Source: an optimization exercise on an open RTL-to-GDS flow (aim: small area). Production flows keep margins and buffers that such runs may drop.
Only simulation tests tie the RTL to the original design; equivalence was not proved.
The series may have gaps, and a smaller design here may also do less where the tests do not look.
Power figures rest on the tool's default switching activity, not on a simulated workload.

`flow/run.sh`:
```
#!/bin/bash
# synth_recipe.tcl (not shown) runs the flow's synth.tcl, then flattens the netlist and writes it again
# the make line also repeats each setting of config.mk as NAME=value (left out here)
make -C /OpenROAD-flow-scripts/flow DESIGN_CONFIG=/design/flow/config.mk WORK_HOME=/design/flow/orfs CLKGATE_MAP_FILE= SYNTH_SCRIPT=/design/flow/synth_recipe.tcl finish
```
`flow/config.mk`:
```
export PLATFORM = sky130hd
export DESIGN_NAME = pixel_processing
export DESIGN_NICKNAME = pixel_processing
export VERILOG_FILES = /design/flow/design.v
export SDC_FILE = /design/flow/constraint.sdc
export NUM_CORES = 4
export LEC_CHECK = 0
export CAP_MARGIN = 20
export CORE_MARGIN = 2
export CORE_UTILIZATION = 40
export SLEW_MARGIN = 20
```
`flow/constraint.sdc`:
```
create_clock -name core_clock -period 10.0 [get_ports {video_clk}]
set_input_delay 2.0000 -clock core_clock [delete_from_list [all_inputs] [get_ports {video_clk}]]
set_output_delay 2.0000 -clock core_clock [all_outputs]
set_load 0.01 [all_outputs]
```
`flow/design.v`:
```
`timescale 1ns/1ns
module pixel_processing#(
    parameter          ROW_NUM = 9'd96,      
    parameter          COL_NUM = 9'd32,      
    parameter          DATA_WIDTH  = 16
)(
    input              rst,
    input              video_clk,
	input     [15:0]   rgb565_i,
    input              data_valid,
	output    [15:0]   pixel_mean,
    output             odata_val
   );
localparam AW = 22;             
localparam NL = 4;              
localparam NS = 8;              
reg [4:0]   col_cnt;
reg [6:0]   row_cnt;
reg         pend;
reg [15:0]  pix;
reg [2:0]   ph;
reg [NL*AW-1:0] ring [0:NS-1];
wire [NL*AW-1:0] port_q = ring[NS-1];
wire        hit  = pend && (ph == col_cnt[4:2]);
wire [1:0]  lane = col_cnt[1:0];
wire        clr  = row_cnt[1:0] == 2'd0;
wire        last_col = col_cnt == COL_NUM-1;
wire        edge_row = (row_cnt[6:2] == 5'd0) || (row_cnt[6:2] == ROW_NUM/4-1);
wire        emit = (row_cnt[1:0] == 2'd3) && (edge_row || col_cnt == 5'd0 || last_col);
wire [AW-1:0] acc = clr ? {AW{1'b0}} : port_q[lane*AW +: AW];
wire [6:0]  sum_r = acc[21:15] + pix[15:11];
wire [7:0]  sum_g = acc[14:7]  + pix[10:5];
wire [6:0]  sum_b = acc[6:0]   + pix[4:0];
wire [AW-1:0] sum = {sum_r, sum_g, sum_b};
assign pixel_mean = {sum_r[6:2], sum_g[7:2], sum_b[6:2]};
assign odata_val  = hit && emit;
integer i;
always@(posedge video_clk)begin
    for (i = 1; i < NS; i = i + 1) ring[i] <= ring[i-1];
    for (i = 0; i < NL; i = i + 1)
        ring[0][i*AW +: AW] <= (hit && lane == i) ? sum : port_q[i*AW +: AW];
end
always@(posedge video_clk)begin
    if (data_valid) pix <= rgb565_i;
end
always@(posedge video_clk or posedge rst)begin
    if(rst)begin
        ph      <= 'b0;
        pend    <= 1'b0;
        col_cnt <= 'b0;
        row_cnt <= 'b0;
    end else begin
        ph <= ph + 1'b1;
        if (data_valid)  pend <= 1'b1;
        else if (hit)    pend <= 1'b0;
        if (hit) begin
            col_cnt <= col_cnt + 1'b1;
            if (last_col) row_cnt <= (row_cnt == ROW_NUM-1) ? 7'd0 : row_cnt + 1'b1;
        end
    end
end
endmodule
```
==> summary.json, run 1 <==
{
  "mostFrequentLayoutCells": {"value": "dfxtp_1, nand2_1, clkbuf_16, mux2_2, o21ai_0"},
  "report.final.slew_viol_count": {"value": 0},
  "die_h": {"value": 215.7, "unit": "um"},
  "fin_hold_ws": {"value": 0.3096, "unit": "ns"},
  "critical_path_buf_inv_count": {"value": 3},
  "cts_max_level": {"value": 3},
  "cp.required": {"value": 8.00, "unit": "ns"},
  "tightest_slew": {"value": 0.6948, "unit": "ns"},
  "synth.area.top_cells": {"value": "dfxtp_1, edfxtp_1, nand2_1"},
  "synth-edff-count": {"value": 16},
  "post_synth_mux_area_share": {"value": 4.999, "unit": "%"},
  "ys_dominant_reg_cell": {"value": "dfxtp_1"},
  "groute.usage.overall": {"value": 12.48, "unit": "%"},
  "synth_xor_xnor_area_share": {"value": 1.012, "unit": "%"},
  "power_dissipated_by_switching_net_loads": {"value": 1.424, "unit": "mW"},
  "remaining_drc_errors": {"value": 0},
  "timing.setup.tns": {"value": 0, "unit": "ns"},
  "detailed_place_hpwl": {"value": 16230, "unit": "um"},
  "post_synthesis_cells": {"value": 1144},
  "synth-compound-area-share": {"value": 2.758, "unit": "%"},
  "cts_root_buf": {"value": "clkbuf_16"},
  "ys_seq_elements": {"value": 736},
  "wl_per_cell": {"value": 14.85, "unit": "um"},
  "post_synth_and_or_nand_nor_area_fraction": {"value": 4.545, "unit": "%"},
  "maximum_number_of_pins_on_one_net_before_global_route_repair": {"value": 33},
  "grt_setup_unrepaired": {"value": "no"},
  "drt_iter0_markers": {"value": 298},
  "cp-start-kind": {"value": "register"},
  "antenna-diode-count": {"value": 0},
  "clkTransAtPathRegs": {"value": 0.06, "unit": "ns"},
  "post_synth_fa_ha_maj_area_fraction": {"value": 2.011, "unit": "%"},
  "postRouteAntennaNets": {"value": 0},
  "met1_length": {"value": 13360, "unit": "um"},
  "layout_worst_path_cycle_share": {"value": 63.63, "unit": "%"},
  "finalHoldViolations": {"value": 0},
  "grt_use_met1": {"value": 16.29, "unit": "%"},
  "critical_path.top_delay_family": {"value": "buffers and inverters"},
  "worst-setup-path-type": {"value": "register to output pin"},
  "post_synthesis_cell_area": {"value": 0.01792, "unit": "mm^2"},
  "critPathMaxStageDelay": {"value": 0.58, "unit": "ns"},
  "synth-seq-area-share": {"value": 83.55, "unit": "%"},
  "drt-pass1-iter-count": {"value": 4},
  "final.min_clock_period": {"value": 6.363, "unit": "ns"},
  "synth.avg_cell_area": {"value": 15.67, "unit": "um^2"},
  "wl_met2": {"value": 12560, "unit": "um"},
  "internal_power": {"value": 5.008, "unit": "mW"},
  "gp_congestion": {"value": 0.7349},
  "crit_path_frequent_cell": {"value": "nor2b_1"},
  "max_freq": {"value": 157.2, "unit": "MHz"},
  "antenna_found_initial": {"value": 0},
  "netlist.area_leader.share": {"value": 78.64, "unit": "%"},
  "power.share.sequential": {"value": 51.9, "unit": "%"},
  "drive_above_1_share": {"value": 14.23, "unit": "%"},
  "power.sequential.total": {"value": 3.34, "unit": "mW"},
  "hold_class": {"value": "register to register"},
  "timing.max_cap.violations": {"value": 0},
  "synthDominantAreaCellType": {"value": "dfxtp_1"},
  "total_leakage_power": {"value": 8.655, "unit": "nW"},
  "power.share.switching": {"value": 22.14, "unit": "%"},
  "global_route.peak_usage_layer": {"value": "met2"},
  "status": {"value": "complete, no violations"},
  "port_buffers": {"value": 35},
  "route.met3.wl": {"value": 1269, "unit": "um"},
  "crit_chain": {"value": "buf_4, mux4_2, nor2b_1, ha_1, inv_1, fa_1, nor2b_1, o31a_1, o21ai_0, mux2_2, clkdlybuf4s50_1"},
  "synth-async-reset-ratio": {"value": 2.174, "unit": "%"},
  "share_clk_of_total_power": {"value": 40.8, "unit": "%"},
  "dpl-instance-area": {"value": 0.01896, "unit": "mm^2"},
  "pin_count": {"value": 36},
  "worst_slew_margin_rel": {"value": 53.35, "unit": "%"},
  "numClockSinks": {"value": 736},
  "ys.warnings.count": {"value": 2},
  "design.core.area": {"value": 0.04422, "unit": "mm^2"},
  "mappedNetlistNets": {"value": 1190},
  "cp_slowest_cell": {"value": "mux4_2"},
  "leading_post_synthesis_cells_by_instance_count": {"value": "dfxtp_1, nand2_1, mux2_2, o21ai_0"}
}
[run 1: through the flow]
step,util (%),power [mW]
finish,48.15,6.433
CTS,48.17,6.515
detailed placement,42.88,3.873
global route,48.15,6.704
floorplan,-,3.678
global placement,42.88,3.867
[run 1: worst paths after layout]
kind                                   startpoint                     end  slack (ns)  cells after the start
setup / recovery           col_cnt[0]$_DFFE_PP0P_          pixel_mean[15]        3.64                     11
hold / removal                ring[0][76]$_DFF_P_     ring[1][76]$_DFF_P_        0.31                      0
setup reg to reg           col_cnt[0]$_DFFE_PP0P_     ring[0][87]$_DFF_P_        6.31                     11
hold reg to reg               ring[0][76]$_DFF_P_     ring[1][76]$_DFF_P_        0.31                      0
max in group asynchronous                     rst  col_cnt[0]$_DFFE_PP0P_        7.73                      2
min in group asynchronous                     rst  row_cnt[2]$_DFFE_PP0P_        1.83                      2
[run 1: registers in the layout, indices dropped and copies added, names as in the netlist]
register / cells
ph: 3
col_cnt: 5
pix: 16
pend: 1
row_cnt: 7
ring: 704
[run 1: area by class of cell]
class,count,area share [%]
repair buffers,46,2.010
well taps,592,3.478
inverters,18,0.3173
flip-flops and latches,736,70.33
clock buffers,94,9.013
multi-input cells,363,12.90
clock inverters,29,1.957
Run 1, metal 4:
Supply wires on this layer in gray. Cells faint in the background.
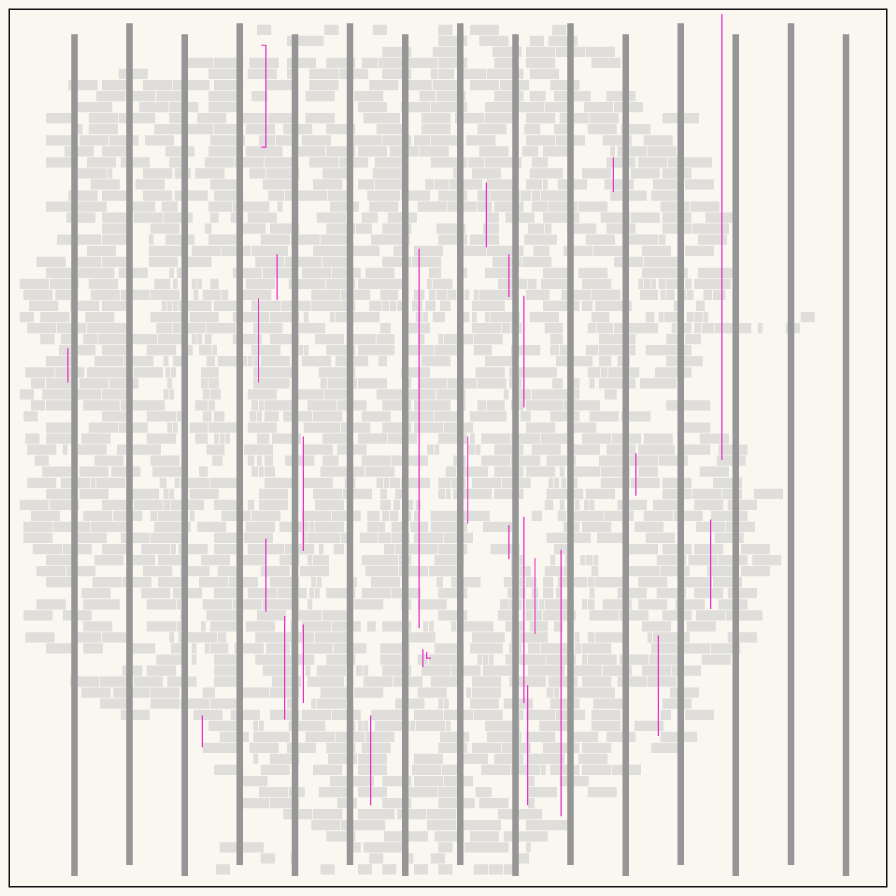
- wire length on this layer: 700 um
- main direction: vertical
- share of all routed wire: 2.5%
total wire length after detailed routing: 27,880 um
detailed-route via count: 7,888

Run 1, gate-type map:
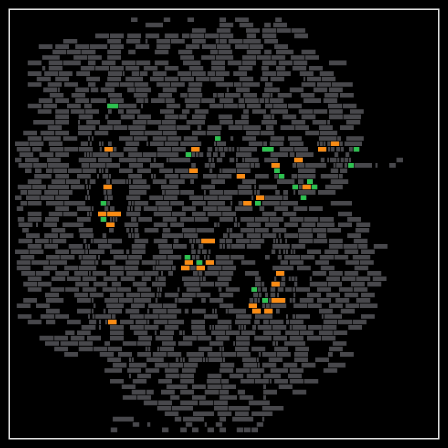
- green: XOR/XNOR gates (cells 19; most used xnor2_1)
- orange: adder and majority cells (cells 27; most used ha_1)
fraction of area in multi-input gates: 12.90%
fin cells: 1,878
most common cell after layout, fill and taps aside: dfxtp_1

Run 1, final layout:
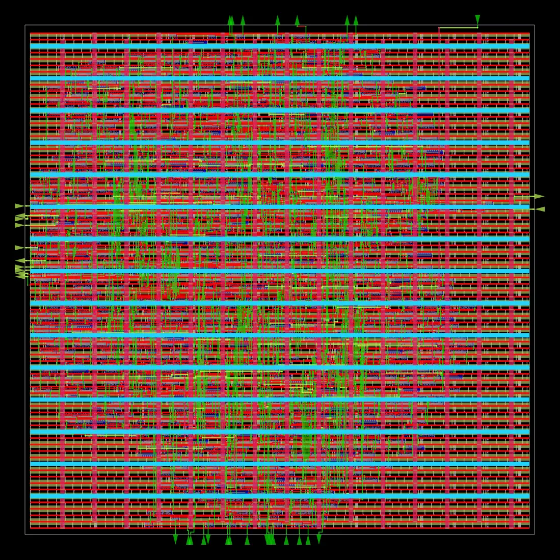
Die ar.: 0.04652 mm^2
share of the core filled with cells: 48.15%
number of placement rows: 77

Run 1, drive-strength map:
Scale bar: 50 um.
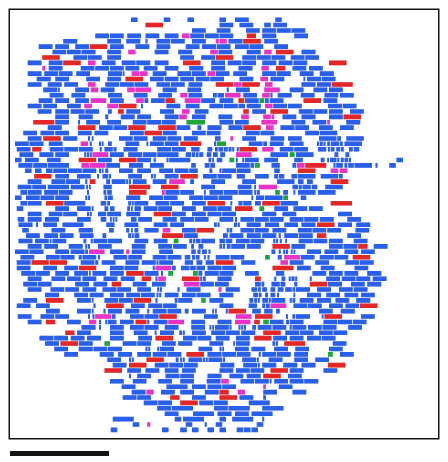
- red: _6 and larger (cells 96; share 7.5%)
- blue: _0 and _1 cells (cells 1,103; share 86%)
- green: _3 and _4 cells (cells 17; share 1.3%)
- magenta: _2 cells (cells 70; share 5.4%)
post-route standard cell area excluding fillers: 0.02129 mm^2
final worst-path setup slack: 3.637 ns
layout overhead on the synthesized area: 18.81%
number of non-clock buffers: 46

Run 1, register map, names as in the netlist:
Scale bar: 50 um. Other sequential cells in the stronger gray, the rest of the logic in the fainter gray.
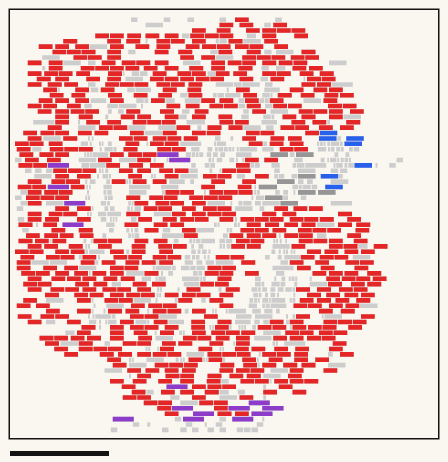

==> run 2: changes to the inputs <==
--- a/flow/config.mk
+++ b/flow/config.mk
@@ -8,4 +8,7 @@
 export CAP_MARGIN = 20
 export CORE_MARGIN = 2
-export CORE_UTILIZATION = 40
+export CORE_UTILIZATION = 70
+export CTS_BUF_LIST = sky130_fd_sc_hd__clkbuf_8
+export CTS_CLUSTER_DIAMETER = 40
+export CTS_CLUSTER_SIZE = 20
 export SLEW_MARGIN = 20
Run 2, register map, names as in the netlist:
Scale bar: 50 um. Other sequential cells in the stronger gray, the rest of the logic in the fainter gray.
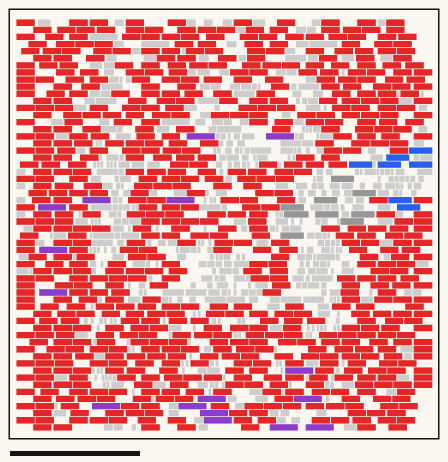
- blue: row_cnt (flops 7)
- purple: pix (flops 16)
- red: ring (flops 704; where spread over the die)
- not colored: 9
Seq. pwr: 3.39 mW
share of the core filled with cells: 78.47%
Storage cell area: 0.01498 mm^2

Run 2, drive-strength map:
Scale bar: 50 um.
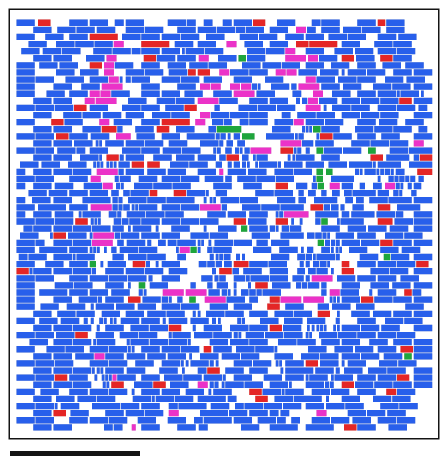
number of non-clock buffers: 43
final worst-path setup slack: 3.635 ns
layout overhead on the synthesized area: 10.25%
post-route standard cell area excluding fillers: 0.01976 mm^2

Run 2, gate-type map:
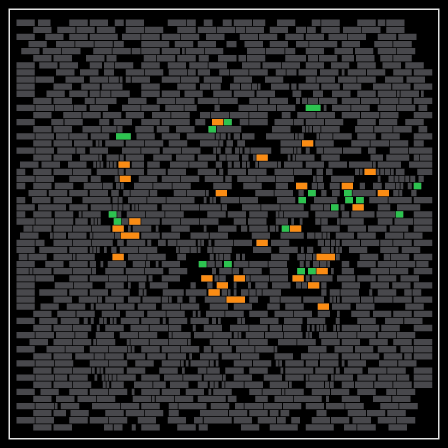
- green: XOR/XNOR gates (cells 19; most used xnor2_1)
- orange: adder and majority cells (cells 27; most used ha_1)
fin cells: 1,583
fraction of area in multi-input gates: 13.90%

==> summary.json, run 2 <==
{
  "cp.required": {"value": 8.00, "unit": "ns"},
  "synth.distinct_cells": {"value": 45},
  "postRouteAntennaNets": {"value": 0},
  "post_synthesis_cells": {"value": 1144},
  "grt_setup_unrepaired": {"value": "no"},
  "synthDominantAreaCellType": {"value": "dfxtp_1"},
  "most_flops_register": {"value": "ring"},
  "hold_class": {"value": "register to register"},
  "power.share.sequential": {"value": 63.0, "unit": "%"},
  "synth.area.top_cells": {"value": "dfxtp_1, edfxtp_1, nand2_1"},
  "die_area": {"value": 0.02690, "unit": "mm^2"},
  "power_frac_comb": {"value": 7.7, "unit": "%"},
  "dpl-instance-area": {"value": 0.01861, "unit": "mm^2"},
  "hold-path-cell-count": {"value": 0},
  "groute.usage.overall": {"value": 21.33, "unit": "%"},
  "wl_per_cell": {"value": 17.38, "unit": "um"},
  "synth.avg_cell_area": {"value": 15.67, "unit": "um^2"},
  "mappedNetlistNets": {"value": 1190},
  "cell_depth_of_the_worst_flop_to_flop_path": {"value": 10},
  "antenna-diode-count": {"value": 0},
  "drive_above_1_share": {"value": 12.29, "unit": "%"},
  "netlist.area_leader.share": {"value": 78.64, "unit": "%"},
  "ys.warnings.count": {"value": 2},
  "finClkSkew": {"value": 0.02681, "unit": "ns"},
  "total_leakage_power": {"value": 8.100, "unit": "nW"},
  "leading_post_synthesis_cells_by_instance_count": {"value": "dfxtp_1, nand2_1, mux2_2, o21ai_0"},
  "worstSetupStartpoint": {"value": "col_cnt[0]$_DFFE_PP0P_"},
  "cts_root_buf": {"value": "clkbuf_8"},
  "min_to": {"value": "ring[2][56]$_DFF_P_"},
  "mostFrequentLayoutCells": {"value": "dfxtp_1, nand2_1, clkbuf_8, mux2_2, o21ai_0"},
  "worstSetupEndpoint": {"value": "pixel_mean[9]"},
  "number_of_flip_flops_under_the_largest_register_name": {"value": 704},
  "power.share.switching": {"value": 24.38, "unit": "%"},
  "power": {"value": 5.383, "unit": "mW"},
  "synth-edff-count": {"value": 16},
  "synth-seq-area-share": {"value": 83.55, "unit": "%"},
  "layout_worst_path_cycle_share": {"value": 63.65, "unit": "%"},
  "post_synthesis_cell_area": {"value": 0.01792, "unit": "mm^2"},
  "fin_hold_ws": {"value": 0.3145, "unit": "ns"},
  "cp-start-kind": {"value": "register"},
  "design.core.area": {"value": 0.02518, "unit": "mm^2"},
  "timing.max_cap.violations": {"value": 0},
  "routed-via-count": {"value": 7786},
  "detailed_place_hpwl": {"value": 16840, "unit": "um"},
  "tightest_slew": {"value": 1.025, "unit": "ns"},
  "synth-compound-area-share": {"value": 2.758, "unit": "%"},
  "critical_path.reg2reg.endpoint": {"value": "ring[0][87]$_DFF_P_"},
  "worst_slew_margin_rel": {"value": 31.49, "unit": "%"},
  "antenna_found_initial": {"value": 0},
  "maximum_number_of_pins_on_one_net_before_global_route_repair": {"value": 30},
  "p_comb": {"value": 412, "unit": "uW"},
  "share_clk_of_total_power": {"value": 29.3, "unit": "%"},
  "status": {"value": "complete, no violations"},
  "post_cts_buffers": {"value": 0},
  "drt_iter0_markers": {"value": 405},
  "internal_power": {"value": 4.071, "unit": "mW"},
  "report.final.slew_viol_count": {"value": 0},
  "max_freq": {"value": 157.1, "unit": "MHz"},
  "drt-pass1-iter-count": {"value": 4},
  "ys_seq_elements": {"value": 736},
  "clkTransAtPathRegs": {"value": 0.11, "unit": "ns"},
  "post_synth_mux_area_share": {"value": 4.999, "unit": "%"},
  "gp_congestion": {"value": 0.8062},
  "power_dissipated_by_switching_net_loads": {"value": 1.312, "unit": "mW"},
  "pin_count": {"value": 36},
  "layout_commonest_cell": {"value": "dfxtp_1"},
  "std_cell_rows": {"value": 58},
  "holdCritStartpoint": {"value": "ring[1][56]$_DFF_P_"},
  "post_synth_fa_ha_maj_area_fraction": {"value": 2.011, "unit": "%"},
  "synth-async-reset-ratio": {"value": 2.174, "unit": "%"},
  "timing.reg2reg.setup_slack": {"value": 6.34, "unit": "ns"},
  "post_synth_and_or_nand_nor_area_fraction": {"value": 4.545, "unit": "%"},
  "ys_dominant_reg_cell": {"value": "dfxtp_1"},
  "largestRegisters": {"value": "ring: 704 flops, pix: 16 flops, row_cnt: 7 flops"},
  "cts_max_level": {"value": 2},
  "die_h": {"value": 164.0, "unit": "um"},
  "remaining_drc_errors": {"value": 0}
}
run 2: cell count changes in the layout (fill, tap and decap cells not counted), sizes merged:
cell,delta
buf,-3
clkbuf,-38
bufinv,-5
inv,+12
clkinv,-2
clkinvlp,+3
run 2: layout make-up:
| type | count | share of cell area (%) |
|---|---|---|
| repair buffers | 43 | 2.052 |
| well taps | 330 | 2.090 |
| clock inverters | 37 | 1.925 |
| flip-flops and latches | 736 | 75.79 |
| multi-input cells | 363 | 13.90 |
| clock buffers | 56 | 3.901 |
| inverters | 18 | 0.3419 |
run 2: worst max-delay path: stages, from the launching register on:
cell and delay, ns:
dfrtp_2 0.97, mux4_2 0.58, nor2b_1 0.14, ha_1 0.22, inv_1 0.08, fa_1 0.22, nor2b_1 0.07, o31a_1 0.28
o21a_1 0.27, nor2_1 0.16, xnor2_1 0.17, clkdlybuf4s50_1 0.58
run 2: metal layers:
metal,global-route usage [%],part of all wire (%),up-vias
met1,29.09,46,3695
met3,4.848,5.2,61
met2,34.05,46,174
met4,7.456,2.8,0
li1,-,-,3856
met5,0,0,-
Run 2, metal 4:
Supply wires on this layer in gray. Cells faint in the background.
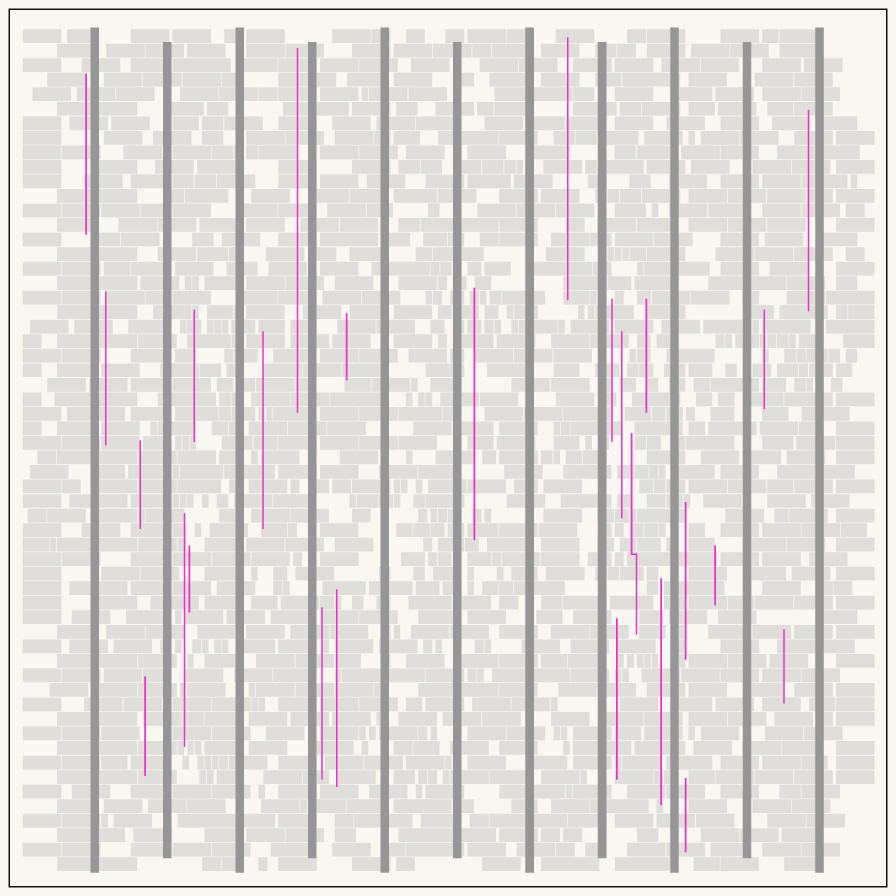

==> run 3: changes to the inputs <==
--- a/flow/config.mk
+++ b/flow/config.mk
@@ -6,4 +6,5 @@
 export NUM_CORES = 4
 export LEC_CHECK = 0
+export ABC_AREA = 1
 export CAP_MARGIN = 20
 export CORE_MARGIN = 2
Run 3, metal 4:
Supply wires on this layer in gray. Cells faint in the background.
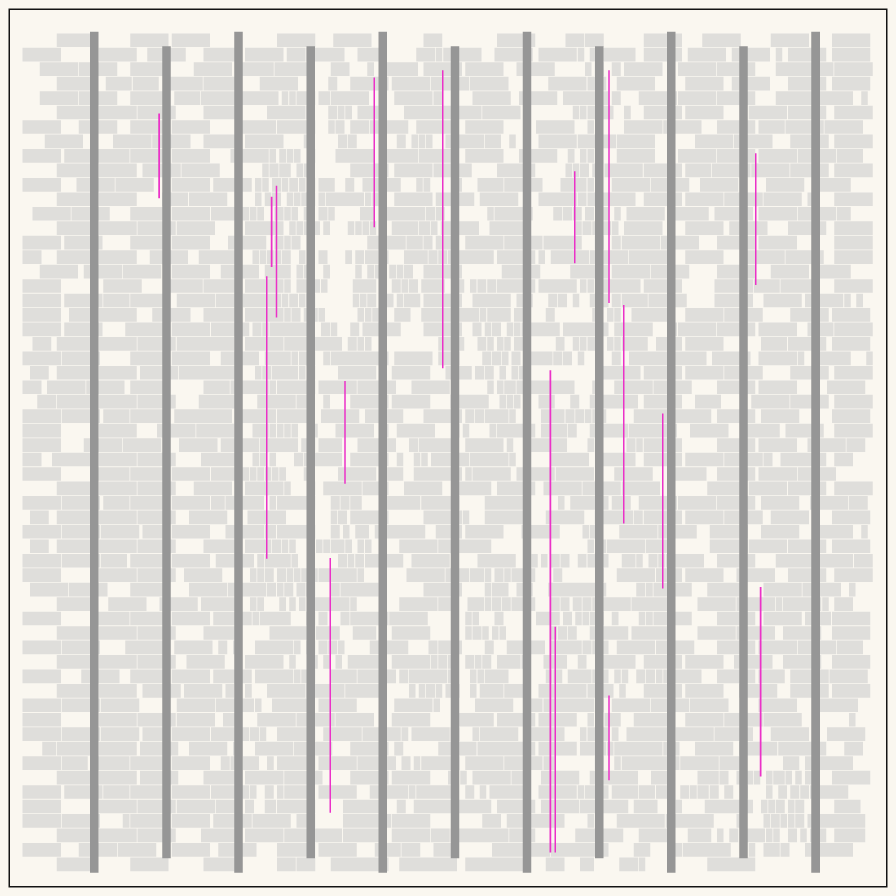
detailed-route via count: 8,657
total wire length after detailed routing: 29,720 um

Run 3, register map, names as in the netlist:
Scale bar: 50 um. Other sequential cells in the stronger gray, the rest of the logic in the fainter gray.
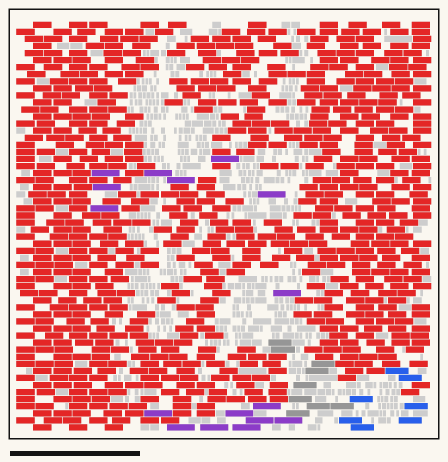
- red: ring (flops 704; where spread over the die)
- purple: pix (flops 16)
- blue: row_cnt (flops 7; where lower right)
- not colored: 9
share of the core filled with cells: 78.11%
Seq. pwr: 3.46 mW
sequential cell area share: 75.92%

==> summary.json, run 3 <==
{
  "layout_commonest_cell": {"value": "dfxtp_1"},
  "numClockSinks": {"value": 736},
  "final_cell_count_no_fill": {"value": 1770},
  "grt_setup_unrepaired": {"value": "no"},
  "grt_use_met1": {"value": 32.18, "unit": "%"},
  "mostFrequentLayoutCells": {"value": "dfxtp_1, nand2_1, o21ai_0, inv_1, clkbuf_8"},
  "number_of_flip_flops_under_the_largest_register_name": {"value": 704},
  "worstSetupEndpoint": {"value": "pixel_mean[15]"},
  "area_delta_synth_final": {"value": 8.965, "unit": "%"},
  "drt-pass1-iter-count": {"value": 5},
  "std_cell_rows": {"value": 58},
  "antenna_found_initial": {"value": 1},
  "finClkSkew": {"value": 0.03239, "unit": "ns"},
  "hold-path-cell-count": {"value": 0},
  "min_to": {"value": "ring[1][70]$_DFF_P_"},
  "dpl-instance-area": {"value": 0.01869, "unit": "mm^2"},
  "timing.reg2reg.setup_slack": {"value": 6.21, "unit": "ns"},
  "post_synthesis_cells": {"value": 1355},
  "fin_hold_ws": {"value": 0.3062, "unit": "ns"},
  "p_comb": {"value": 528, "unit": "uW"},
  "power_frac_comb": {"value": 9.6, "unit": "%"},
  "clkTransAtPathRegs": {"value": 0.12, "unit": "ns"},
  "worstSetupStartpoint": {"value": "col_cnt[1]$_DFFE_PP0P_"},
  "global_route.peak_usage_layer": {"value": "met2"},
  "synth-async-reset-ratio": {"value": 2.174, "unit": "%"},
  "synth.avg_cell_area": {"value": 13.36, "unit": "um^2"},
  "remaining_drc_errors": {"value": 0},
  "synthDominantAreaCellType": {"value": "dfxtp_1"},
  "power_dissipated_by_switching_net_loads": {"value": 1.437, "unit": "mW"},
  "post_synthesis_cell_area": {"value": 0.01810, "unit": "mm^2"},
  "drt_iter0_markers": {"value": 662},
  "cp-start-kind": {"value": "register"},
  "timing.setup.tns": {"value": 0, "unit": "ns"},
  "grt.met3_usage": {"value": 4.169, "unit": "%"},
  "cell_depth_of_the_worst_flop_to_flop_path": {"value": 11},
  "port_buffers": {"value": 35},
  "wl_per_cell": {"value": 16.79, "unit": "um"},
  "worst_slew_margin_rel": {"value": 30.99, "unit": "%"},
  "largestRegisters": {"value": "ring: 704 flops, pix: 16 flops, row_cnt: 7 flops"},
  "drive_above_1_share": {"value": 6.528, "unit": "%"},
  "status": {"value": "complete, no violations"},
  "top_layer_used": {"value": "met5"},
  "met1_length": {"value": 14330, "unit": "um"},
  "worst-setup-path-type": {"value": "register to output pin"},
  "mappedNetlistNets": {"value": 1401},
  "max_freq": {"value": 147.3, "unit": "MHz"},
  "wl_met2": {"value": 13480, "unit": "um"},
  "timing.max_cap.violations": {"value": 0},
  "synth-edff-count": {"value": 16},
  "global_route.usage.met2": {"value": 35.96, "unit": "%"},
  "final.min_clock_period": {"value": 6.791, "unit": "ns"},
  "ys_dominant_reg_cell": {"value": "dfxtp_1"},
  "tightest_slew": {"value": 1.035, "unit": "ns"},
  "cts_max_level": {"value": 2},
  "ys.warnings.count": {"value": 2},
  "antenna-diode-count": {"value": 0},
  "route.met3.wl": {"value": 1296, "unit": "um"},
  "final.setup.worst_slack": {"value": 3.209, "unit": "ns"},
  "post_cts_buffers": {"value": 0},
  "power.share.switching": {"value": 26.18, "unit": "%"},
  "design.core.area": {"value": 0.02525, "unit": "mm^2"},
  "groute.usage.overall": {"value": 22.73, "unit": "%"},
  "netlist.area_leader.share": {"value": 77.85, "unit": "%"},
  "total_leakage_power": {"value": 8.346, "unit": "nW"},
  "postRouteAntennaNets": {"value": 0},
  "most_flops_register": {"value": "ring"},
  "power.share.sequential": {"value": 63.0, "unit": "%"},
  "worstReg2RegStart": {"value": "col_cnt[1]$_DFFE_PP0P_"},
  "hold_class": {"value": "register to register"},
  "clock_tree_from_tritoncts": {"value": "done"}
}
Run 3, final layout:
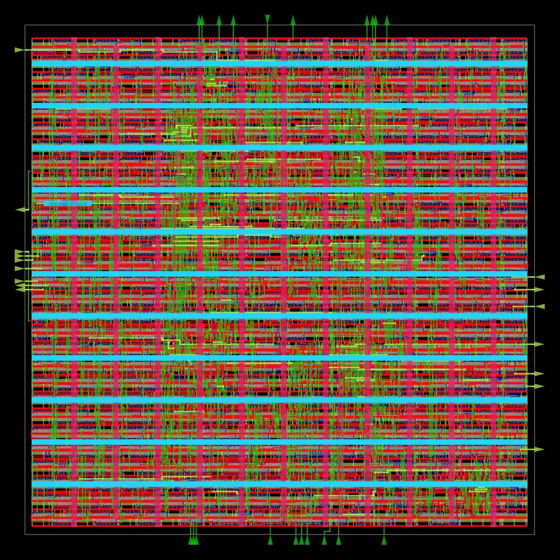
number of ports placed on the die boundary: 36
post-route standard cell area excluding fillers: 0.01973 mm^2

## run 3: cell type report
class / instances / area [um^2] / area share, %
sequential: 736 / 14980 / 75.92
timing repair buffer: 36 / 357.8 / 1.814
clock inverter: 24 / 275.3 / 1.395
inverter: 70 / 267.8 / 1.357
tap: 330 / 412.9 / 2.093
multi-input combinational: 519 / 2679 / 13.58
clock buffer: 55 / 757.0 / 3.838
## run 3: worst max-delay path, stage by stage (launching register included)
cell             delay [ns]
dfrtp_1                1.03
inv_2                  0.52
nor2_1                 0.20
o21ai_0                0.09
a21oi_1                0.14
ha_1                   0.25
inv_1                  0.09
fa_1                   0.41
o21ai_0                0.31
nand2_1                0.09
nand2_1                0.09
nand2_1                0.05
nand2_1                0.13
and2_1                 0.21
clkdlybuf4s50_1        0.56
## run 3: cells by family (layout without fill, tap and decap cells)
kind of cell | Yosys count | count (layout) | synth area share (%)
AND/OR/NAND/NOR | 325 | 325 | 7.527
buffers and inverters | 100 | 185 | 2.481
AO/OA/AOI/OAI | 145 | 145 | 4.216
XOR/XNOR | 22 | 22 | 1.064
adder cells (fa/ha/maj) | 27 | 27 | 1.991
flip-flops | 736 | 736 | 82.72
==> run 4: changes to the inputs <==
--- a/flow/config.mk
+++ b/flow/config.mk
@@ -9,7 +9,8 @@
 export CAP_MARGIN = 20
 export CORE_MARGIN = 2
-export CORE_UTILIZATION = 70
+export CORE_UTILIZATION = 85
 export CTS_BUF_LIST = sky130_fd_sc_hd__clkbuf_8
 export CTS_CLUSTER_DIAMETER = 40
-export CTS_CLUSTER_SIZE = 20
+export CTS_CLUSTER_SIZE = 24
+export PLACE_DENSITY = 0.9
 export SLEW_MARGIN = 20
==> summary.json, run 4 <==
{
  "leading_post_synthesis_cells_by_instance_count": {"value": "dfxtp_1, nand2_1, o21ai_0"},
  "ys.warnings.count": {"value": 2},
  "die_x": {"value": 149.9, "unit": "um"},
  "synth-async-reset-ratio": {"value": 2.174, "unit": "%"},
  "mappedNetlistNets": {"value": 1401},
  "synthMostInstantiatedCell": {"value": "dfxtp_1"},
  "synthDominantAreaCellType": {"value": "dfxtp_1"},
  "firstError": {"value": "Error: detail_place.tcl, 38 bad optional access"},
  "initial_utilization": {"value": 86.39, "unit": "%"},
  "synth.distinct_cells": {"value": 35},
  "ys_dominant_reg_cell": {"value": "dfxtp_1"},
  "gp_congestion": {"value": 0.8158},
  "ys_seq_elements": {"value": 736},
  "post_synthesis_cells": {"value": 1355},
  "synth-seq-area-share": {"value": 82.72, "unit": "%"},
  "port_buffers": {"value": 35},
  "netlist.area_leader.share": {"value": 77.85, "unit": "%"},
  "std_cell_rows": {"value": 53},
  "outcome.stop_stage": {"value": "detailed placement (3_5_place_dp)"},
  "synth.area.top_cells": {"value": "dfxtp_1, nand2_1, edfxtp_1"},
  "status": {"value": "aborted with a tool error"},
  "post_synthesis_cell_area": {"value": 0.01810, "unit": "mm^2"},
  "synth.avg_cell_area": {"value": 13.36, "unit": "um^2"},
  "die_h": {"value": 149.9, "unit": "um"},
  "pin_count": {"value": 36},
  "synth-edff-count": {"value": 16}
}
[run 4: how the worst max path moves through the flow]
stage                                     from            end
after floorplan         col_cnt[0]$_DFFE_PP0P_  pixel_mean[4]
after global placement  col_cnt[0]$_DFFE_PP0P_  pixel_mean[9]
[run 4: cells by family after synthesis]
group	after synthesis	share of synthesized area, %
AOI/OAI and AO/OA	145	4.216
xor gates and xnor gates	22	1.064
adders and majority gates	27	1.991
buffers and inverters	100	2.481
DFF	736	82.72
and+or+nand+nor	325	7.527
[run 4: metrics by stage]
stage / hold slack, ns / cells / cell area, um^2
global placement: 0.3095 / 1638 / 18640
floorplan: 0.3096 / 1355 / 18100
[run 4: power groups by stage]
| stage | Combinational, mW | Clock [mW] | Sequential [mW] |
|---|---|---|---|
| floorplan | 0.414 | 0 | 3.41 |
| global placement | 0.546 | 0 | 3.45 |
==> run 5: changes to the inputs <==
==> flow/config.mk (replaced) <==
export PLATFORM = sky130hd
export DESIGN_NAME = pixel_processing
export DESIGN_NICKNAME = pixel_processing
export VERILOG_FILES = /design/flow/design.v
export SDC_FILE = /design/flow/constraint.sdc
export NUM_CORES = 4
export LEC_CHECK = 0
export CAP_MARGIN = 20
export CORE_MARGIN = 2
export CORE_UTILIZATION = 70
export CTS_BUF_LIST = sky130_fd_sc_hd__clkbuf_4
export CTS_CLUSTER_DIAMETER = 25
export CTS_CLUSTER_SIZE = 10
export SLEW_MARGIN = 20
Run 5, metal 4:
Supply wires on this layer in gray. Cells faint in the background.
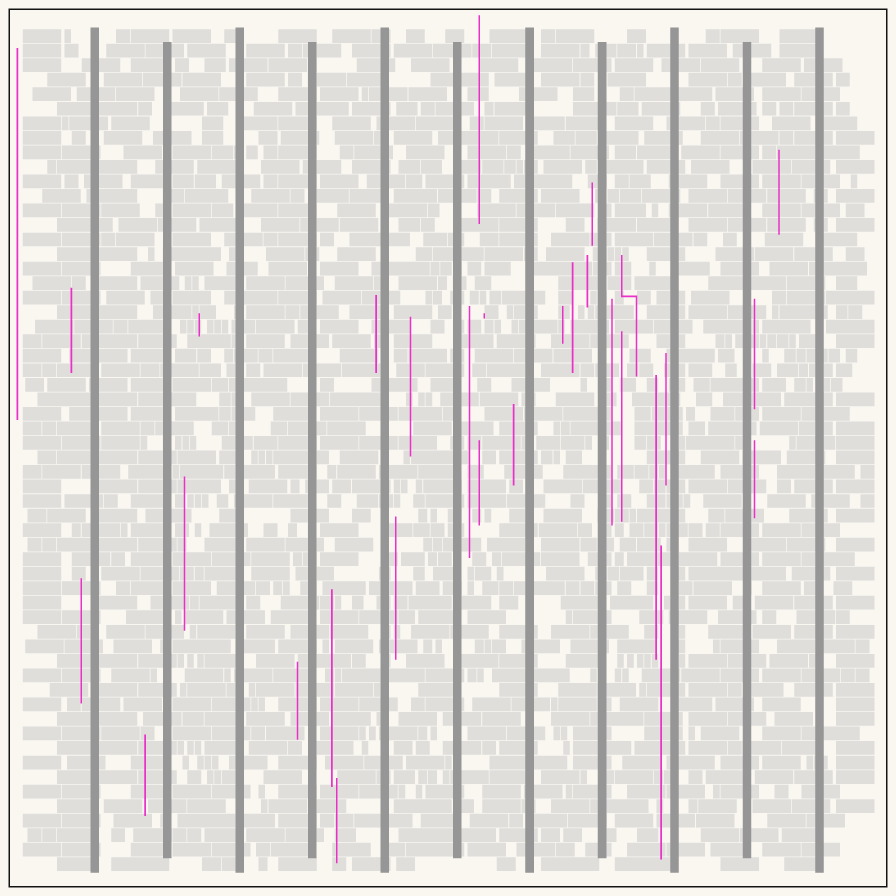
- nets with wire on the layer: 19
- longest straight run: 69.4 um
- main direction: vertical
- share of all routed wire: 2.7%
- wire length on this layer: 743 um
total wire length after detailed routing: 27,970 um
detailed-route via count: 8,207

Run 5, gate-type map:
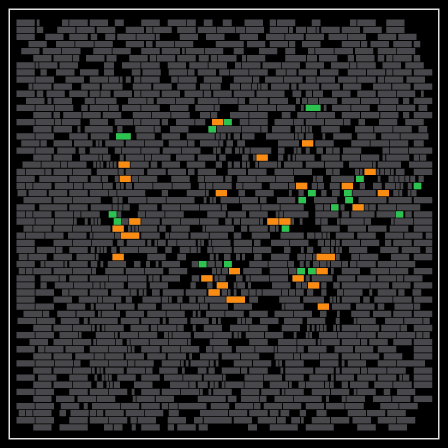
fraction of area in multi-input gates: 13.48%
fin cells: 1,707

==> summary.json, run 5 <==
{
  "layout_worst_path_cycle_share": {"value": 65.03, "unit": "%"},
  "area_delta_synth_final": {"value": 13.68, "unit": "%"},
  "clkTransAtPathRegs": {"value": 0.10, "unit": "ns"},
  "worst-setup-path-type": {"value": "register to output pin"},
  "crit_chain": {"value": "mux4_2, nor2b_1, ha_1, inv_1, fa_1, nor2b_1, o31a_1, o21ai_0, mux2_2, clkdlybuf4s50_1"},
  "antenna_found_initial": {"value": 1},
  "pin_count": {"value": 36},
  "post_synth_mux_area_share": {"value": 4.999, "unit": "%"},
  "most_flops_register": {"value": "ring"},
  "synth.distinct_cells": {"value": 45},
  "synthMostInstantiatedCell": {"value": "dfxtp_1"},
  "final.min_clock_period": {"value": 6.503, "unit": "ns"},
  "layout_commonest_cell": {"value": "dfxtp_1"},
  "max_freq": {"value": 153.8, "unit": "MHz"},
  "numClockSinks": {"value": 736},
  "timing.critical_path.arrival": {"value": 4.50, "unit": "ns"},
  "initial_utilization": {"value": 71.17, "unit": "%"},
  "maximum_number_of_pins_on_one_net_before_global_route_repair": {"value": 30},
  "finish.utilization": {"value": 80.91, "unit": "%"},
  "ys_dominant_reg_cell": {"value": "dfxtp_1"},
  "hold_class": {"value": "register to register"},
  "wl_met2": {"value": 12860, "unit": "um"},
  "fin_hold_ws": {"value": 0.3099, "unit": "ns"},
  "critical_path_buf_inv_count": {"value": 2},
  "cts_max_level": {"value": 3},
  "detailed_place_hpwl": {"value": 16840, "unit": "um"},
  "postRouteAntennaNets": {"value": 0},
  "ys.warnings.count": {"value": 2},
  "post_synthesis_cell_area": {"value": 0.01792, "unit": "mm^2"},
  "mappedNetlistNets": {"value": 1190},
  "synth-edff-count": {"value": 16},
  "post_cts_buffers": {"value": 0},
  "finalHoldViolations": {"value": 0},
  "total_leakage_power": {"value": 8.430, "unit": "nW"},
  "cp.required": {"value": 8.00, "unit": "ns"},
  "status": {"value": "complete, no violations"},
  "port_buffers": {"value": 35},
  "synth.area.top_cells": {"value": "dfxtp_1, edfxtp_1, nand2_1"},
  "synth_xor_xnor_area_share": {"value": 1.012, "unit": "%"},
  "clock_tree_from_tritoncts": {"value": "done"},
  "crit_path_frequent_cell": {"value": "nor2b_1"},
  "drive_above_1_share": {"value": 19.14, "unit": "%"},
  "critical_path.top_delay_family": {"value": "multiplexers"},
  "drt-pass1-iter-count": {"value": 4},
  "finClkSkew": {"value": 0.03401, "unit": "ns"},
  "groute.usage.overall": {"value": 21.93, "unit": "%"},
  "top_layer_used": {"value": "met5"},
  "report.final.slew_viol_count": {"value": 0},
  "tightest_slew": {"value": 1.052, "unit": "ns"},
  "post_synthesis_cells": {"value": 1144},
  "wl_per_cell": {"value": 16.39, "unit": "um"},
  "synth.avg_cell_area": {"value": 15.67, "unit": "um^2"},
  "cts_root_buf": {"value": "clkbuf_4"},
  "global_route.peak_usage_layer": {"value": "met2"},
  "cp-start-kind": {"value": "register"},
  "mostFrequentLayoutCells": {"value": "dfxtp_1, clkbuf_4, nand2_1, mux2_2, o21ai_0"},
  "critPathMaxStageDelay": {"value": 0.97, "unit": "ns"},
  "grt.met3_usage": {"value": 6.540, "unit": "%"},
  "timing.max_cap.violations": {"value": 0},
  "met1_length": {"value": 13130, "unit": "um"},
  "number_of_flip_flops_under_the_largest_register_name": {"value": 704},
  "post_synth_and_or_nand_nor_area_fraction": {"value": 4.545, "unit": "%"},
  "dpl-instance-area": {"value": 0.01861, "unit": "mm^2"},
  "worst_slew_margin_rel": {"value": 29.73, "unit": "%"},
  "netlist.area_leader.share": {"value": 78.64, "unit": "%"},
  "leading_post_synthesis_cells_by_instance_count": {"value": "dfxtp_1, nand2_1, mux2_2, o21ai_0"},
  "synth-seq-area-share": {"value": 83.55, "unit": "%"},
  "synth_top_family_by_area": {"value": "multiplexers"},
  "ys_seq_elements": {"value": 736},
  "synth-async-reset-ratio": {"value": 2.174, "unit": "%"},
  "die_area": {"value": 0.02690, "unit": "mm^2"},
  "power": {"value": 5.822, "unit": "mW"},
  "remaining_drc_errors": {"value": 0},
  "drt_iter0_markers": {"value": 449},
  "global_route.usage.met2": {"value": 34.09, "unit": "%"},
  "cp_slowest_cell": {"value": "dfrtp_2"},
  "post_synth_fa_ha_maj_area_fraction": {"value": 2.011, "unit": "%"},
  "grt_setup_unrepaired": {"value": "no"},
  "final.setup.worst_slack": {"value": 3.497, "unit": "ns"},
  "synth-compound-area-share": {"value": 2.758, "unit": "%"},
  "largestRegisters": {"value": "ring: 704 flops, pix: 16 flops, row_cnt: 7 flops"},
  "synthDominantAreaCellType": {"value": "dfxtp_1"},
  "route.met3.wl": {"value": 1214, "unit": "um"},
  "grt_use_met1": {"value": 28.99, "unit": "%"},
  "worstPathMaxFanout": {"value": 29},
  "gp_congestion": {"value": 0.8062},
  "design.core.area": {"value": 0.02518, "unit": "mm^2"}
}
Run 5, final layout:
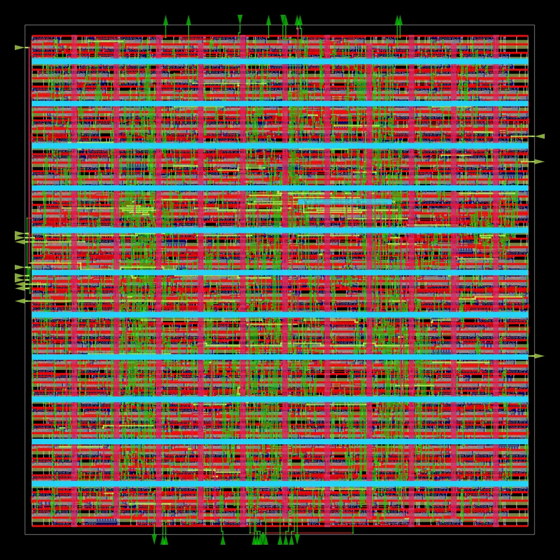
number of placement rows: 58
post-route standard cell area excluding fillers: 0.02037 mm^2
DIE HEIGHT: 164.0 um
floorplan die width: 164.0 um

==> run 5: worst paths after layout <==
kind	depth (start not counted)	endpoint	start	slack, ns
min	0	ring[1][20]$_DFF_P_	ring[0][20]$_DFF_P_	0.31
min reg2reg	0	ring[1][20]$_DFF_P_	ring[0][20]$_DFF_P_	0.31
max	10	pixel_mean[15]	col_cnt[0]$_DFFE_PP0P_	3.50
max reg2reg	10	ring[0][65]$_DFF_P_	col_cnt[0]$_DFFE_PP0P_	6.32
min in group asynchronous	2	row_cnt[6]$_DFFE_PP0P_	rst	1.62
max in group asynchronous	2	col_cnt[0]$_DFFE_PP0P_	rst	7.93
==> run 5: where the power goes <==
part / internal [mW] / switching (mW) / total [mW]
combinational: 0.187 / 0.225 / 0.412
sequential: 3.23 / 0.165 / 3.39
clock: 0.981 / 1.04 / 2.02
==> run 5: cell type report <==
class	count	area, um^2	area share [%]
Antenna cell	3	7.507	0.03685
Clock buffer	137	1028	5.048
Clock inverter	77	729.5	3.580
Inverter	18	67.56	0.3316
Multi-Input combinational cell	363	2746	13.48
Sequential cell	736	14980	73.51
Tap cell	330	412.9	2.027
Timing Repair Buffer	43	405.4	1.990
Run 5, register map, names as in the netlist:
Scale bar: 50 um. Other sequential cells in the stronger gray, the rest of the logic in the fainter gray.
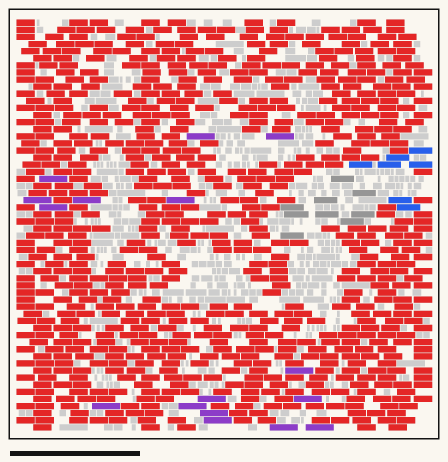

==> run 6: changes to the inputs <==
==> flow/flow/run.sh (new file) <==
#!/bin/bash
# Own layout flow: the standard flow (standard.sh) with two changes:
# CTS without dummy loads and with smaller clock buffers, and the smallest
# buffer cell for the port buffers. Each tool's output is in orfs/logs/;
# the whole make output is in flow_make.log.
set -euo pipefail
here=$(cd "$(dirname "$0")" && pwd)
source "$here/knobs.sh"
export CTS_ARGS BUFFER_PORTS_ARGS
bash standard.sh finish > flow_make.log 2>&1
==> flow/flow/knobs.sh (new file) <==
CTS_ARGS="-sink_clustering_enable -repair_clock_nets -sink_clustering_size 40 -sink_clustering_max_diameter 60 -buf_list sky130_fd_sc_hd__clkbuf_16 -dont_use_dummy_load"
BUFFER_PORTS_ARGS="-buffer_cell sky130_fd_sc_hd__buf_1"
==> flow/standard.sh (new file) <==
#!/bin/bash
# synth_recipe.tcl (not shown) runs the flow's synth.tcl, then flattens the netlist and writes it again
# the make line also repeats each setting of config.mk as NAME=value (left out here)
make -C /OpenROAD-flow-scripts/flow DESIGN_CONFIG=/design/flow/config.mk WORK_HOME=/design/flow/orfs CLKGATE_MAP_FILE= SYNTH_SCRIPT=/design/flow/synth_recipe.tcl "${@:-finish}"
--- a/flow/config.mk
+++ b/flow/config.mk
@@ -9,6 +9,3 @@
 export CORE_MARGIN = 2
 export CORE_UTILIZATION = 70
-export CTS_BUF_LIST = sky130_fd_sc_hd__clkbuf_4
-export CTS_CLUSTER_DIAMETER = 25
-export CTS_CLUSTER_SIZE = 10
 export SLEW_MARGIN = 20
removed: flow/run.sh
Run 6, register map, names as in the netlist:
Scale bar: 50 um. Other sequential cells in the stronger gray, the rest of the logic in the fainter gray.
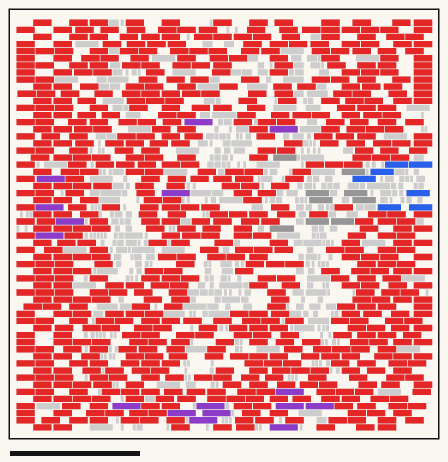
sequential cell area share: 77.55%
share of the core filled with cells: 76.68%

Run 6, final layout:
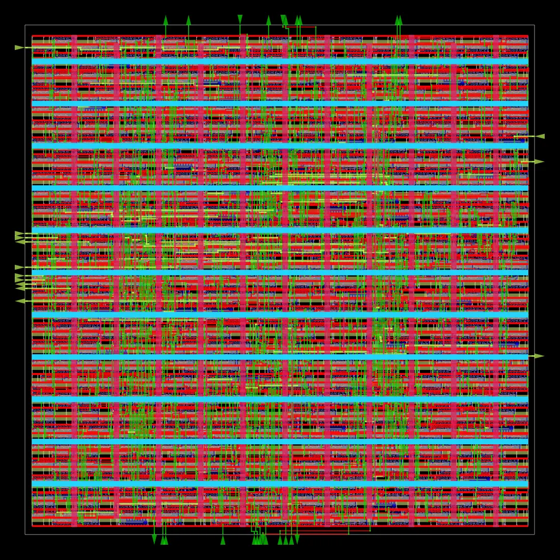
total wire length after detailed routing: 27,110 um
fin cells: 1,528

==> summary.json, run 6 <==
{
  "grt_setup_unrepaired": {"value": "no"},
  "route.met3.wl": {"value": 1169, "unit": "um"},
  "cp_slowest_cell": {"value": "dfrtp_1"},
  "timing.critical_path.arrival": {"value": 3.94, "unit": "ns"},
  "global_route.peak_usage_layer": {"value": "met2"},
  "total_leakage_power": {"value": 7.857, "unit": "nW"},
  "status": {"value": "complete, no violations"},
  "antenna-diode-count": {"value": 0},
  "worst_slew_margin_rel": {"value": 31.03, "unit": "%"},
  "met1_length": {"value": 13010, "unit": "um"},
  "most_flops_register": {"value": "ring"},
  "cp-start-kind": {"value": "register"},
  "max-vdd-ir-drop": {"value": 0.0002155, "unit": "V"},
  "number_of_flip_flops_under_the_largest_register_name": {"value": 704},
  "worstReg2RegStart": {"value": "col_cnt[1]$_DFFE_PP0P_"},
  "postRouteAntennaNets": {"value": 0},
  "hold-path-cell-count": {"value": 0},
  "ys.warnings.count": {"value": 2},
  "critical_path_buf_inv_count": {"value": 3},
  "initial_utilization": {"value": 71.17, "unit": "%"},
  "cts_root_buf": {"value": "clkbuf_16"},
  "drt-pass1-iter-count": {"value": 5},
  "top_layer_used": {"value": "met4"},
  "clock_tree_from_tritoncts": {"value": "done"},
  "holdCritStartpoint": {"value": "ring[5][44]$_DFF_P_"},
  "drive_above_1_share": {"value": 9.015, "unit": "%"},
  "worst-setup-path-type": {"value": "register to output pin"},
  "fin_hold_ws": {"value": 0.2725, "unit": "ns"},
  "timing.setup.tns": {"value": 0, "unit": "ns"},
  "finClkSkew": {"value": 0.04980, "unit": "ns"},
  "pin_count": {"value": 36},
  "remaining_drc_errors": {"value": 0},
  "die_area": {"value": 0.02690, "unit": "mm^2"},
  "crit_path_frequent_cell": {"value": "a211oi_1"},
  "post_synthesis_cells": {"value": 1144},
  "ys_dominant_reg_cell": {"value": "dfxtp_1"},
  "worstPathMaxFanout": {"value": 19},
  "finalHoldViolations": {"value": 0},
  "detailed_place_hpwl": {"value": 16280, "unit": "um"},
  "clkTransAtPathRegs": {"value": 0.12, "unit": "ns"},
  "synth.distinct_cells": {"value": 45},
  "die_x": {"value": 164.0, "unit": "um"},
  "routed-via-count": {"value": 7610},
  "drt-vias-per-instance": {"value": 4.980},
  "report.final.setup_viol": {"value": 0},
  "grt_use_met1": {"value": 30.05, "unit": "%"},
  "std_cell_rows": {"value": 58},
  "setup.worst_path.end_class": {"value": "output pin"},
  "numClockSinks": {"value": 736},
  "synth-async-reset-ratio": {"value": 2.174, "unit": "%"},
  "power": {"value": 5.247, "unit": "mW"},
  "mappedNetlistNets": {"value": 1190},
  "layout_worst_path_cycle_share": {"value": 59.40, "unit": "%"},
  "numCtsBuffers": {"value": 36},
  "synth-edff-count": {"value": 16},
  "grt.met3_usage": {"value": 3.586, "unit": "%"},
  "gp_congestion": {"value": 0.7839},
  "max_freq": {"value": 168.3, "unit": "MHz"},
  "layout_commonest_cell": {"value": "dfxtp_1"},
  "crit_chain": {"value": "buf_4, nor2b_1, a211oi_1, a211o_1, inv_1, ha_1, a211oi_1, o21bai_1, o311ai_4, mux2i_1, buf_1"},
  "post_synthesis_cell_area": {"value": 0.01792, "unit": "mm^2"},
  "drt_iter0_markers": {"value": 487},
  "critPathMaxStageDelay": {"value": 0.77, "unit": "ns"},
  "hold_class": {"value": "register to register"},
  "synth.avg_cell_area": {"value": 15.67, "unit": "um^2"},
  "antenna_found_initial": {"value": 1},
  "mostFrequentLayoutCells": {"value": "dfxtp_1, nand2_1, mux2_2, o21ai_0, clkbuf_16"},
  "report.final.slew_viol_count": {"value": 0},
  "synth-seq-area-share": {"value": 83.55, "unit": "%"},
  "global_route.usage.met2": {"value": 33.14, "unit": "%"},
  "synth.area.top_cells": {"value": "dfxtp_1, edfxtp_1, nand2_1"},
  "timing.max_cap.violations": {"value": 0},
  "cts_max_level": {"value": 2},
  "largestRegisters": {"value": "ring: 704 flops, pix: 16 flops, row_cnt: 7 flops"},
  "worstSetupStartpoint": {"value": "col_cnt[1]$_DFFE_PP0P_"},
  "final.min_clock_period": {"value": 5.940, "unit": "ns"},
  "dpl-instance-area": {"value": 0.01841, "unit": "mm^2"},
  "ys_seq_elements": {"value": 736},
  "critical_path.top_delay_family": {"value": "compound AO/OA/AOI/OAI gates"},
  "cell_depth_of_the_worst_flop_to_flop_path": {"value": 11},
  "synthDominantAreaCellType": {"value": "dfxtp_1"},
  "synthMostInstantiatedCell": {"value": "dfxtp_1"},
  "min_to": {"value": "ring[6][44]$_DFF_P_"},
  "worstSetupEndpoint": {"value": "pixel_mean[10]"},
  "tightest_slew": {"value": 1.032, "unit": "ns"},
  "groute.usage.overall": {"value": 21.10, "unit": "%"},
  "cp.required": {"value": 8.00, "unit": "ns"},
  "post_cts_buffers": {"value": 0},
  "maximum_number_of_pins_on_one_net_before_global_route_repair": {"value": 41},
  "timing.reg2reg.setup_slack": {"value": 6.34, "unit": "ns"},
  "netlist.area_leader.share": {"value": 78.64, "unit": "%"},
  "design.core.area": {"value": 0.02518, "unit": "mm^2"},
  "port_buffers": {"value": 35},
  "ctsHoldBuffers": {"value": 0},
  "path_depth": {"value": 11},
  "die_h": {"value": 164.0, "unit": "um"},
  "wl_met2": {"value": 12120, "unit": "um"},
  "critical_path.reg2reg.endpoint": {"value": "ring[0][6]$_DFF_P_"},
  "leading_post_synthesis_cells_by_instance_count": {"value": "dfxtp_1, nand2_1, mux2_2, o21ai_0"},
  "wl_per_cell": {"value": 17.74, "unit": "um"}
}
Run 6, drive-strength map:
Scale bar: 50 um.
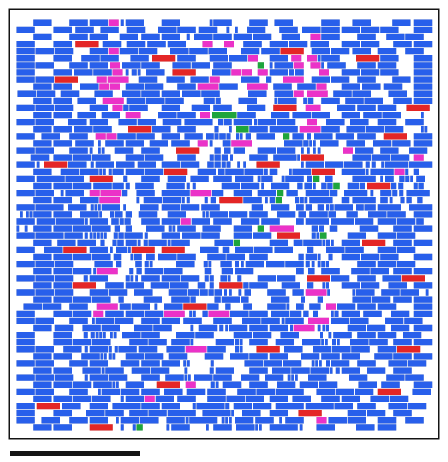
- green: _3 and _4 cells (cells 12; share 1.0%)
- magenta: _2 cells (cells 60; share 5.0%)
- blue: _0 and _1 cells (cells 1,090; share 91%)
- red: _6 and larger (cells 36; share 3.0%)
number of non-clock buffers: 45
final worst-path setup slack: 4.060 ns
layout overhead on the synthesized area: 7.742%
post-route standard cell area excluding fillers: 0.01931 mm^2

## run 6: cell count changes in the layout (fill, tap and decap cells not counted)
cell	change
buf_1	+35
buf_2	-1
buf_4	+2
bufinv_16	-11
clkbuf_16	+36
clkbuf_4	-137
clkdlybuf4s50_1	-34
clkinv_1	-22
clkinv_2	-12
clkinv_4	-8
clkinvlp_4	-17
diode_2	-3
inv_4	-1
inv_6	-6
## run 6: cell families after synthesis
family	after synthesis	synth area share (%)
compound gates	78	2.758
xor+xnor	19	1.012
fa+ha+maj	27	2.011
buf+inv	45	1.124
flops	736	83.55
mux	61	4.999
simple gates	178	4.545
## run 6: layout make-up
| class | instances | area (um^2) |
|---|---|---|
| repair buffers | 45 | 206.4 |
| inverters | 18 | 67.56 |
| flip-flops and latches | 736 | 14980 |
| multi-input cells | 363 | 2746 |
| well taps | 330 | 412.9 |
| clock buffers | 36 | 900.9 |
| fillers | 1435 | 5872 |
## run 6: power breakdown
group | internal, mW | switching, mW | leakage, nW | total [mW]
Sequential | 3.23 | 0.145 | 6.07 | 3.37
Clock | 0.646 | 0.803 | 0.444 | 1.45
Combinational | 0.181 | 0.246 | 1.34 | 0.427
Run 6, gate-type map:
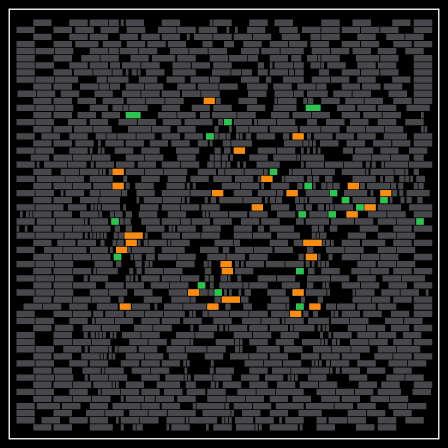

==> run 7: changes to the inputs <==
==> flow/flow/knobs.sh (replaced) <==
CTS_ARGS="-sink_clustering_enable -repair_clock_nets -sink_clustering_size 22 -sink_clustering_max_diameter 30 -buf_list sky130_fd_sc_hd__clkbuf_8 -dont_use_dummy_load"
BUFFER_PORTS_ARGS="-buffer_cell sky130_fd_sc_hd__buf_1"
--- a/flow/config.mk
+++ b/flow/config.mk
@@ -9,3 +9,4 @@
 export CORE_MARGIN = 2
 export CORE_UTILIZATION = 70
+export PLACE_DENSITY = 0.85
 export SLEW_MARGIN = 20
Run 7, gate-type map:
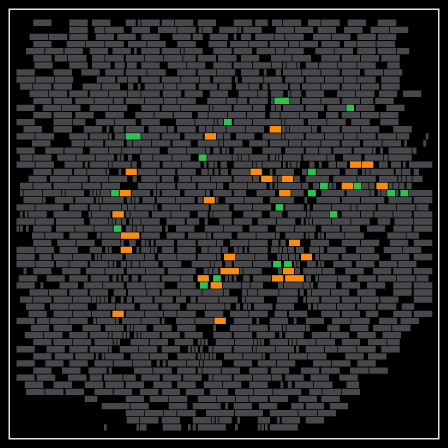
fraction of area in multi-input gates: 14.05%
fin cells: 1,573

Run 7, drive-strength map:
Scale bar: 50 um.
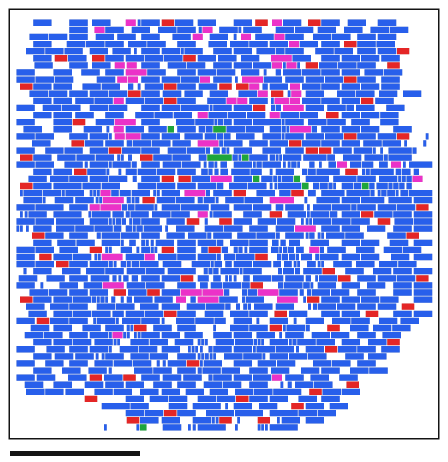
- magenta: _2 cells (cells 60; share 4.8%)
- green: _3 and _4 cells (cells 9; share 0.72%)
- red: _6 and larger (cells 84; share 6.8%)
- blue: _0 and _1 cells (cells 1,090; share 88%)
final worst-path setup slack: 3.983 ns
layout overhead on the synthesized area: 9.041%
number of non-clock buffers: 42
post-route standard cell area excluding fillers: 0.01954 mm^2

==> summary.json, run 7 <==
{
  "status": {"value": "complete, no violations"},
  "layout_worst_path_cycle_share": {"value": 60.17, "unit": "%"},
  "share_clk_of_total_power": {"value": 29.7, "unit": "%"},
  "synth-seq-area-share": {"value": 83.55, "unit": "%"},
  "total_leakage_power": {"value": 8.003, "unit": "nW"},
  "holdCritStartpoint": {"value": "ring[2][63]$_DFF_P_"},
  "hold_class": {"value": "register to register"},
  "pin_count": {"value": 36},
  "worstReg2RegStart": {"value": "col_cnt[0]$_DFFE_PP0P_"},
  "leading_post_synthesis_cells_by_instance_count": {"value": "dfxtp_1, nand2_1, mux2_2, o21ai_0"},
  "worstPathMaxFanout": {"value": 29},
  "cts_max_level": {"value": 3},
  "cp-start-kind": {"value": "register"},
  "cp.required": {"value": 8.00, "unit": "ns"},
  "post_synthesis_cells": {"value": 1144},
  "antenna-diode-count": {"value": 0},
  "most_flops_register": {"value": "ring"},
  "worst_slew_margin_rel": {"value": 26.24, "unit": "%"},
  "drt_iter0_markers": {"value": 477},
  "clkTransAtPathRegs": {"value": 0.07, "unit": "ns"},
  "drive_above_1_share": {"value": 12.31, "unit": "%"},
  "critical_path.reg2reg.endpoint": {"value": "ring[0][6]$_DFF_P_"},
  "power.sequential.total": {"value": 3.39, "unit": "mW"},
  "ys_dominant_reg_cell": {"value": "dfxtp_1"},
  "finClkSkew": {"value": 0.05773, "unit": "ns"},
  "report.final.slew_viol_count": {"value": 0},
  "crit_chain": {"value": "mux4_2, nor2b_1, ha_1, inv_1, fa_1, nor2b_1, o31a_1, o21ai_0, mux2_2, buf_1"},
  "power.share.switching": {"value": 23.15, "unit": "%"},
  "post_synthesis_cell_area": {"value": 0.01792, "unit": "mm^2"},
  "clk-power": {"value": 1.60, "unit": "mW"},
  "report.final.setup_viol": {"value": 0},
  "max_freq": {"value": 166.2, "unit": "MHz"},
  "final.min_clock_period": {"value": 6.017, "unit": "ns"},
  "ys_seq_elements": {"value": 736},
  "number_of_flip_flops_under_the_largest_register_name": {"value": 704},
  "antenna_found_initial": {"value": 0},
  "postRouteAntennaNets": {"value": 0},
  "power_frac_comb": {"value": 7.6, "unit": "%"},
  "synth-async-reset-ratio": {"value": 2.174, "unit": "%"},
  "fillCellCount": {"value": 1327},
  "timing.setup.tns": {"value": 0, "unit": "ns"},
  "drt-pass1-iter-count": {"value": 5},
  "drt-vias-per-instance": {"value": 5.114},
  "timing.max_cap.violations": {"value": 0},
  "port_buffers": {"value": 35},
  "synth-edff-count": {"value": 16},
  "synthDominantAreaCellType": {"value": "dfxtp_1"},
  "routed-via-count": {"value": 8045},
  "cell_depth_of_the_worst_flop_to_flop_path": {"value": 10},
  "power.share.sequential": {"value": 62.7, "unit": "%"},
  "layout_commonest_cell": {"value": "dfxtp_1"},
  "worstSetupEndpoint": {"value": "pixel_mean[4]"},
  "wl_per_cell": {"value": 17.80, "unit": "um"},
  "timing.critical_path.arrival": {"value": 4.02, "unit": "ns"},
  "max-vdd-ir-drop": {"value": 0.0001952, "unit": "V"},
  "fin_hold_ws": {"value": 0.2832, "unit": "ns"},
  "p_comb": {"value": 410, "unit": "uW"},
  "post_cts_buffers": {"value": 0},
  "power": {"value": 5.401, "unit": "mW"},
  "power_dissipated_by_switching_net_loads": {"value": 1.250, "unit": "mW"},
  "synth.distinct_cells": {"value": 45}
}
Run 7, final layout:
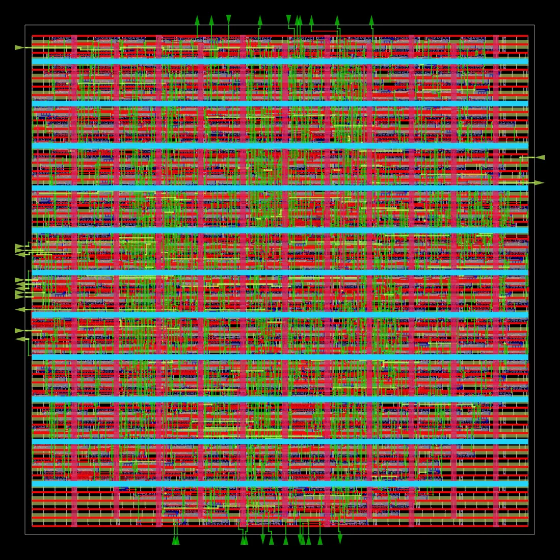
share of the core filled with cells: 77.61%
total wire length after detailed routing: 28,000 um

==> run 7: cell families after synthesis <==
logic type	synth area share, %
xor gates and xnor gates	1.012
adders and majority gates	2.011
and+or+nand+nor	4.545
muxes	4.999
AOI/OAI and AO/OA	2.758
buffers and inverters	1.124
DFF	83.55
==> run 7: final cells by class <==
class                   instances  area (um^2)  area share [%]
well taps                     330        412.9           2.113
multi-input cells             363         2746           14.05
clock buffers                  84         1156           5.916
repair buffers                 42        183.9          0.9412
flip-flops and latches        736        14980           76.63
inverters                      18        67.56          0.3457
==> run 7: critical path: cells and delay by family, from the launching register on <==
| family | cells | cell delay [ns] |
|---|---|---|
| muxes | 2 | 1.00 |
| AOI/OAI and AO/OA | 2 | 0.54 |
| adders and majority gates | 2 | 0.44 |
| buffers and inverters | 2 | 0.22 |
| and+or+nand+nor | 2 | 0.23 |
| DFF | 1 | 0.98 |
==> run 7: routing by layer <==
metal,track usage [%],part of all wire (%),up-vias
li1,-,-,3878
met1,28.84,45,3922
met2,35.12,48,176
met3,4.672,4.2,69
met4,9.848,3.3,0
met5,0,0,-
Run 7, metal 4:
Supply wires on this layer in gray. Cells faint in the background.
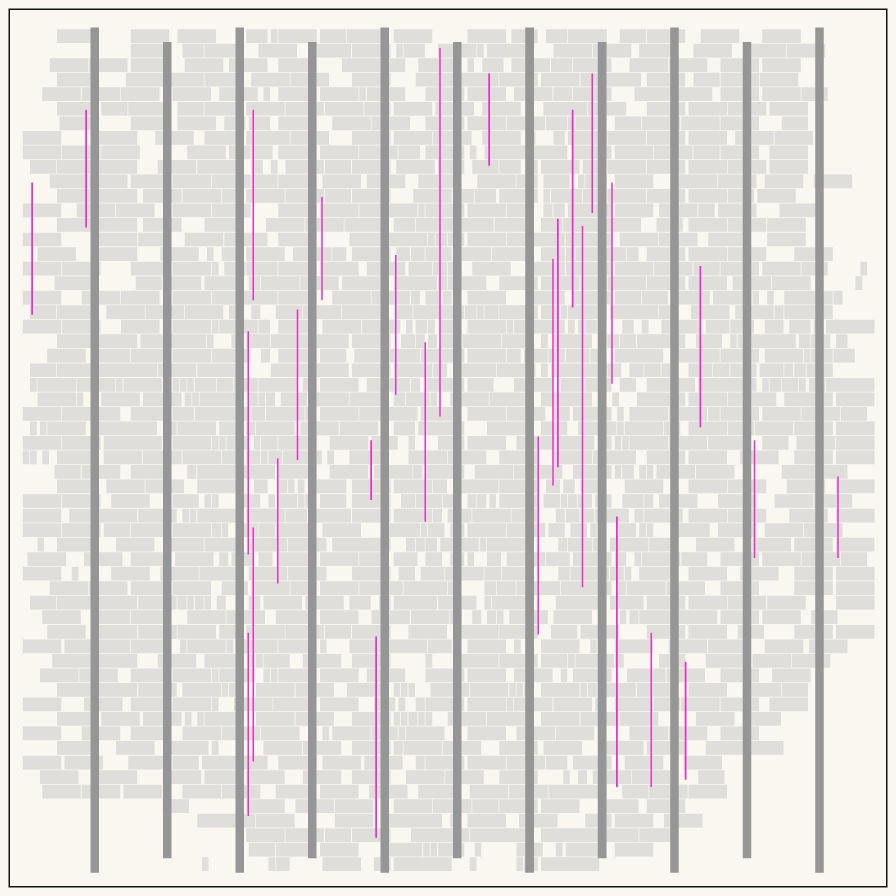

==> run 8: changes to the inputs <==
==> flow/flow/knobs.sh (replaced) <==
CTS_ARGS="-sink_clustering_enable -repair_clock_nets -sink_clustering_size 20 -sink_clustering_max_diameter 40 -buf_list sky130_fd_sc_hd__clkbuf_8 -dont_use_dummy_load"
BUFFER_PORTS_ARGS="-buffer_cell sky130_fd_sc_hd__buf_1"
--- a/flow/config.mk
+++ b/flow/config.mk
@@ -9,4 +9,3 @@
 export CORE_MARGIN = 2
 export CORE_UTILIZATION = 70
-export PLACE_DENSITY = 0.85
 export SLEW_MARGIN = 20
Run 8, metal 4:
Supply wires on this layer in gray. Cells faint in the background.
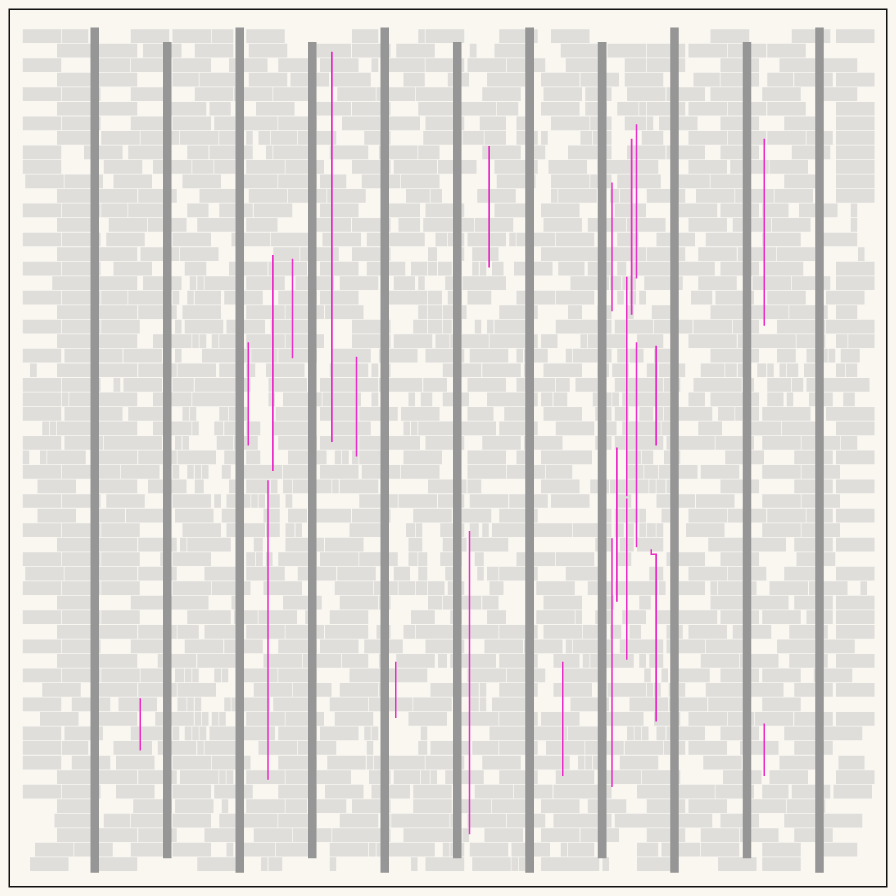
total wire length after detailed routing: 26,310 um
detailed-route via count: 7,594

Run 8, drive-strength map:
Scale bar: 50 um.
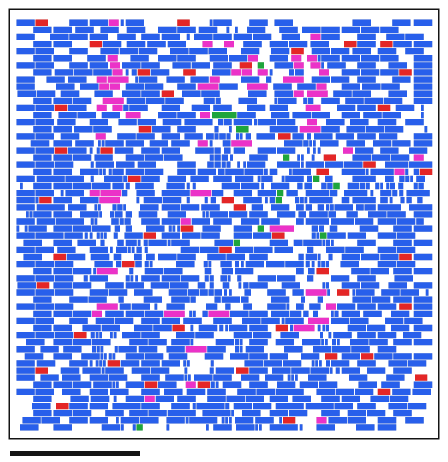
- magenta: _2 cells (cells 60; share 5.0%)
- red: _6 and larger (cells 50; share 4.1%)
- blue: _0 and _1 cells (cells 1,090; share 90%)
- green: _3 and _4 cells (cells 12; share 0.99%)
number of non-clock buffers: 45
layout overhead on the synthesized area: 6.570%
post-route standard cell area excluding fillers: 0.01910 mm^2
final worst-path setup slack: 3.973 ns

Run 8, gate-type map:
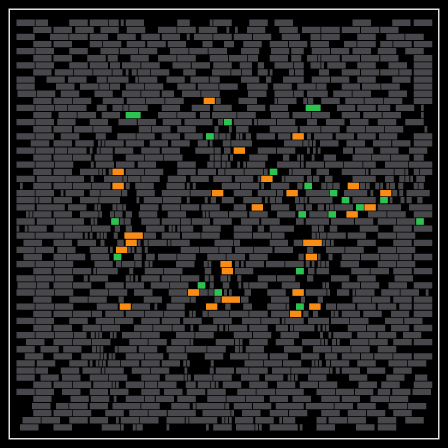
- orange: adder and majority cells (cells 27; most used ha_1)
- green: XOR/XNOR gates (cells 19; most used xnor2_1)
fraction of area in multi-input gates: 14.38%
fin cells: 1,543

==> summary.json, run 8 <==
{
  "status": {"value": "complete, no violations"},
  "fillCellCount": {"value": 1476},
  "hold-path-cell-count": {"value": 0},
  "synth-async-reset-ratio": {"value": 2.174, "unit": "%"},
  "power.sequential.total": {"value": 3.37, "unit": "mW"},
  "worstPathMaxFanout": {"value": 19},
  "critical_path.top_delay_family": {"value": "flip-flops"},
  "worst-setup-path-type": {"value": "register to output pin"},
  "antenna_found_initial": {"value": 1},
  "synth.avg_cell_area": {"value": 15.67, "unit": "um^2"},
  "layout_worst_path_cycle_share": {"value": 60.27, "unit": "%"},
  "post_synthesis_cells": {"value": 1144},
  "synthMostInstantiatedCell": {"value": "dfxtp_1"},
  "layout.sequential_cells": {"value": 736},
  "report.final.setup_viol": {"value": 0},
  "grt.met3_usage": {"value": 4.747, "unit": "%"},
  "dpl-instance-area": {"value": 0.01841, "unit": "mm^2"},
  "setup.worst_path.end_class": {"value": "output pin"},
  "largestRegisters": {"value": "ring: 704 flops, pix: 16 flops, row_cnt: 7 flops"},
  "postRouteAntennaNets": {"value": 0},
  "maximum_number_of_pins_on_one_net_before_global_route_repair": {"value": 26},
  "total_leakage_power": {"value": 7.773, "unit": "nW"},
  "ys_seq_elements": {"value": 736},
  "tightest_slew": {"value": 0.9806, "unit": "ns"},
  "multi_input_area": {"value": 0.002746, "unit": "mm^2"},
  "internal_power": {"value": 3.856, "unit": "mW"},
  "global_route.peak_usage_layer": {"value": "met2"},
  "hold_class": {"value": "register to register"},
  "timing.setup.tns": {"value": 0, "unit": "ns"},
  "critical_path_buf_inv_count": {"value": 3},
  "nMultiInputCombCells": {"value": 363},
  "met1_length": {"value": 12770, "unit": "um"},
  "netlist.area_leader.share": {"value": 78.64, "unit": "%"},
  "port_buffers": {"value": 35},
  "global_route.usage.met2": {"value": 31.19, "unit": "%"},
  "wl_per_cell": {"value": 17.05, "unit": "um"},
  "mostFrequentLayoutCells": {"value": "dfxtp_1, nand2_1, clkbuf_8, mux2_2, o21ai_0"},
  "cell_depth_of_the_worst_flop_to_flop_path": {"value": 11},
  "mappedNetlistNets": {"value": 1190},
  "numClockSinks": {"value": 736},
  "groute.usage.overall": {"value": 20.44, "unit": "%"},
  "synth-seq-area-share": {"value": 83.55, "unit": "%"},
  "cts_max_level": {"value": 2},
  "worst_slew_margin_rel": {"value": 34.47, "unit": "%"},
  "ys.warnings.count": {"value": 2},
  "cp-start-kind": {"value": "register"},
  "leading_post_synthesis_cells_by_instance_count": {"value": "dfxtp_1, nand2_1, mux2_2, o21ai_0"},
  "wl_met2": {"value": 11570, "unit": "um"},
  "path_depth": {"value": 11},
  "ctsHoldBuffers": {"value": 0},
  "std_cell_rows": {"value": 58},
  "route.met3.wl": {"value": 1269, "unit": "um"},
  "area_share_nonclk_buffers": {"value": 1.081, "unit": "%"},
  "timing.max_cap.violations": {"value": 0},
  "cp_slowest_cell": {"value": "dfrtp_1"},
  "clock_buffer_count": {"value": 50},
  "critPathMaxStageDelay": {"value": 0.78, "unit": "ns"},
  "cts_root_buf": {"value": "clkbuf_8"},
  "power_dissipated_by_switching_net_loads": {"value": 1.163, "unit": "mW"},
  "detailed_place_hpwl": {"value": 16280, "unit": "um"},
  "remaining_drc_errors": {"value": 0},
  "clk-power": {"value": 1.23, "unit": "mW"},
  "power.share.switching": {"value": 23.16, "unit": "%"},
  "final.min_clock_period": {"value": 6.027, "unit": "ns"},
  "post_synthesis_cell_area": {"value": 0.01792, "unit": "mm^2"},
  "pin_count": {"value": 36},
  "synthDominantAreaCellType": {"value": "dfxtp_1"},
  "drt_iter0_markers": {"value": 437},
  "layout_commonest_cell": {"value": "dfxtp_1"},
  "finClkSkew": {"value": 0.06291, "unit": "ns"},
  "clock_tree_from_tritoncts": {"value": "done"},
  "numCtsBuffers": {"value": 50},
  "ys_dominant_reg_cell": {"value": "dfxtp_1"},
  "die_x": {"value": 164.0, "unit": "um"},
  "seq_area": {"value": 0.01498, "unit": "mm^2"},
  "top_layer_used": {"value": "met4"},
  "number_of_flip_flops_under_the_largest_register_name": {"value": 704},
  "drt-pass1-iter-count": {"value": 4},
  "design.core.area": {"value": 0.02518, "unit": "mm^2"},
  "grt_setup_unrepaired": {"value": "no"},
  "grt_use_met1": {"value": 28.97, "unit": "%"},
  "finish.utilization": {"value": 75.85, "unit": "%"},
  "dominant_power_group": {"value": "sequential cells"},
  "cp.required": {"value": 8.00, "unit": "ns"},
  "gp_congestion": {"value": 0.7839},
  "crit_chain": {"value": "buf_4, mux4_2, nor2b_1, ha_1, inv_1, fa_1, nor2b_1, o31a_1, o21ai_0, mux2_2, buf_1"},
  "initial_utilization": {"value": 71.17, "unit": "%"},
  "synth-edff-count": {"value": 16},
  "antenna-diode-count": {"value": 1},
  "finalHoldViolations": {"value": 0},
  "share_clk_of_total_power": {"value": 24.5, "unit": "%"},
  "most_flops_register": {"value": "ring"},
  "post_cts_buffers": {"value": 0},
  "largestClassByArea": {"value": "flip-flops and latches"},
  "final.signal_inverter_count": {"value": 18},
  "p_comb": {"value": 422, "unit": "uW"},
  "power": {"value": 5.019, "unit": "mW"},
  "synth.area.top_cells": {"value": "dfxtp_1, edfxtp_1, nand2_1"},
  "die_h": {"value": 164.0, "unit": "um"}
}
==> run 8: cell count changes in the layout (fill, tap and decap cells not counted) <==
| cell | before | now |
|---|---|---|
| clkbuf_8 | 84 | 50 |
| buf_4 | 7 | 10 |
| diode_2 | 0 | 1 |
==> run 8: cells by family after synthesis <==
family | share of synthesized area [%]
flops | 83.55
xor+xnor | 1.012
simple gates | 4.545
fa+ha+maj | 2.011
mux | 4.999
buf+inv | 1.124
compound gates | 2.758
==> run 8: final timing paths <==
check | slack, ns | endpoint | start
worst min register to register | 0.28 | ring[4][56]$_DFF_P_ | ring[3][56]$_DFF_P_
worst min-delay path | 0.28 | ring[4][56]$_DFF_P_ | ring[3][56]$_DFF_P_
max in group asynchronous | 8.08 | row_cnt[4]$_DFFE_PP0P_ | rst
min in group asynchronous | 1.45 | col_cnt[1]$_DFFE_PP0P_ | rst
worst max register to register | 6.30 | ring[0][6]$_DFF_P_ | col_cnt[1]$_DFFE_PP0P_
worst max-delay path | 3.97 | pixel_mean[4] | col_cnt[1]$_DFFE_PP0P_
Run 8, register map, names as in the netlist:
Scale bar: 50 um. Other sequential cells in the stronger gray, the rest of the logic in the fainter gray.
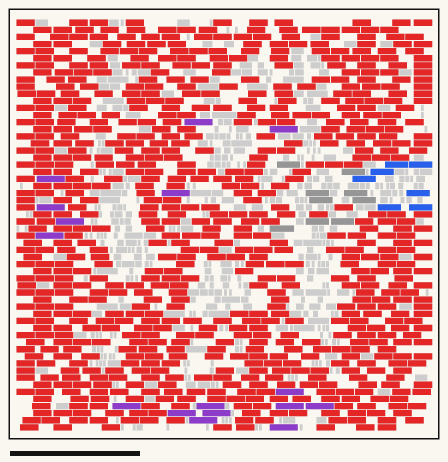

==> run 9: changes to the inputs <==
--- a/flow/design.v
+++ b/flow/design.v
@@ -28,9 +28,29 @@
 wire        edge_row = (row_cnt[6:2] == 5'd0) || (row_cnt[6:2] == ROW_NUM/4-1);
 wire        emit = (row_cnt[1:0] == 2'd3) && (edge_row || col_cnt == 5'd0 || last_col);
-wire [AW-1:0] acc = clr ? {AW{1'b0}} : port_q[lane*AW +: AW];
-wire [6:0]  sum_r = acc[21:15] + pix[15:11];
-wire [7:0]  sum_g = acc[14:7]  + pix[10:5];
-wire [6:0]  sum_b = acc[6:0]   + pix[4:0];
-wire [AW-1:0] sum = {sum_r, sum_g, sum_b};
+wire [NL-1:0] wsel;    
+wire [NL-1:0] rsel;    
+reg  [AW-1:0] acc;
+genvar g;
+generate for (g = 0; g < NL; g = g + 1) begin : dec
+    assign wsel[g] = hit && lane == g;
+    assign rsel[g] = !clr && lane == g;
+end endgenerate
+integer k;
+always @(*) begin
+    acc = {AW{1'b0}};
+    for (k = 0; k < NL; k = k + 1) acc = acc | ({AW{rsel[k]}} & port_q[k*AW +: AW]);
+end
+wire [AW-1:0] addend = {2'b0, pix[15:11], 2'b0, pix[10:5], 2'b0, pix[4:0]};
+wire [AW-1:0] sum;
+wire [AW:0]   cy;
+genvar b;
+generate for (b = 0; b < AW; b = b + 1) begin : add
+    wire cin = (b == 0 || b == 7 || b == 15) ? 1'b0 : cy[b];
+    assign sum[b]  = acc[b] ^ addend[b] ^ cin;
+    assign cy[b+1] = (acc[b] & addend[b]) | (cin & (acc[b] ^ addend[b]));
+end endgenerate
+wire [6:0]  sum_r = sum[21:15];
+wire [7:0]  sum_g = sum[14:7];
+wire [6:0]  sum_b = sum[6:0];
 assign pixel_mean = {sum_r[6:2], sum_g[7:2], sum_b[6:2]};
 assign odata_val  = hit && emit;
@@ -39,5 +59,5 @@
     for (i = 1; i < NS; i = i + 1) ring[i] <= ring[i-1];
     for (i = 0; i < NL; i = i + 1)
-        ring[0][i*AW +: AW] <= (hit && lane == i) ? sum : port_q[i*AW +: AW];
+        ring[0][i*AW +: AW] <= ({AW{wsel[i]}} & sum) | ({AW{~wsel[i]}} & port_q[i*AW +: AW]);
 end
 always@(posedge video_clk)begin
==> flow/flow/knobs.sh (replaced) <==
CTS_ARGS="-sink_clustering_enable -repair_clock_nets -sink_clustering_size 20 -sink_clustering_max_diameter 60 -buf_list sky130_fd_sc_hd__clkbuf_8 -dont_use_dummy_load"
BUFFER_PORTS_ARGS="-buffer_cell sky130_fd_sc_hd__buf_1"
Run 9, register map, names as in the netlist:
Scale bar: 50 um. Other sequential cells in the stronger gray, the rest of the logic in the fainter gray.
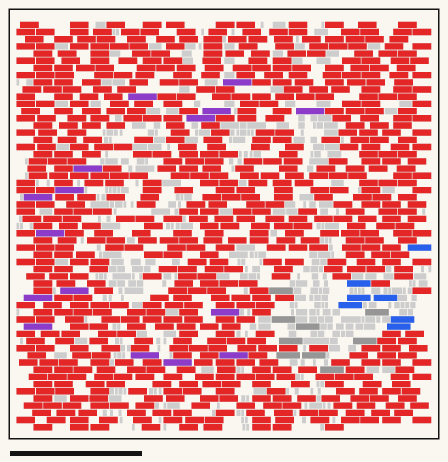
- purple: pix (flops 16)
- red: ring (flops 704; where spread over the die)
- blue: row_cnt (flops 7)
- not colored: 9
Storage cell area: 0.01497 mm^2
Seq. pwr: 3.35 mW
share of the core filled with cells: 75.82%
sequential cell area share: 80.97%

Run 9, drive-strength map:
Scale bar: 50 um.
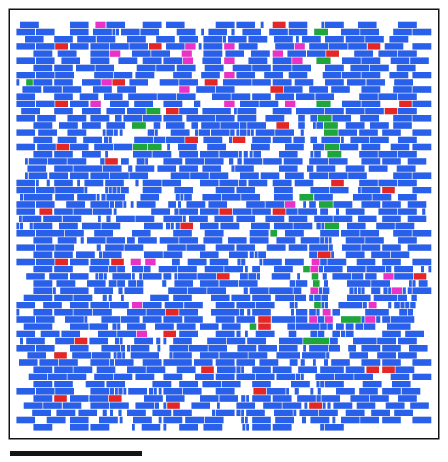
- red: _6 and larger (cells 42; share 3.7%)
- blue: _0 and _1 cells (cells 1,041; share 91%)
- green: _3 and _4 cells (cells 24; share 2.1%)
- magenta: _2 cells (cells 31; share 2.7%)
post-route standard cell area excluding fillers: 0.01849 mm^2
final worst-path setup slack: 3.091 ns
layout overhead on the synthesized area: 5.783%

==> summary.json, run 9 <==
{
  "status": {"value": "complete, no violations"},
  "crit_chain": {"value": "inv_1, ha_1, nor2b_2, buf_4, a22oi_1, nand2_1, ha_1, inv_1, fa_1, fa_1, fa_1, inv_1, fa_1, inv_1, fa_1, inv_1, ha_1, xnor2_1, inv_1, buf_1"},
  "holdCritStartpoint": {"value": "ring[3][46]$_DFF_P_"},
  "critPathMaxStageDelay": {"value": 0.43, "unit": "ns"},
  "timing.critical_path.arrival": {"value": 4.91, "unit": "ns"},
  "ys_seq_elements": {"value": 736},
  "number_of_flip_flops_under_the_largest_register_name": {"value": 704},
  "std_cell_rows": {"value": 57},
  "critical_path_buf_inv_count": {"value": 8},
  "timing.max_cap.violations": {"value": 0},
  "drt-pass1-iter-count": {"value": 4},
  "timing.setup.tns": {"value": 0, "unit": "ns"},
  "antenna-diode-count": {"value": 0},
  "cp-start-kind": {"value": "register"},
  "synth.area.top_cells": {"value": "dfxtp_1, edfxtp_1, dfrtp_1"},
  "hold_class": {"value": "register to register"},
  "tightest_slew": {"value": 0.9164, "unit": "ns"},
  "gp_congestion": {"value": 0.7651},
  "power_frac_comb": {"value": 6.4, "unit": "%"},
  "remaining_drc_errors": {"value": 0},
  "min_to": {"value": "ring[4][46]$_DFF_P_"},
  "power_dissipated_by_switching_net_loads": {"value": 1.089, "unit": "mW"},
  "drt-vias-per-instance": {"value": 4.914},
  "cp.required": {"value": 8.00, "unit": "ns"},
  "fin_hold_ws": {"value": 0.3188, "unit": "ns"},
  "share_clk_of_total_power": {"value": 23.9, "unit": "%"},
  "antenna_found_initial": {"value": 0},
  "cell_depth_of_the_worst_flop_to_flop_path": {"value": 19},
  "synthDominantAreaCellType": {"value": "dfxtp_1"},
  "max-vdd-ir-drop": {"value": 0.0001800, "unit": "V"},
  "mappedNetlistNets": {"value": 1126},
  "max_freq": {"value": 144.7, "unit": "MHz"},
  "report.final.setup_viol": {"value": 0},
  "mostFrequentLayoutCells": {"value": "dfxtp_1, nand2_1, o21ai_0, clkbuf_8, buf_1"},
  "initial_utilization": {"value": 71.67, "unit": "%"},
  "post_synth_fa_ha_maj_area_fraction": {"value": 2.491, "unit": "%"},
  "worstSetupStartpoint": {"value": "col_cnt[0]$_DFFE_PP0P_"},
  "synth_top_family_by_area": {"value": "compound AO/OA/AOI/OAI gates"},
  "synth.avg_cell_area": {"value": 16.19, "unit": "um^2"},
  "post_synth_and_or_nand_nor_area_fraction": {"value": 2.555, "unit": "%"},
  "wl_per_cell": {"value": 17.47, "unit": "um"},
  "groute.usage.overall": {"value": 20.02, "unit": "%"},
  "grt_setup_unrepaired": {"value": "no"},
  "timing.reg2reg.setup_slack": {"value": 5.57, "unit": "ns"},
  "synth-compound-area-share": {"value": 3.851, "unit": "%"},
  "critical_path.reg2reg.endpoint": {"value": "ring[0][58]$_DFF_P_"},
  "drt_iter0_markers": {"value": 438},
  "finClkSkew": {"value": 0.02784, "unit": "ns"},
  "synth-async-reset-ratio": {"value": 2.174, "unit": "%"},
  "cts_root_buf": {"value": "clkbuf_8"},
  "setup.worst_path.end_class": {"value": "output pin"},
  "die_x": {"value": 162.0, "unit": "um"},
  "clk-power": {"value": 1.15, "unit": "mW"},
  "cts_max_level": {"value": 2},
  "worstReg2RegStart": {"value": "col_cnt[0]$_DFFE_PP0P_"},
  "dpl-instance-area": {"value": 0.01791, "unit": "mm^2"},
  "netlist.area_leader.share": {"value": 80.62, "unit": "%"},
  "dominant_power_group": {"value": "sequential cells"}
}
Run 9, metal 4:
Supply wires on this layer in gray. Cells faint in the background.
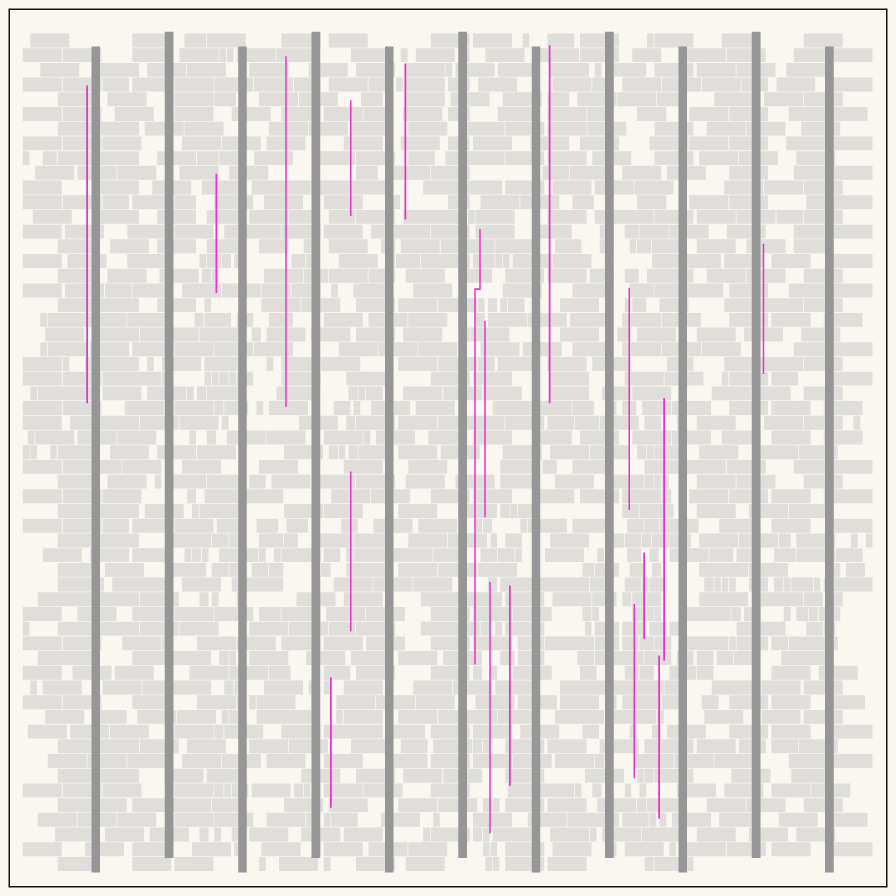
- share of all routed wire: 2.8%
- longest straight run: 69.3 um
detailed-route via count: 7,184
total wire length after detailed routing: 25,530 um

==> run 9: layout make-up <==
| cell class | count | area [um^2] | share of cell area (%) |
|---|---|---|---|
| flip-flops and latches | 736 | 14970 | 80.97 |
| well taps | 324 | 405.4 | 2.192 |
| multi-input cells | 284 | 2223 | 12.02 |
| inverters | 34 | 127.6 | 0.6901 |
| repair buffers | 42 | 183.9 | 0.9946 |
| clock buffers | 42 | 578.1 | 3.126 |
==> run 9: worst max-delay path by stage <==
stage	end	cells past startpoint
5_1_grt	pixel_mean[10]	20
6_report	pixel_mean[10]	20
3_3_place_gp	pixel_mean[10]	20
4_1_cts	pixel_mean[10]	20
3_5_place_dp	pixel_mean[10]	20
2_1_floorplan	pixel_mean[10]	20
==> run 9: through the flow <==
step	std cells	util, %
detailed placement	1420	73.45
CTS	1462	75.82
finish	1462	75.82
global route	1462	75.82
global placement	1420	73.45
floorplan	1080	-
==> run 9: per-layer routing <==
metal / track usage [%] / up-vias / routed length (um)
met4: 6.999 / 0 / 704
li1: - / 3563 / -
met3: 3.856 / 50 / 854
met1: 28.30 / 3460 / 12480
met5: 0 / - / 0
met2: 31.55 / 111 / 11490
==> run 10: changes to the inputs <==
--- a/flow/config.mk
+++ b/flow/config.mk
@@ -6,6 +6,6 @@
 export NUM_CORES = 4
 export LEC_CHECK = 0
-export CAP_MARGIN = 20
+export CAP_MARGIN = 0
 export CORE_MARGIN = 2
 export CORE_UTILIZATION = 70
-export SLEW_MARGIN = 20
+export SLEW_MARGIN = 0
Run 10, final layout:
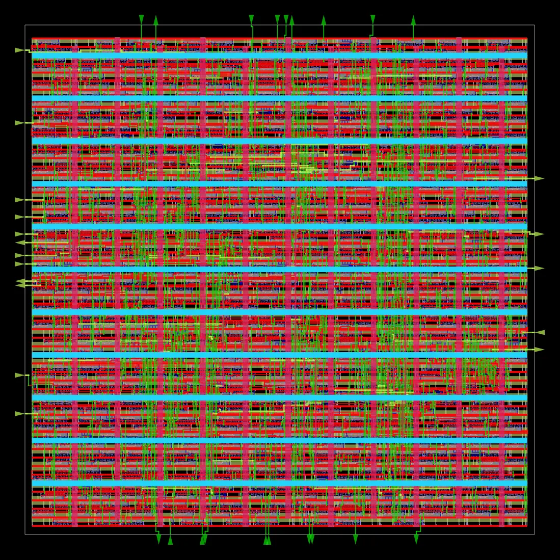
floorplan die width: 162.0 um
fin cells: 1,462
number of placement rows: 57
Die ar.: 0.02625 mm^2
DIE HEIGHT: 162.0 um

==> summary.json, run 10 <==
{
  "status": {"value": "complete, no violations"},
  "finalHoldViolations": {"value": 0},
  "drt-vias-per-instance": {"value": 4.914},
  "met1_length": {"value": 12480, "unit": "um"},
  "mappedNetlistNets": {"value": 1126},
  "global_route.peak_usage_layer": {"value": "met2"},
  "synth.distinct_cells": {"value": 36},
  "ys_dominant_reg_cell": {"value": "dfxtp_1"},
  "top_layer_used": {"value": "met4"},
  "grt_use_met1": {"value": 28.30, "unit": "%"},
  "cts_max_level": {"value": 2},
  "holdCritStartpoint": {"value": "ring[3][46]$_DFF_P_"},
  "critical_path_buf_inv_count": {"value": 8},
  "post_synth_and_or_nand_nor_area_fraction": {"value": 2.555, "unit": "%"},
  "critical_path.top_delay_family": {"value": "adder cells"},
  "post_synth_fa_ha_maj_area_fraction": {"value": 2.491, "unit": "%"},
  "synth.avg_cell_area": {"value": 16.19, "unit": "um^2"},
  "design.core.area": {"value": 0.02439, "unit": "mm^2"},
  "initial_utilization": {"value": 71.67, "unit": "%"},
  "max_freq": {"value": 144.7, "unit": "MHz"},
  "worstSetupStartpoint": {"value": "col_cnt[0]$_DFFE_PP0P_"},
  "synth_top_family_by_area": {"value": "compound AO/OA/AOI/OAI gates"},
  "fillCellCount": {"value": 1508},
  "post_synth_mux_area_share": {"value": 2.891, "unit": "%"},
  "synthDominantAreaCellType": {"value": "dfxtp_1"},
  "numCtsBuffers": {"value": 42},
  "tightest_slew": {"value": 0.9164, "unit": "ns"},
  "worstReg2RegStart": {"value": "col_cnt[0]$_DFFE_PP0P_"},
  "groute.usage.overall": {"value": 20.02, "unit": "%"},
  "layout_worst_path_cycle_share": {"value": 69.09, "unit": "%"},
  "worstSetupEndpoint": {"value": "pixel_mean[10]"},
  "cts_root_buf": {"value": "clkbuf_8"},
  "antenna_found_initial": {"value": 0},
  "cell_depth_of_the_worst_flop_to_flop_path": {"value": 19},
  "post_synthesis_cells": {"value": 1080},
  "total_leakage_power": {"value": 7.495, "unit": "nW"},
  "critical_path.reg2reg.endpoint": {"value": "ring[0][58]$_DFF_P_"},
  "grt.met3_usage": {"value": 3.856, "unit": "%"},
  "timing.setup.tns": {"value": 0, "unit": "ns"},
  "cp-start-kind": {"value": "register"},
  "hold-path-cell-count": {"value": 0},
  "port_buffers": {"value": 35},
  "path_depth": {"value": 20},
  "mostFrequentLayoutCells": {"value": "dfxtp_1, nand2_1, o21ai_0, clkbuf_8, buf_1"},
  "final.setup.worst_slack": {"value": 3.091, "unit": "ns"},
  "cp_slowest_cell": {"value": "dfrtp_1"},
  "synth-compound-area-share": {"value": 3.851, "unit": "%"},
  "clock_tree_from_tritoncts": {"value": "done"},
  "netlist.area_leader.share": {"value": 80.62, "unit": "%"},
  "max-vdd-ir-drop": {"value": 0.0001800, "unit": "V"},
  "most_flops_register": {"value": "ring"},
  "crit_chain": {"value": "inv_1, ha_1, nor2b_2, buf_4, a22oi_1, nand2_1, ha_1, inv_1, fa_1, fa_1, fa_1, inv_1, fa_1, inv_1, fa_1, inv_1, ha_1, xnor2_1, inv_1, buf_1"},
  "post_cts_buffers": {"value": 0},
  "maximum_number_of_pins_on_one_net_before_global_route_repair": {"value": 37},
  "worst-setup-path-type": {"value": "register to output pin"},
  "crit_path_frequent_cell": {"value": "inv_1"},
  "pin_count": {"value": 36},
  "cp.required": {"value": 8.00, "unit": "ns"},
  "routed-via-count": {"value": 7184},
  "route.met3.wl": {"value": 854, "unit": "um"}
}
Run 10, gate-type map:
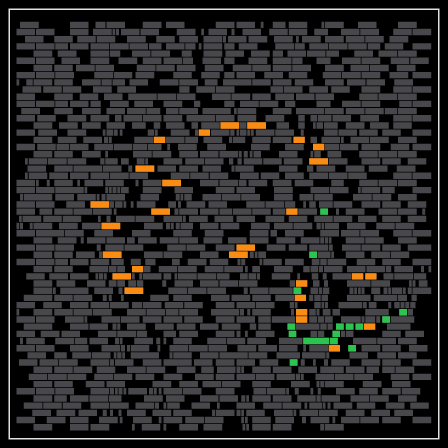
- orange: adder and majority cells (cells 27; most used ha_1)
- green: XOR/XNOR gates (cells 15; most used xnor2_1; where lower right)
fraction of area in multi-input gates: 12.02%

==> run 10: cell counts after synthesis <==
No cell type changed its count.
==> run 10: layout make-up <==
class,instances,area [um^2],area share [%]
Sequential cell,736,14970,80.97
Tap cell,324,405.4,2.192
Multi-Input combinational cell,284,2223,12.02
Timing Repair Buffer,42,183.9,0.9946
Inverter,34,127.6,0.6901
Clock buffer,42,578.1,3.126
==> run 10: cell families (layout without fill, tap and decap cells) <==
group           Yosys count  after routing
buf+inv                  60            118
compound gates          106            106
simple gates             96             96
mux                      40             40
xor+xnor                 15             15
fa+ha+maj                27             27
flops                   736            736
==> run 10: metrics by stage <==
step / hold WS (ns) / instances / cell area, um^2 / utilization (%)
3_5_place_dp: 0.3121 / 1420 / 17910 / 73.45
5_1_grt: 0.3240 / 1462 / 18490 / 75.82
3_3_place_gp: 0.3096 / 1420 / 17910 / 73.45
2_1_floorplan: 0.3096 / 1080 / 17480 / -
4_1_cts: 0.3172 / 1462 / 18490 / 75.82
6_report: 0.3188 / 1462 / 18490 / 75.82
==> run 10: where the power goes <==
part / leakage, nW / internal (mW) / switching, mW
Clock: 0.302 / 0.382 / 0.771
Sequential: 6.07 / 3.23 / 0.129
Combinational: 1.12 / 0.120 / 0.189
==> run 11: changes to the inputs <==
==> flow/flow/knobs.sh (replaced) <==
CTS_ARGS="-sink_clustering_enable -repair_clock_nets -sink_clustering_size 20 -sink_clustering_max_diameter 40 -buf_list sky130_fd_sc_hd__clkbuf_8 -dont_use_dummy_load"
BUFFER_PORTS_ARGS="-buffer_cell sky130_fd_sc_hd__buf_1"
--- a/flow/config.mk
+++ b/flow/config.mk
@@ -6,6 +6,6 @@
 export NUM_CORES = 4
 export LEC_CHECK = 0
-export CAP_MARGIN = 0
+export CAP_MARGIN = 20
 export CORE_MARGIN = 2
 export CORE_UTILIZATION = 70
-export SLEW_MARGIN = 0
+export SLEW_MARGIN = 20
Run 11, metal 4:
Supply wires on this layer in gray. Cells faint in the background.
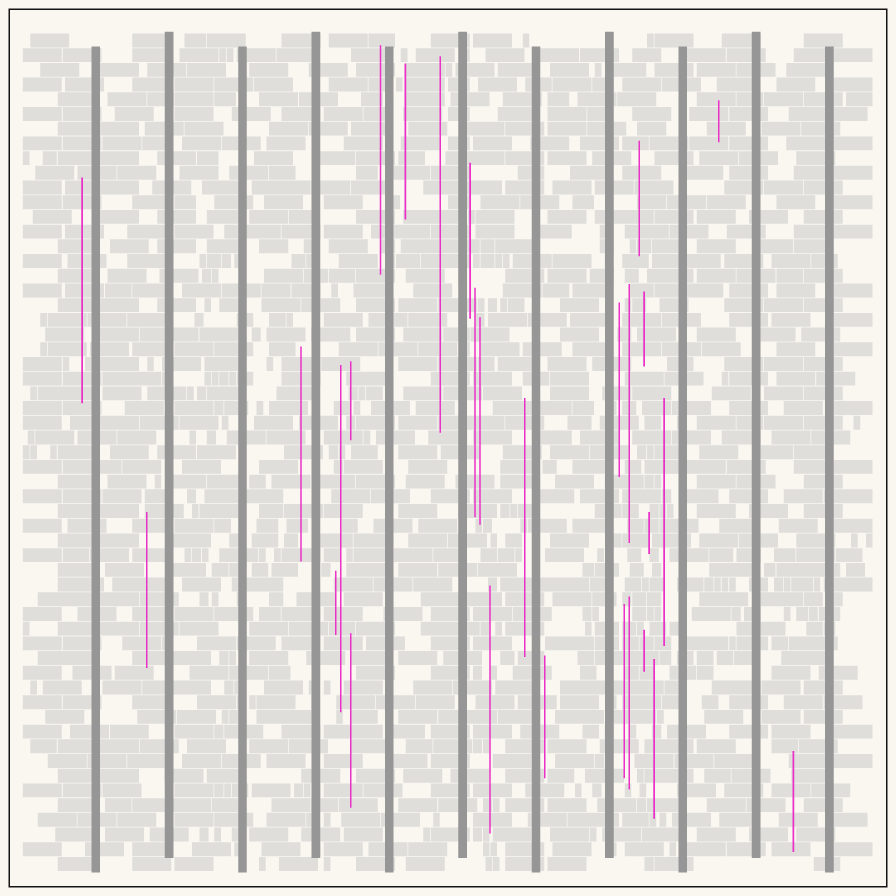
- share of all routed wire: 3.5%
- longest straight run: 69.4 um
total wire length after detailed routing: 25,620 um
detailed-route via count: 7,205

Run 11, final layout:
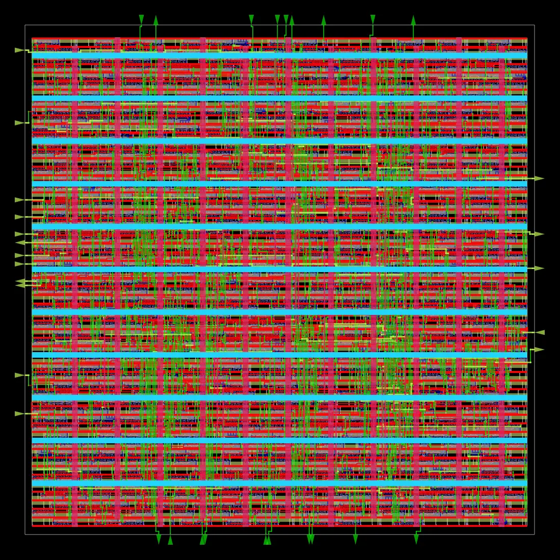
fin cells: 1,469
post-route standard cell area excluding fillers: 0.01859 mm^2
share of the core filled with cells: 76.21%

Run 11, register map, names as in the netlist:
Scale bar: 50 um. Other sequential cells in the stronger gray, the rest of the logic in the fainter gray.
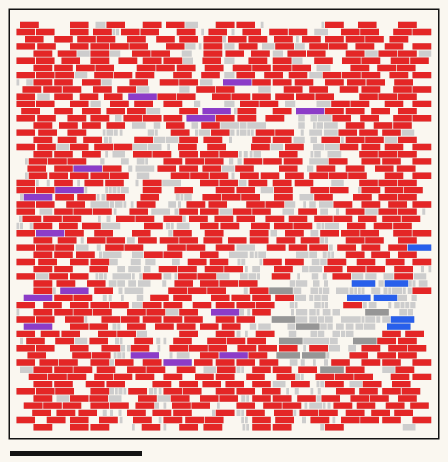
- purple: pix (flops 16)
- red: ring (flops 704; where spread over the die)
- blue: row_cnt (flops 7)
- not colored: 9
sequential cell area share: 80.55%

==> summary.json, run 11 <==
{
  "layout_commonest_cell": {"value": "dfxtp_1"},
  "worst-setup-path-type": {"value": "register to output pin"},
  "ys_dominant_reg_cell": {"value": "dfxtp_1"},
  "synth-seq-area-share": {"value": 85.66, "unit": "%"},
  "seq_area": {"value": 0.01497, "unit": "mm^2"},
  "status": {"value": "complete, no violations"},
  "fillCellCount": {"value": 1517},
  "setup.worst_path.end_class": {"value": "output pin"},
  "worstReg2RegStart": {"value": "col_cnt[0]$_DFFE_PP0P_"},
  "synth-compound-area-share": {"value": 3.851, "unit": "%"},
  "clkTransAtPathRegs": {"value": 0.11, "unit": "ns"},
  "critical_path_buf_inv_count": {"value": 8},
  "worstPathMaxFanout": {"value": 19},
  "min_to": {"value": "ring[5][68]$_DFF_P_"},
  "critPathMaxStageDelay": {"value": 0.43, "unit": "ns"},
  "synth-edff-count": {"value": 16},
  "max-vdd-ir-drop": {"value": 0.0001841, "unit": "V"},
  "most_flops_register": {"value": "ring"},
  "post_cts_buffers": {"value": 0},
  "power": {"value": 4.890, "unit": "mW"},
  "grt_setup_unrepaired": {"value": "no"},
  "post_synth_mux_area_share": {"value": 2.891, "unit": "%"},
  "hold_class": {"value": "register to register"},
  "ctsHoldBuffers": {"value": 0},
  "initial_utilization": {"value": 71.67, "unit": "%"},
  "cts_root_buf": {"value": "clkbuf_8"},
  "path_depth": {"value": 20},
  "report.final.setup_viol": {"value": 0},
  "drive_above_1_share": {"value": 9.083, "unit": "%"},
  "final.setup.worst_slack": {"value": 3.009, "unit": "ns"},
  "layout_worst_path_cycle_share": {"value": 69.91, "unit": "%"},
  "final.min_clock_period": {"value": 6.991, "unit": "ns"},
  "post_synthesis_cell_area": {"value": 0.01748, "unit": "mm^2"},
  "total_leakage_power": {"value": 7.546, "unit": "nW"},
  "cp_slowest_cell": {"value": "dfrtp_1"},
  "netlist.area_leader.share": {"value": 80.62, "unit": "%"},
  "dpl-instance-area": {"value": 0.01791, "unit": "mm^2"},
  "area_delta_synth_final": {"value": 6.334, "unit": "%"},
  "die_h": {"value": 162.0, "unit": "um"},
  "numPlacedInstances": {"value": 1420},
  "clock_tree_from_tritoncts": {"value": "done"},
  "finalHoldViolations": {"value": 0},
  "synth.area.top_cells": {"value": "dfxtp_1, edfxtp_1, dfrtp_1"},
  "ys.warnings.count": {"value": 2},
  "post_synth_and_or_nand_nor_area_fraction": {"value": 2.555, "unit": "%"},
  "worstSetupStartpoint": {"value": "col_cnt[0]$_DFFE_PP0P_"},
  "max_freq": {"value": 143.0, "unit": "MHz"},
  "antenna_found_initial": {"value": 0},
  "drt-pass1-iter-count": {"value": 4},
  "cp.required": {"value": 8.00, "unit": "ns"},
  "numCtsBuffers": {"value": 49},
  "remaining_drc_errors": {"value": 0},
  "gp_congestion": {"value": 0.7651},
  "cts_max_level": {"value": 2},
  "groute.usage.overall": {"value": 20.01, "unit": "%"},
  "maximum_number_of_pins_on_one_net_before_global_route_repair": {"value": 37},
  "post_synth_fa_ha_maj_area_fraction": {"value": 2.491, "unit": "%"},
  "mappedNetlistNets": {"value": 1126},
  "antenna-diode-count": {"value": 0}
}
run 11: cell counts after synthesis:
Identical to the previous run, type by type.
run 11: worst register-to-register path: cells and delay by family (launching register included):
family	cells	cell delay [ns]
compound gates	2	0.32
buf+inv	6	0.75
fa+ha+maj	8	2.33
flops	1	0.43
simple gates	2	0.29
xor+xnor	1	0.22
run 11: layer usage:
metal | routed length [um] | GRT usage [%] | vias to the layer above
li1 | - | - | 3583
met1 | 12220 | 27.87 | 3397
met2 | 11340 | 31.22 | 158
met3 | 1162 | 3.933 | 67
met4 | 892 | 8.488 | 0
met5 | 0 | 0 | -
run 11: final cells by class:
| type | count | share of cell area, % |
|---|---|---|
| Timing Repair Buffer | 42 | 0.9894 |
| Sequential cell | 736 | 80.55 |
| Tap cell | 324 | 2.181 |
| Clock buffer | 49 | 3.628 |
| Inverter | 34 | 0.6865 |
| Multi-Input combinational cell | 284 | 11.96 |
run 11: power by group:
group	internal (mW)	switching, mW
Sequential	3.23	0.129
Combinational	0.120	0.190
Clock	0.441	0.784
Run 11, drive-strength map:
Scale bar: 50 um.
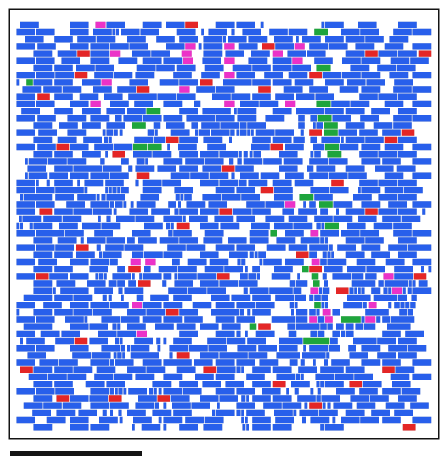

==> run 12: changes to the inputs <==
==> flow/flow/run.sh (replaced) <==
#!/bin/bash
# Own layout flow: the standard flow (standard.sh) with these changes:
#  - synthesis maps the logic with an area-oriented ABC script (abc_map.script)
#    instead of ORFS's speed script; the rest of the synthesis is unchanged,
#    so the registers are the standard synthesis's;
#  - CTS without dummy loads and with smaller clock buffers;
#  - the smallest buffer cell for the port buffers.
# Each tool's output is in orfs/logs/; the make output is in flow_make.log.
set -euo pipefail
here=$(cd "$(dirname "$0")" && pwd)
rm -rf scripts_local
cp -r "$FLOW_HOME/scripts" scripts_local
cp "$here/abc_map.script" scripts_local/abc_speed.script
export SCRIPTS_DIR=$PWD/scripts_local
source "$here/knobs.sh"
export CTS_ARGS BUFFER_PORTS_ARGS
bash standard.sh finish > flow_make.log 2>&1
==> flow/flow/abc_map.script (new file) <==
&get -n
&st
&dch
&nf
&st
&syn2
&if -g -K 6
&synch2
&nf
&st
&syn2
&if -g -K 6
&synch2
&nf
&put
topo
dnsize -c
Run 12, drive-strength map:
Scale bar: 50 um.
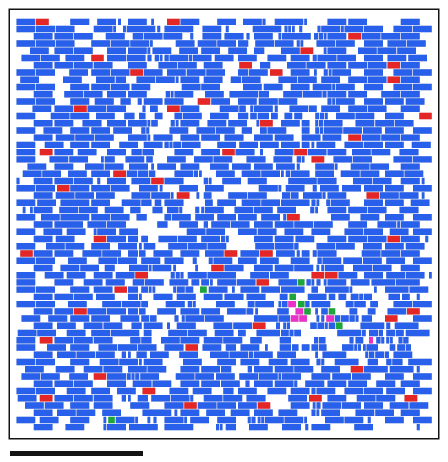
- green: _3 and _4 cells (cells 8; share 0.70%)
- blue: _0 and _1 cells (cells 1,084; share 94%)
- magenta: _2 cells (cells 6; share 0.52%)
- red: _6 and larger (cells 51; share 4.4%)
final worst-path setup slack: 2.970 ns
layout overhead on the synthesized area: 7.635%
post-route standard cell area excluding fillers: 0.01854 mm^2

Run 12, metal 4:
Supply wires on this layer in gray. Cells faint in the background.
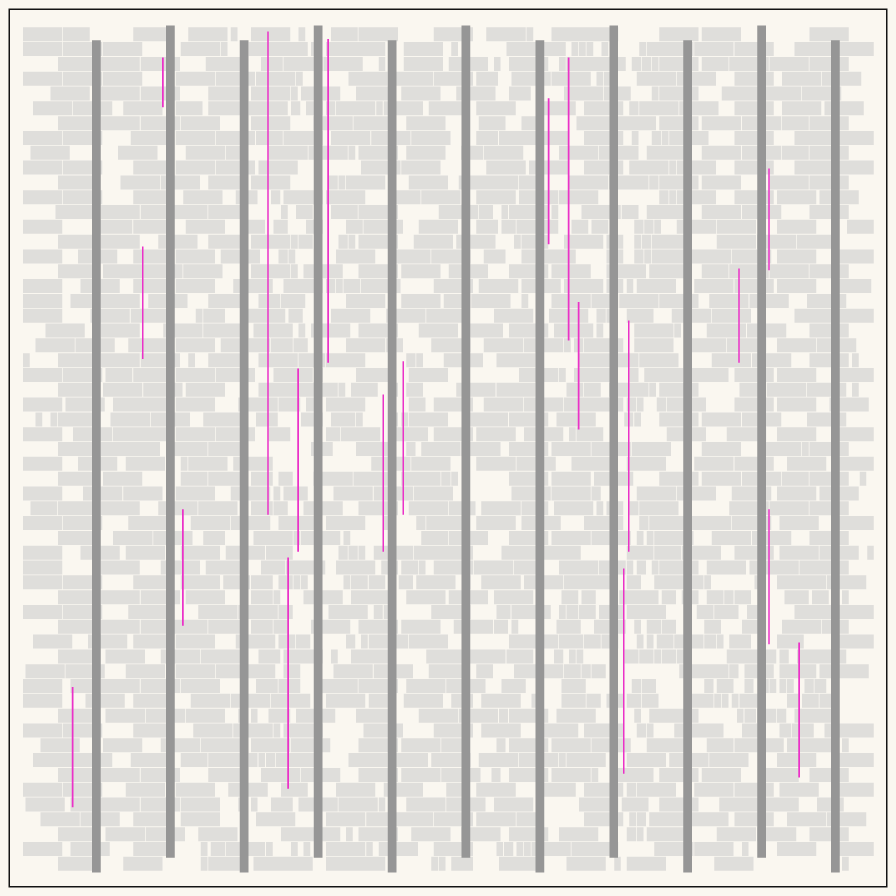
- nets with wire on the layer: 8
- wire length on this layer: 617 um
- share of all routed wire: 2.5%
- main direction: vertical
detailed-route via count: 7,192
total wire length after detailed routing: 25,190 um

==> summary.json, run 12 <==
{
  "synthMostInstantiatedCell": {"value": "dfxtp_1"},
  "crit_path_frequent_cell": {"value": "clkinv_1"},
  "clkTransAtPathRegs": {"value": 0.11, "unit": "ns"},
  "pin_count": {"value": 36},
  "remaining_drc_errors": {"value": 0},
  "worstSetupEndpoint": {"value": "pixel_mean[10]"},
  "ys_dominant_reg_cell": {"value": "dfxtp_1"},
  "critPathMaxStageDelay": {"value": 0.41, "unit": "ns"},
  "clock_tree_from_tritoncts": {"value": "done"},
  "hold-path-cell-count": {"value": 0},
  "min_to": {"value": "ring[6][20]$_DFF_P_"},
  "numPlacedInstances": {"value": 1421},
  "synth-compound-area-share": {"value": 3.908, "unit": "%"},
  "holdCritStartpoint": {"value": "ring[5][20]$_DFF_P_"},
  "synth.avg_cell_area": {"value": 16.34, "unit": "um^2"},
  "largestRegisters": {"value": "ring: 704 flops, pix: 16 flops, row_cnt: 7 flops"},
  "power_dissipated_by_switching_net_loads": {"value": 1.098, "unit": "mW"},
  "design.core.area": {"value": 0.02425, "unit": "mm^2"},
  "cts_root_buf": {"value": "clkbuf_8"},
  "numCtsBuffers": {"value": 51},
  "cp.required": {"value": 8.00, "unit": "ns"},
  "timing.max_cap.violations": {"value": 0},
  "synth-async-reset-ratio": {"value": 2.174, "unit": "%"},
  "die_h": {"value": 160.9, "unit": "um"},
  "drive_above_1_share": {"value": 5.657, "unit": "%"},
  "mostFrequentLayoutCells": {"value": "dfxtp_1, nand2_1, o21ai_0, clkbuf_8, mux2_1"},
  "timing.reg2reg.setup_slack": {"value": 5.60, "unit": "ns"},
  "port_buffers": {"value": 35},
  "layout_worst_path_cycle_share": {"value": 70.30, "unit": "%"},
  "path_depth": {"value": 20},
  "power_frac_comb": {"value": 5.6, "unit": "%"},
  "report.final.setup_viol": {"value": 0},
  "leading_post_synthesis_cells_by_instance_count": {"value": "dfxtp_1, nand2_1, o21ai_0"},
  "post_synthesis_cells": {"value": 1054},
  "mappedNetlistNets": {"value": 1100},
  "initial_utilization": {"value": 71.03, "unit": "%"},
  "post_cts_buffers": {"value": 0},
  "worstSetupStartpoint": {"value": "row_cnt[1]$_DFFE_PP0P_"},
  "cp-start-kind": {"value": "register"},
  "worstPathMaxFanout": {"value": 19},
  "tightest_slew": {"value": 0.8470, "unit": "ns"},
  "internal_power": {"value": 3.781, "unit": "mW"},
  "fin_hold_ws": {"value": 0.2791, "unit": "ns"},
  "report.final.slew_viol_count": {"value": 0},
  "crit_chain": {"value": "clkinv_1, ha_1, nor2b_2, buf_4, a22oi_1, nand2_1, ha_1, clkinv_1, fa_1, fa_1, fa_1, clkinv_1, fa_1, clkinv_1, fa_1, clkinv_1, ha_1, xnor2_1, clkinv_1, buf_1"},
  "post_synth_mux_area_share": {"value": 2.608, "unit": "%"},
  "status": {"value": "complete, no violations"},
  "critical_path.reg2reg.endpoint": {"value": "ring[0][58]$_DFF_P_"},
  "cell_depth_of_the_worst_flop_to_flop_path": {"value": 19},
  "layout_commonest_cell": {"value": "dfxtp_1"},
  "finalHoldViolations": {"value": 0},
  "drt_iter0_markers": {"value": 536},
  "die_x": {"value": 160.9, "unit": "um"},
  "drt-pass1-iter-count": {"value": 4},
  "cp_slowest_cell": {"value": "dfrtp_1"},
  "ys.warnings.count": {"value": 2},
  "timing.setup.tns": {"value": 0, "unit": "ns"},
  "detailed_place_hpwl": {"value": 15720, "unit": "um"},
  "critical_path.top_delay_family": {"value": "adder cells"},
  "gp_congestion": {"value": 0.7996},
  "antenna_found_initial": {"value": 0},
  "maximum_number_of_pins_on_one_net_before_global_route_repair": {"value": 37},
  "ys_seq_elements": {"value": 736},
  "std_cell_rows": {"value": 57},
  "dpl-instance-area": {"value": 0.01783, "unit": "mm^2"},
  "post_synth_fa_ha_maj_area_fraction": {"value": 2.528, "unit": "%"},
  "hold_class": {"value": "register to register"},
  "synth.area.top_cells": {"value": "dfxtp_1, edfxtp_1, mux2_1"},
  "drt-vias-per-instance": {"value": 4.883},
  "total_leakage_power": {"value": 7.403, "unit": "nW"},
  "timing.critical_path.arrival": {"value": 5.03, "unit": "ns"},
  "max_freq": {"value": 142.2, "unit": "MHz"},
  "critical_path_buf_inv_count": {"value": 8}
}
Run 12, gate-type map:
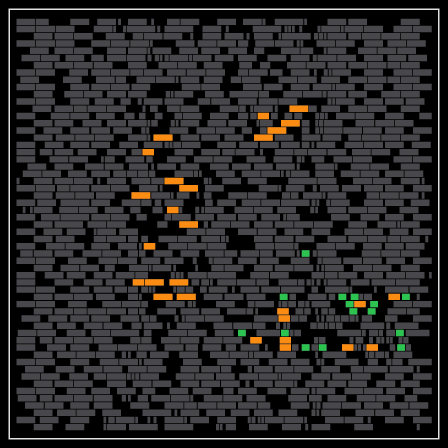
- green: XOR/XNOR gates (cells 15; most used xnor2_1)
- orange: adder and majority cells (cells 27; most used ha_1)
fin cells: 1,473
fraction of area in multi-input gates: 11.50%

==> run 12: routing by layer <==
layer / global-route usage, % / wire (um) / vias up
met1: 30.24 / 12730 / 3432
li1: - / - / 3591
met5: 0 / 0 / -
met3: 3.642 / 889 / 49
met4: 6.940 / 616 / 0
met2: 30.45 / 10950 / 120
==> run 12: cell type report <==
type	instances	area [um^2]
multi-input combinational	284	2132
tap	324	405.4
timing repair buffer	44	196.4
clock buffer	51	701.9
inverter	34	127.6
sequential	736	14970
fill	1452	5710
==> run 12: power groups by stage <==
stage	registers (mW)	logic [mW]	clock network (mW)
6_report	3.35	0.275	1.25
5_1_grt	3.38	0.307	1.39
4_1_cts	3.35	0.279	1.28
3_5_place_dp	3.42	0.276	0
3_3_place_gp	3.41	0.268	0
2_1_floorplan	3.36	0.174	0
==> run 12: metrics by stage <==
step                      power [mW]  utilization (%)
after floorplan                3.531                -
final                          4.880            76.45
after detailed placement       3.691            73.53
after global placement         3.677            73.53
after CTS                      4.914            76.43
after global routing           5.077            76.45

[what the ideal ports hide]
How much do the figures lean on ideal ports? The routed layouts below were timed once more, with nothing changed but the port constraints.
Step 1 sets driving cells, clkbuf_16 on the clock port and buf_2 on the other inputs (assumed; they add their load-dependent delay and slew).
Step 2 adds t to the input delays and takes it off the output delays; t is the mean of the earliest and latest rising clock arrival at the registers after step 1. Input paths then give back, and output paths get back, about the clock's delay inside the block.
Slacks: no drivers / after step 1 / after step 2; pairs: no drivers / after step 1.
| run | shift t [ns] | setup slack, ns | hold WS [ns] | clock arrival spread, ns | worst register clock-pin slew, ns |
|---|---|---|---|---|---|
| run 1 | 0.609 | 3.637 / 3.584 / 4.193 | 0.310 / 0.310 / 0.310 | 0.026 / 0.026 | 0.06 / 0.06 |
| run 2 | 0.645 | 3.635 / 3.590 / 4.235 | 0.315 / 0.315 / 0.315 | 0.030 / 0.030 | 0.12 / 0.12 |
| run 3 | 0.643 | 3.209 / 3.167 / 3.810 | 0.306 / 0.306 / 0.306 | 0.037 / 0.037 | 0.12 / 0.12 |
| run 5 | 0.798 | 3.497 / 3.452 / 4.250 | 0.310 / 0.310 / 0.310 | 0.045 / 0.044 | 0.11 / 0.11 |
| run 6 | 0.569 | 4.060 / 4.013 / 4.582 | 0.272 / 0.272 / 0.272 | 0.050 / 0.050 | 0.12 / 0.12 |
| run 7 | 0.626 | 3.983 / 3.939 / 4.565 | 0.283 / 0.283 / 0.283 | 0.072 / 0.072 | 0.09 / 0.09 |
| run 8 | 0.619 | 3.973 / 3.928 / 4.547 | 0.283 / 0.283 / 0.283 | 0.081 / 0.082 | 0.12 / 0.12 |
| run 9 | 0.617 | 3.091 / 3.046 / 3.663 | 0.319 / 0.319 / 0.319 | 0.030 / 0.030 | 0.12 / 0.12 |
| run 10 | 0.617 | 3.091 / 3.046 / 3.663 | 0.319 / 0.319 / 0.319 | 0.030 / 0.030 | 0.12 / 0.12 |
| run 11 | 0.607 | 3.009 / 2.967 / 3.574 | 0.270 / 0.270 / 0.270 | 0.059 / 0.059 | 0.11 / 0.11 |
| run 12 | 0.625 | 2.970 / 2.921 / 3.546 | 0.279 / 0.279 / 0.279 | 0.073 / 0.073 | 0.11 / 0.11 |
After both steps setup and hold are still met in every run listed.
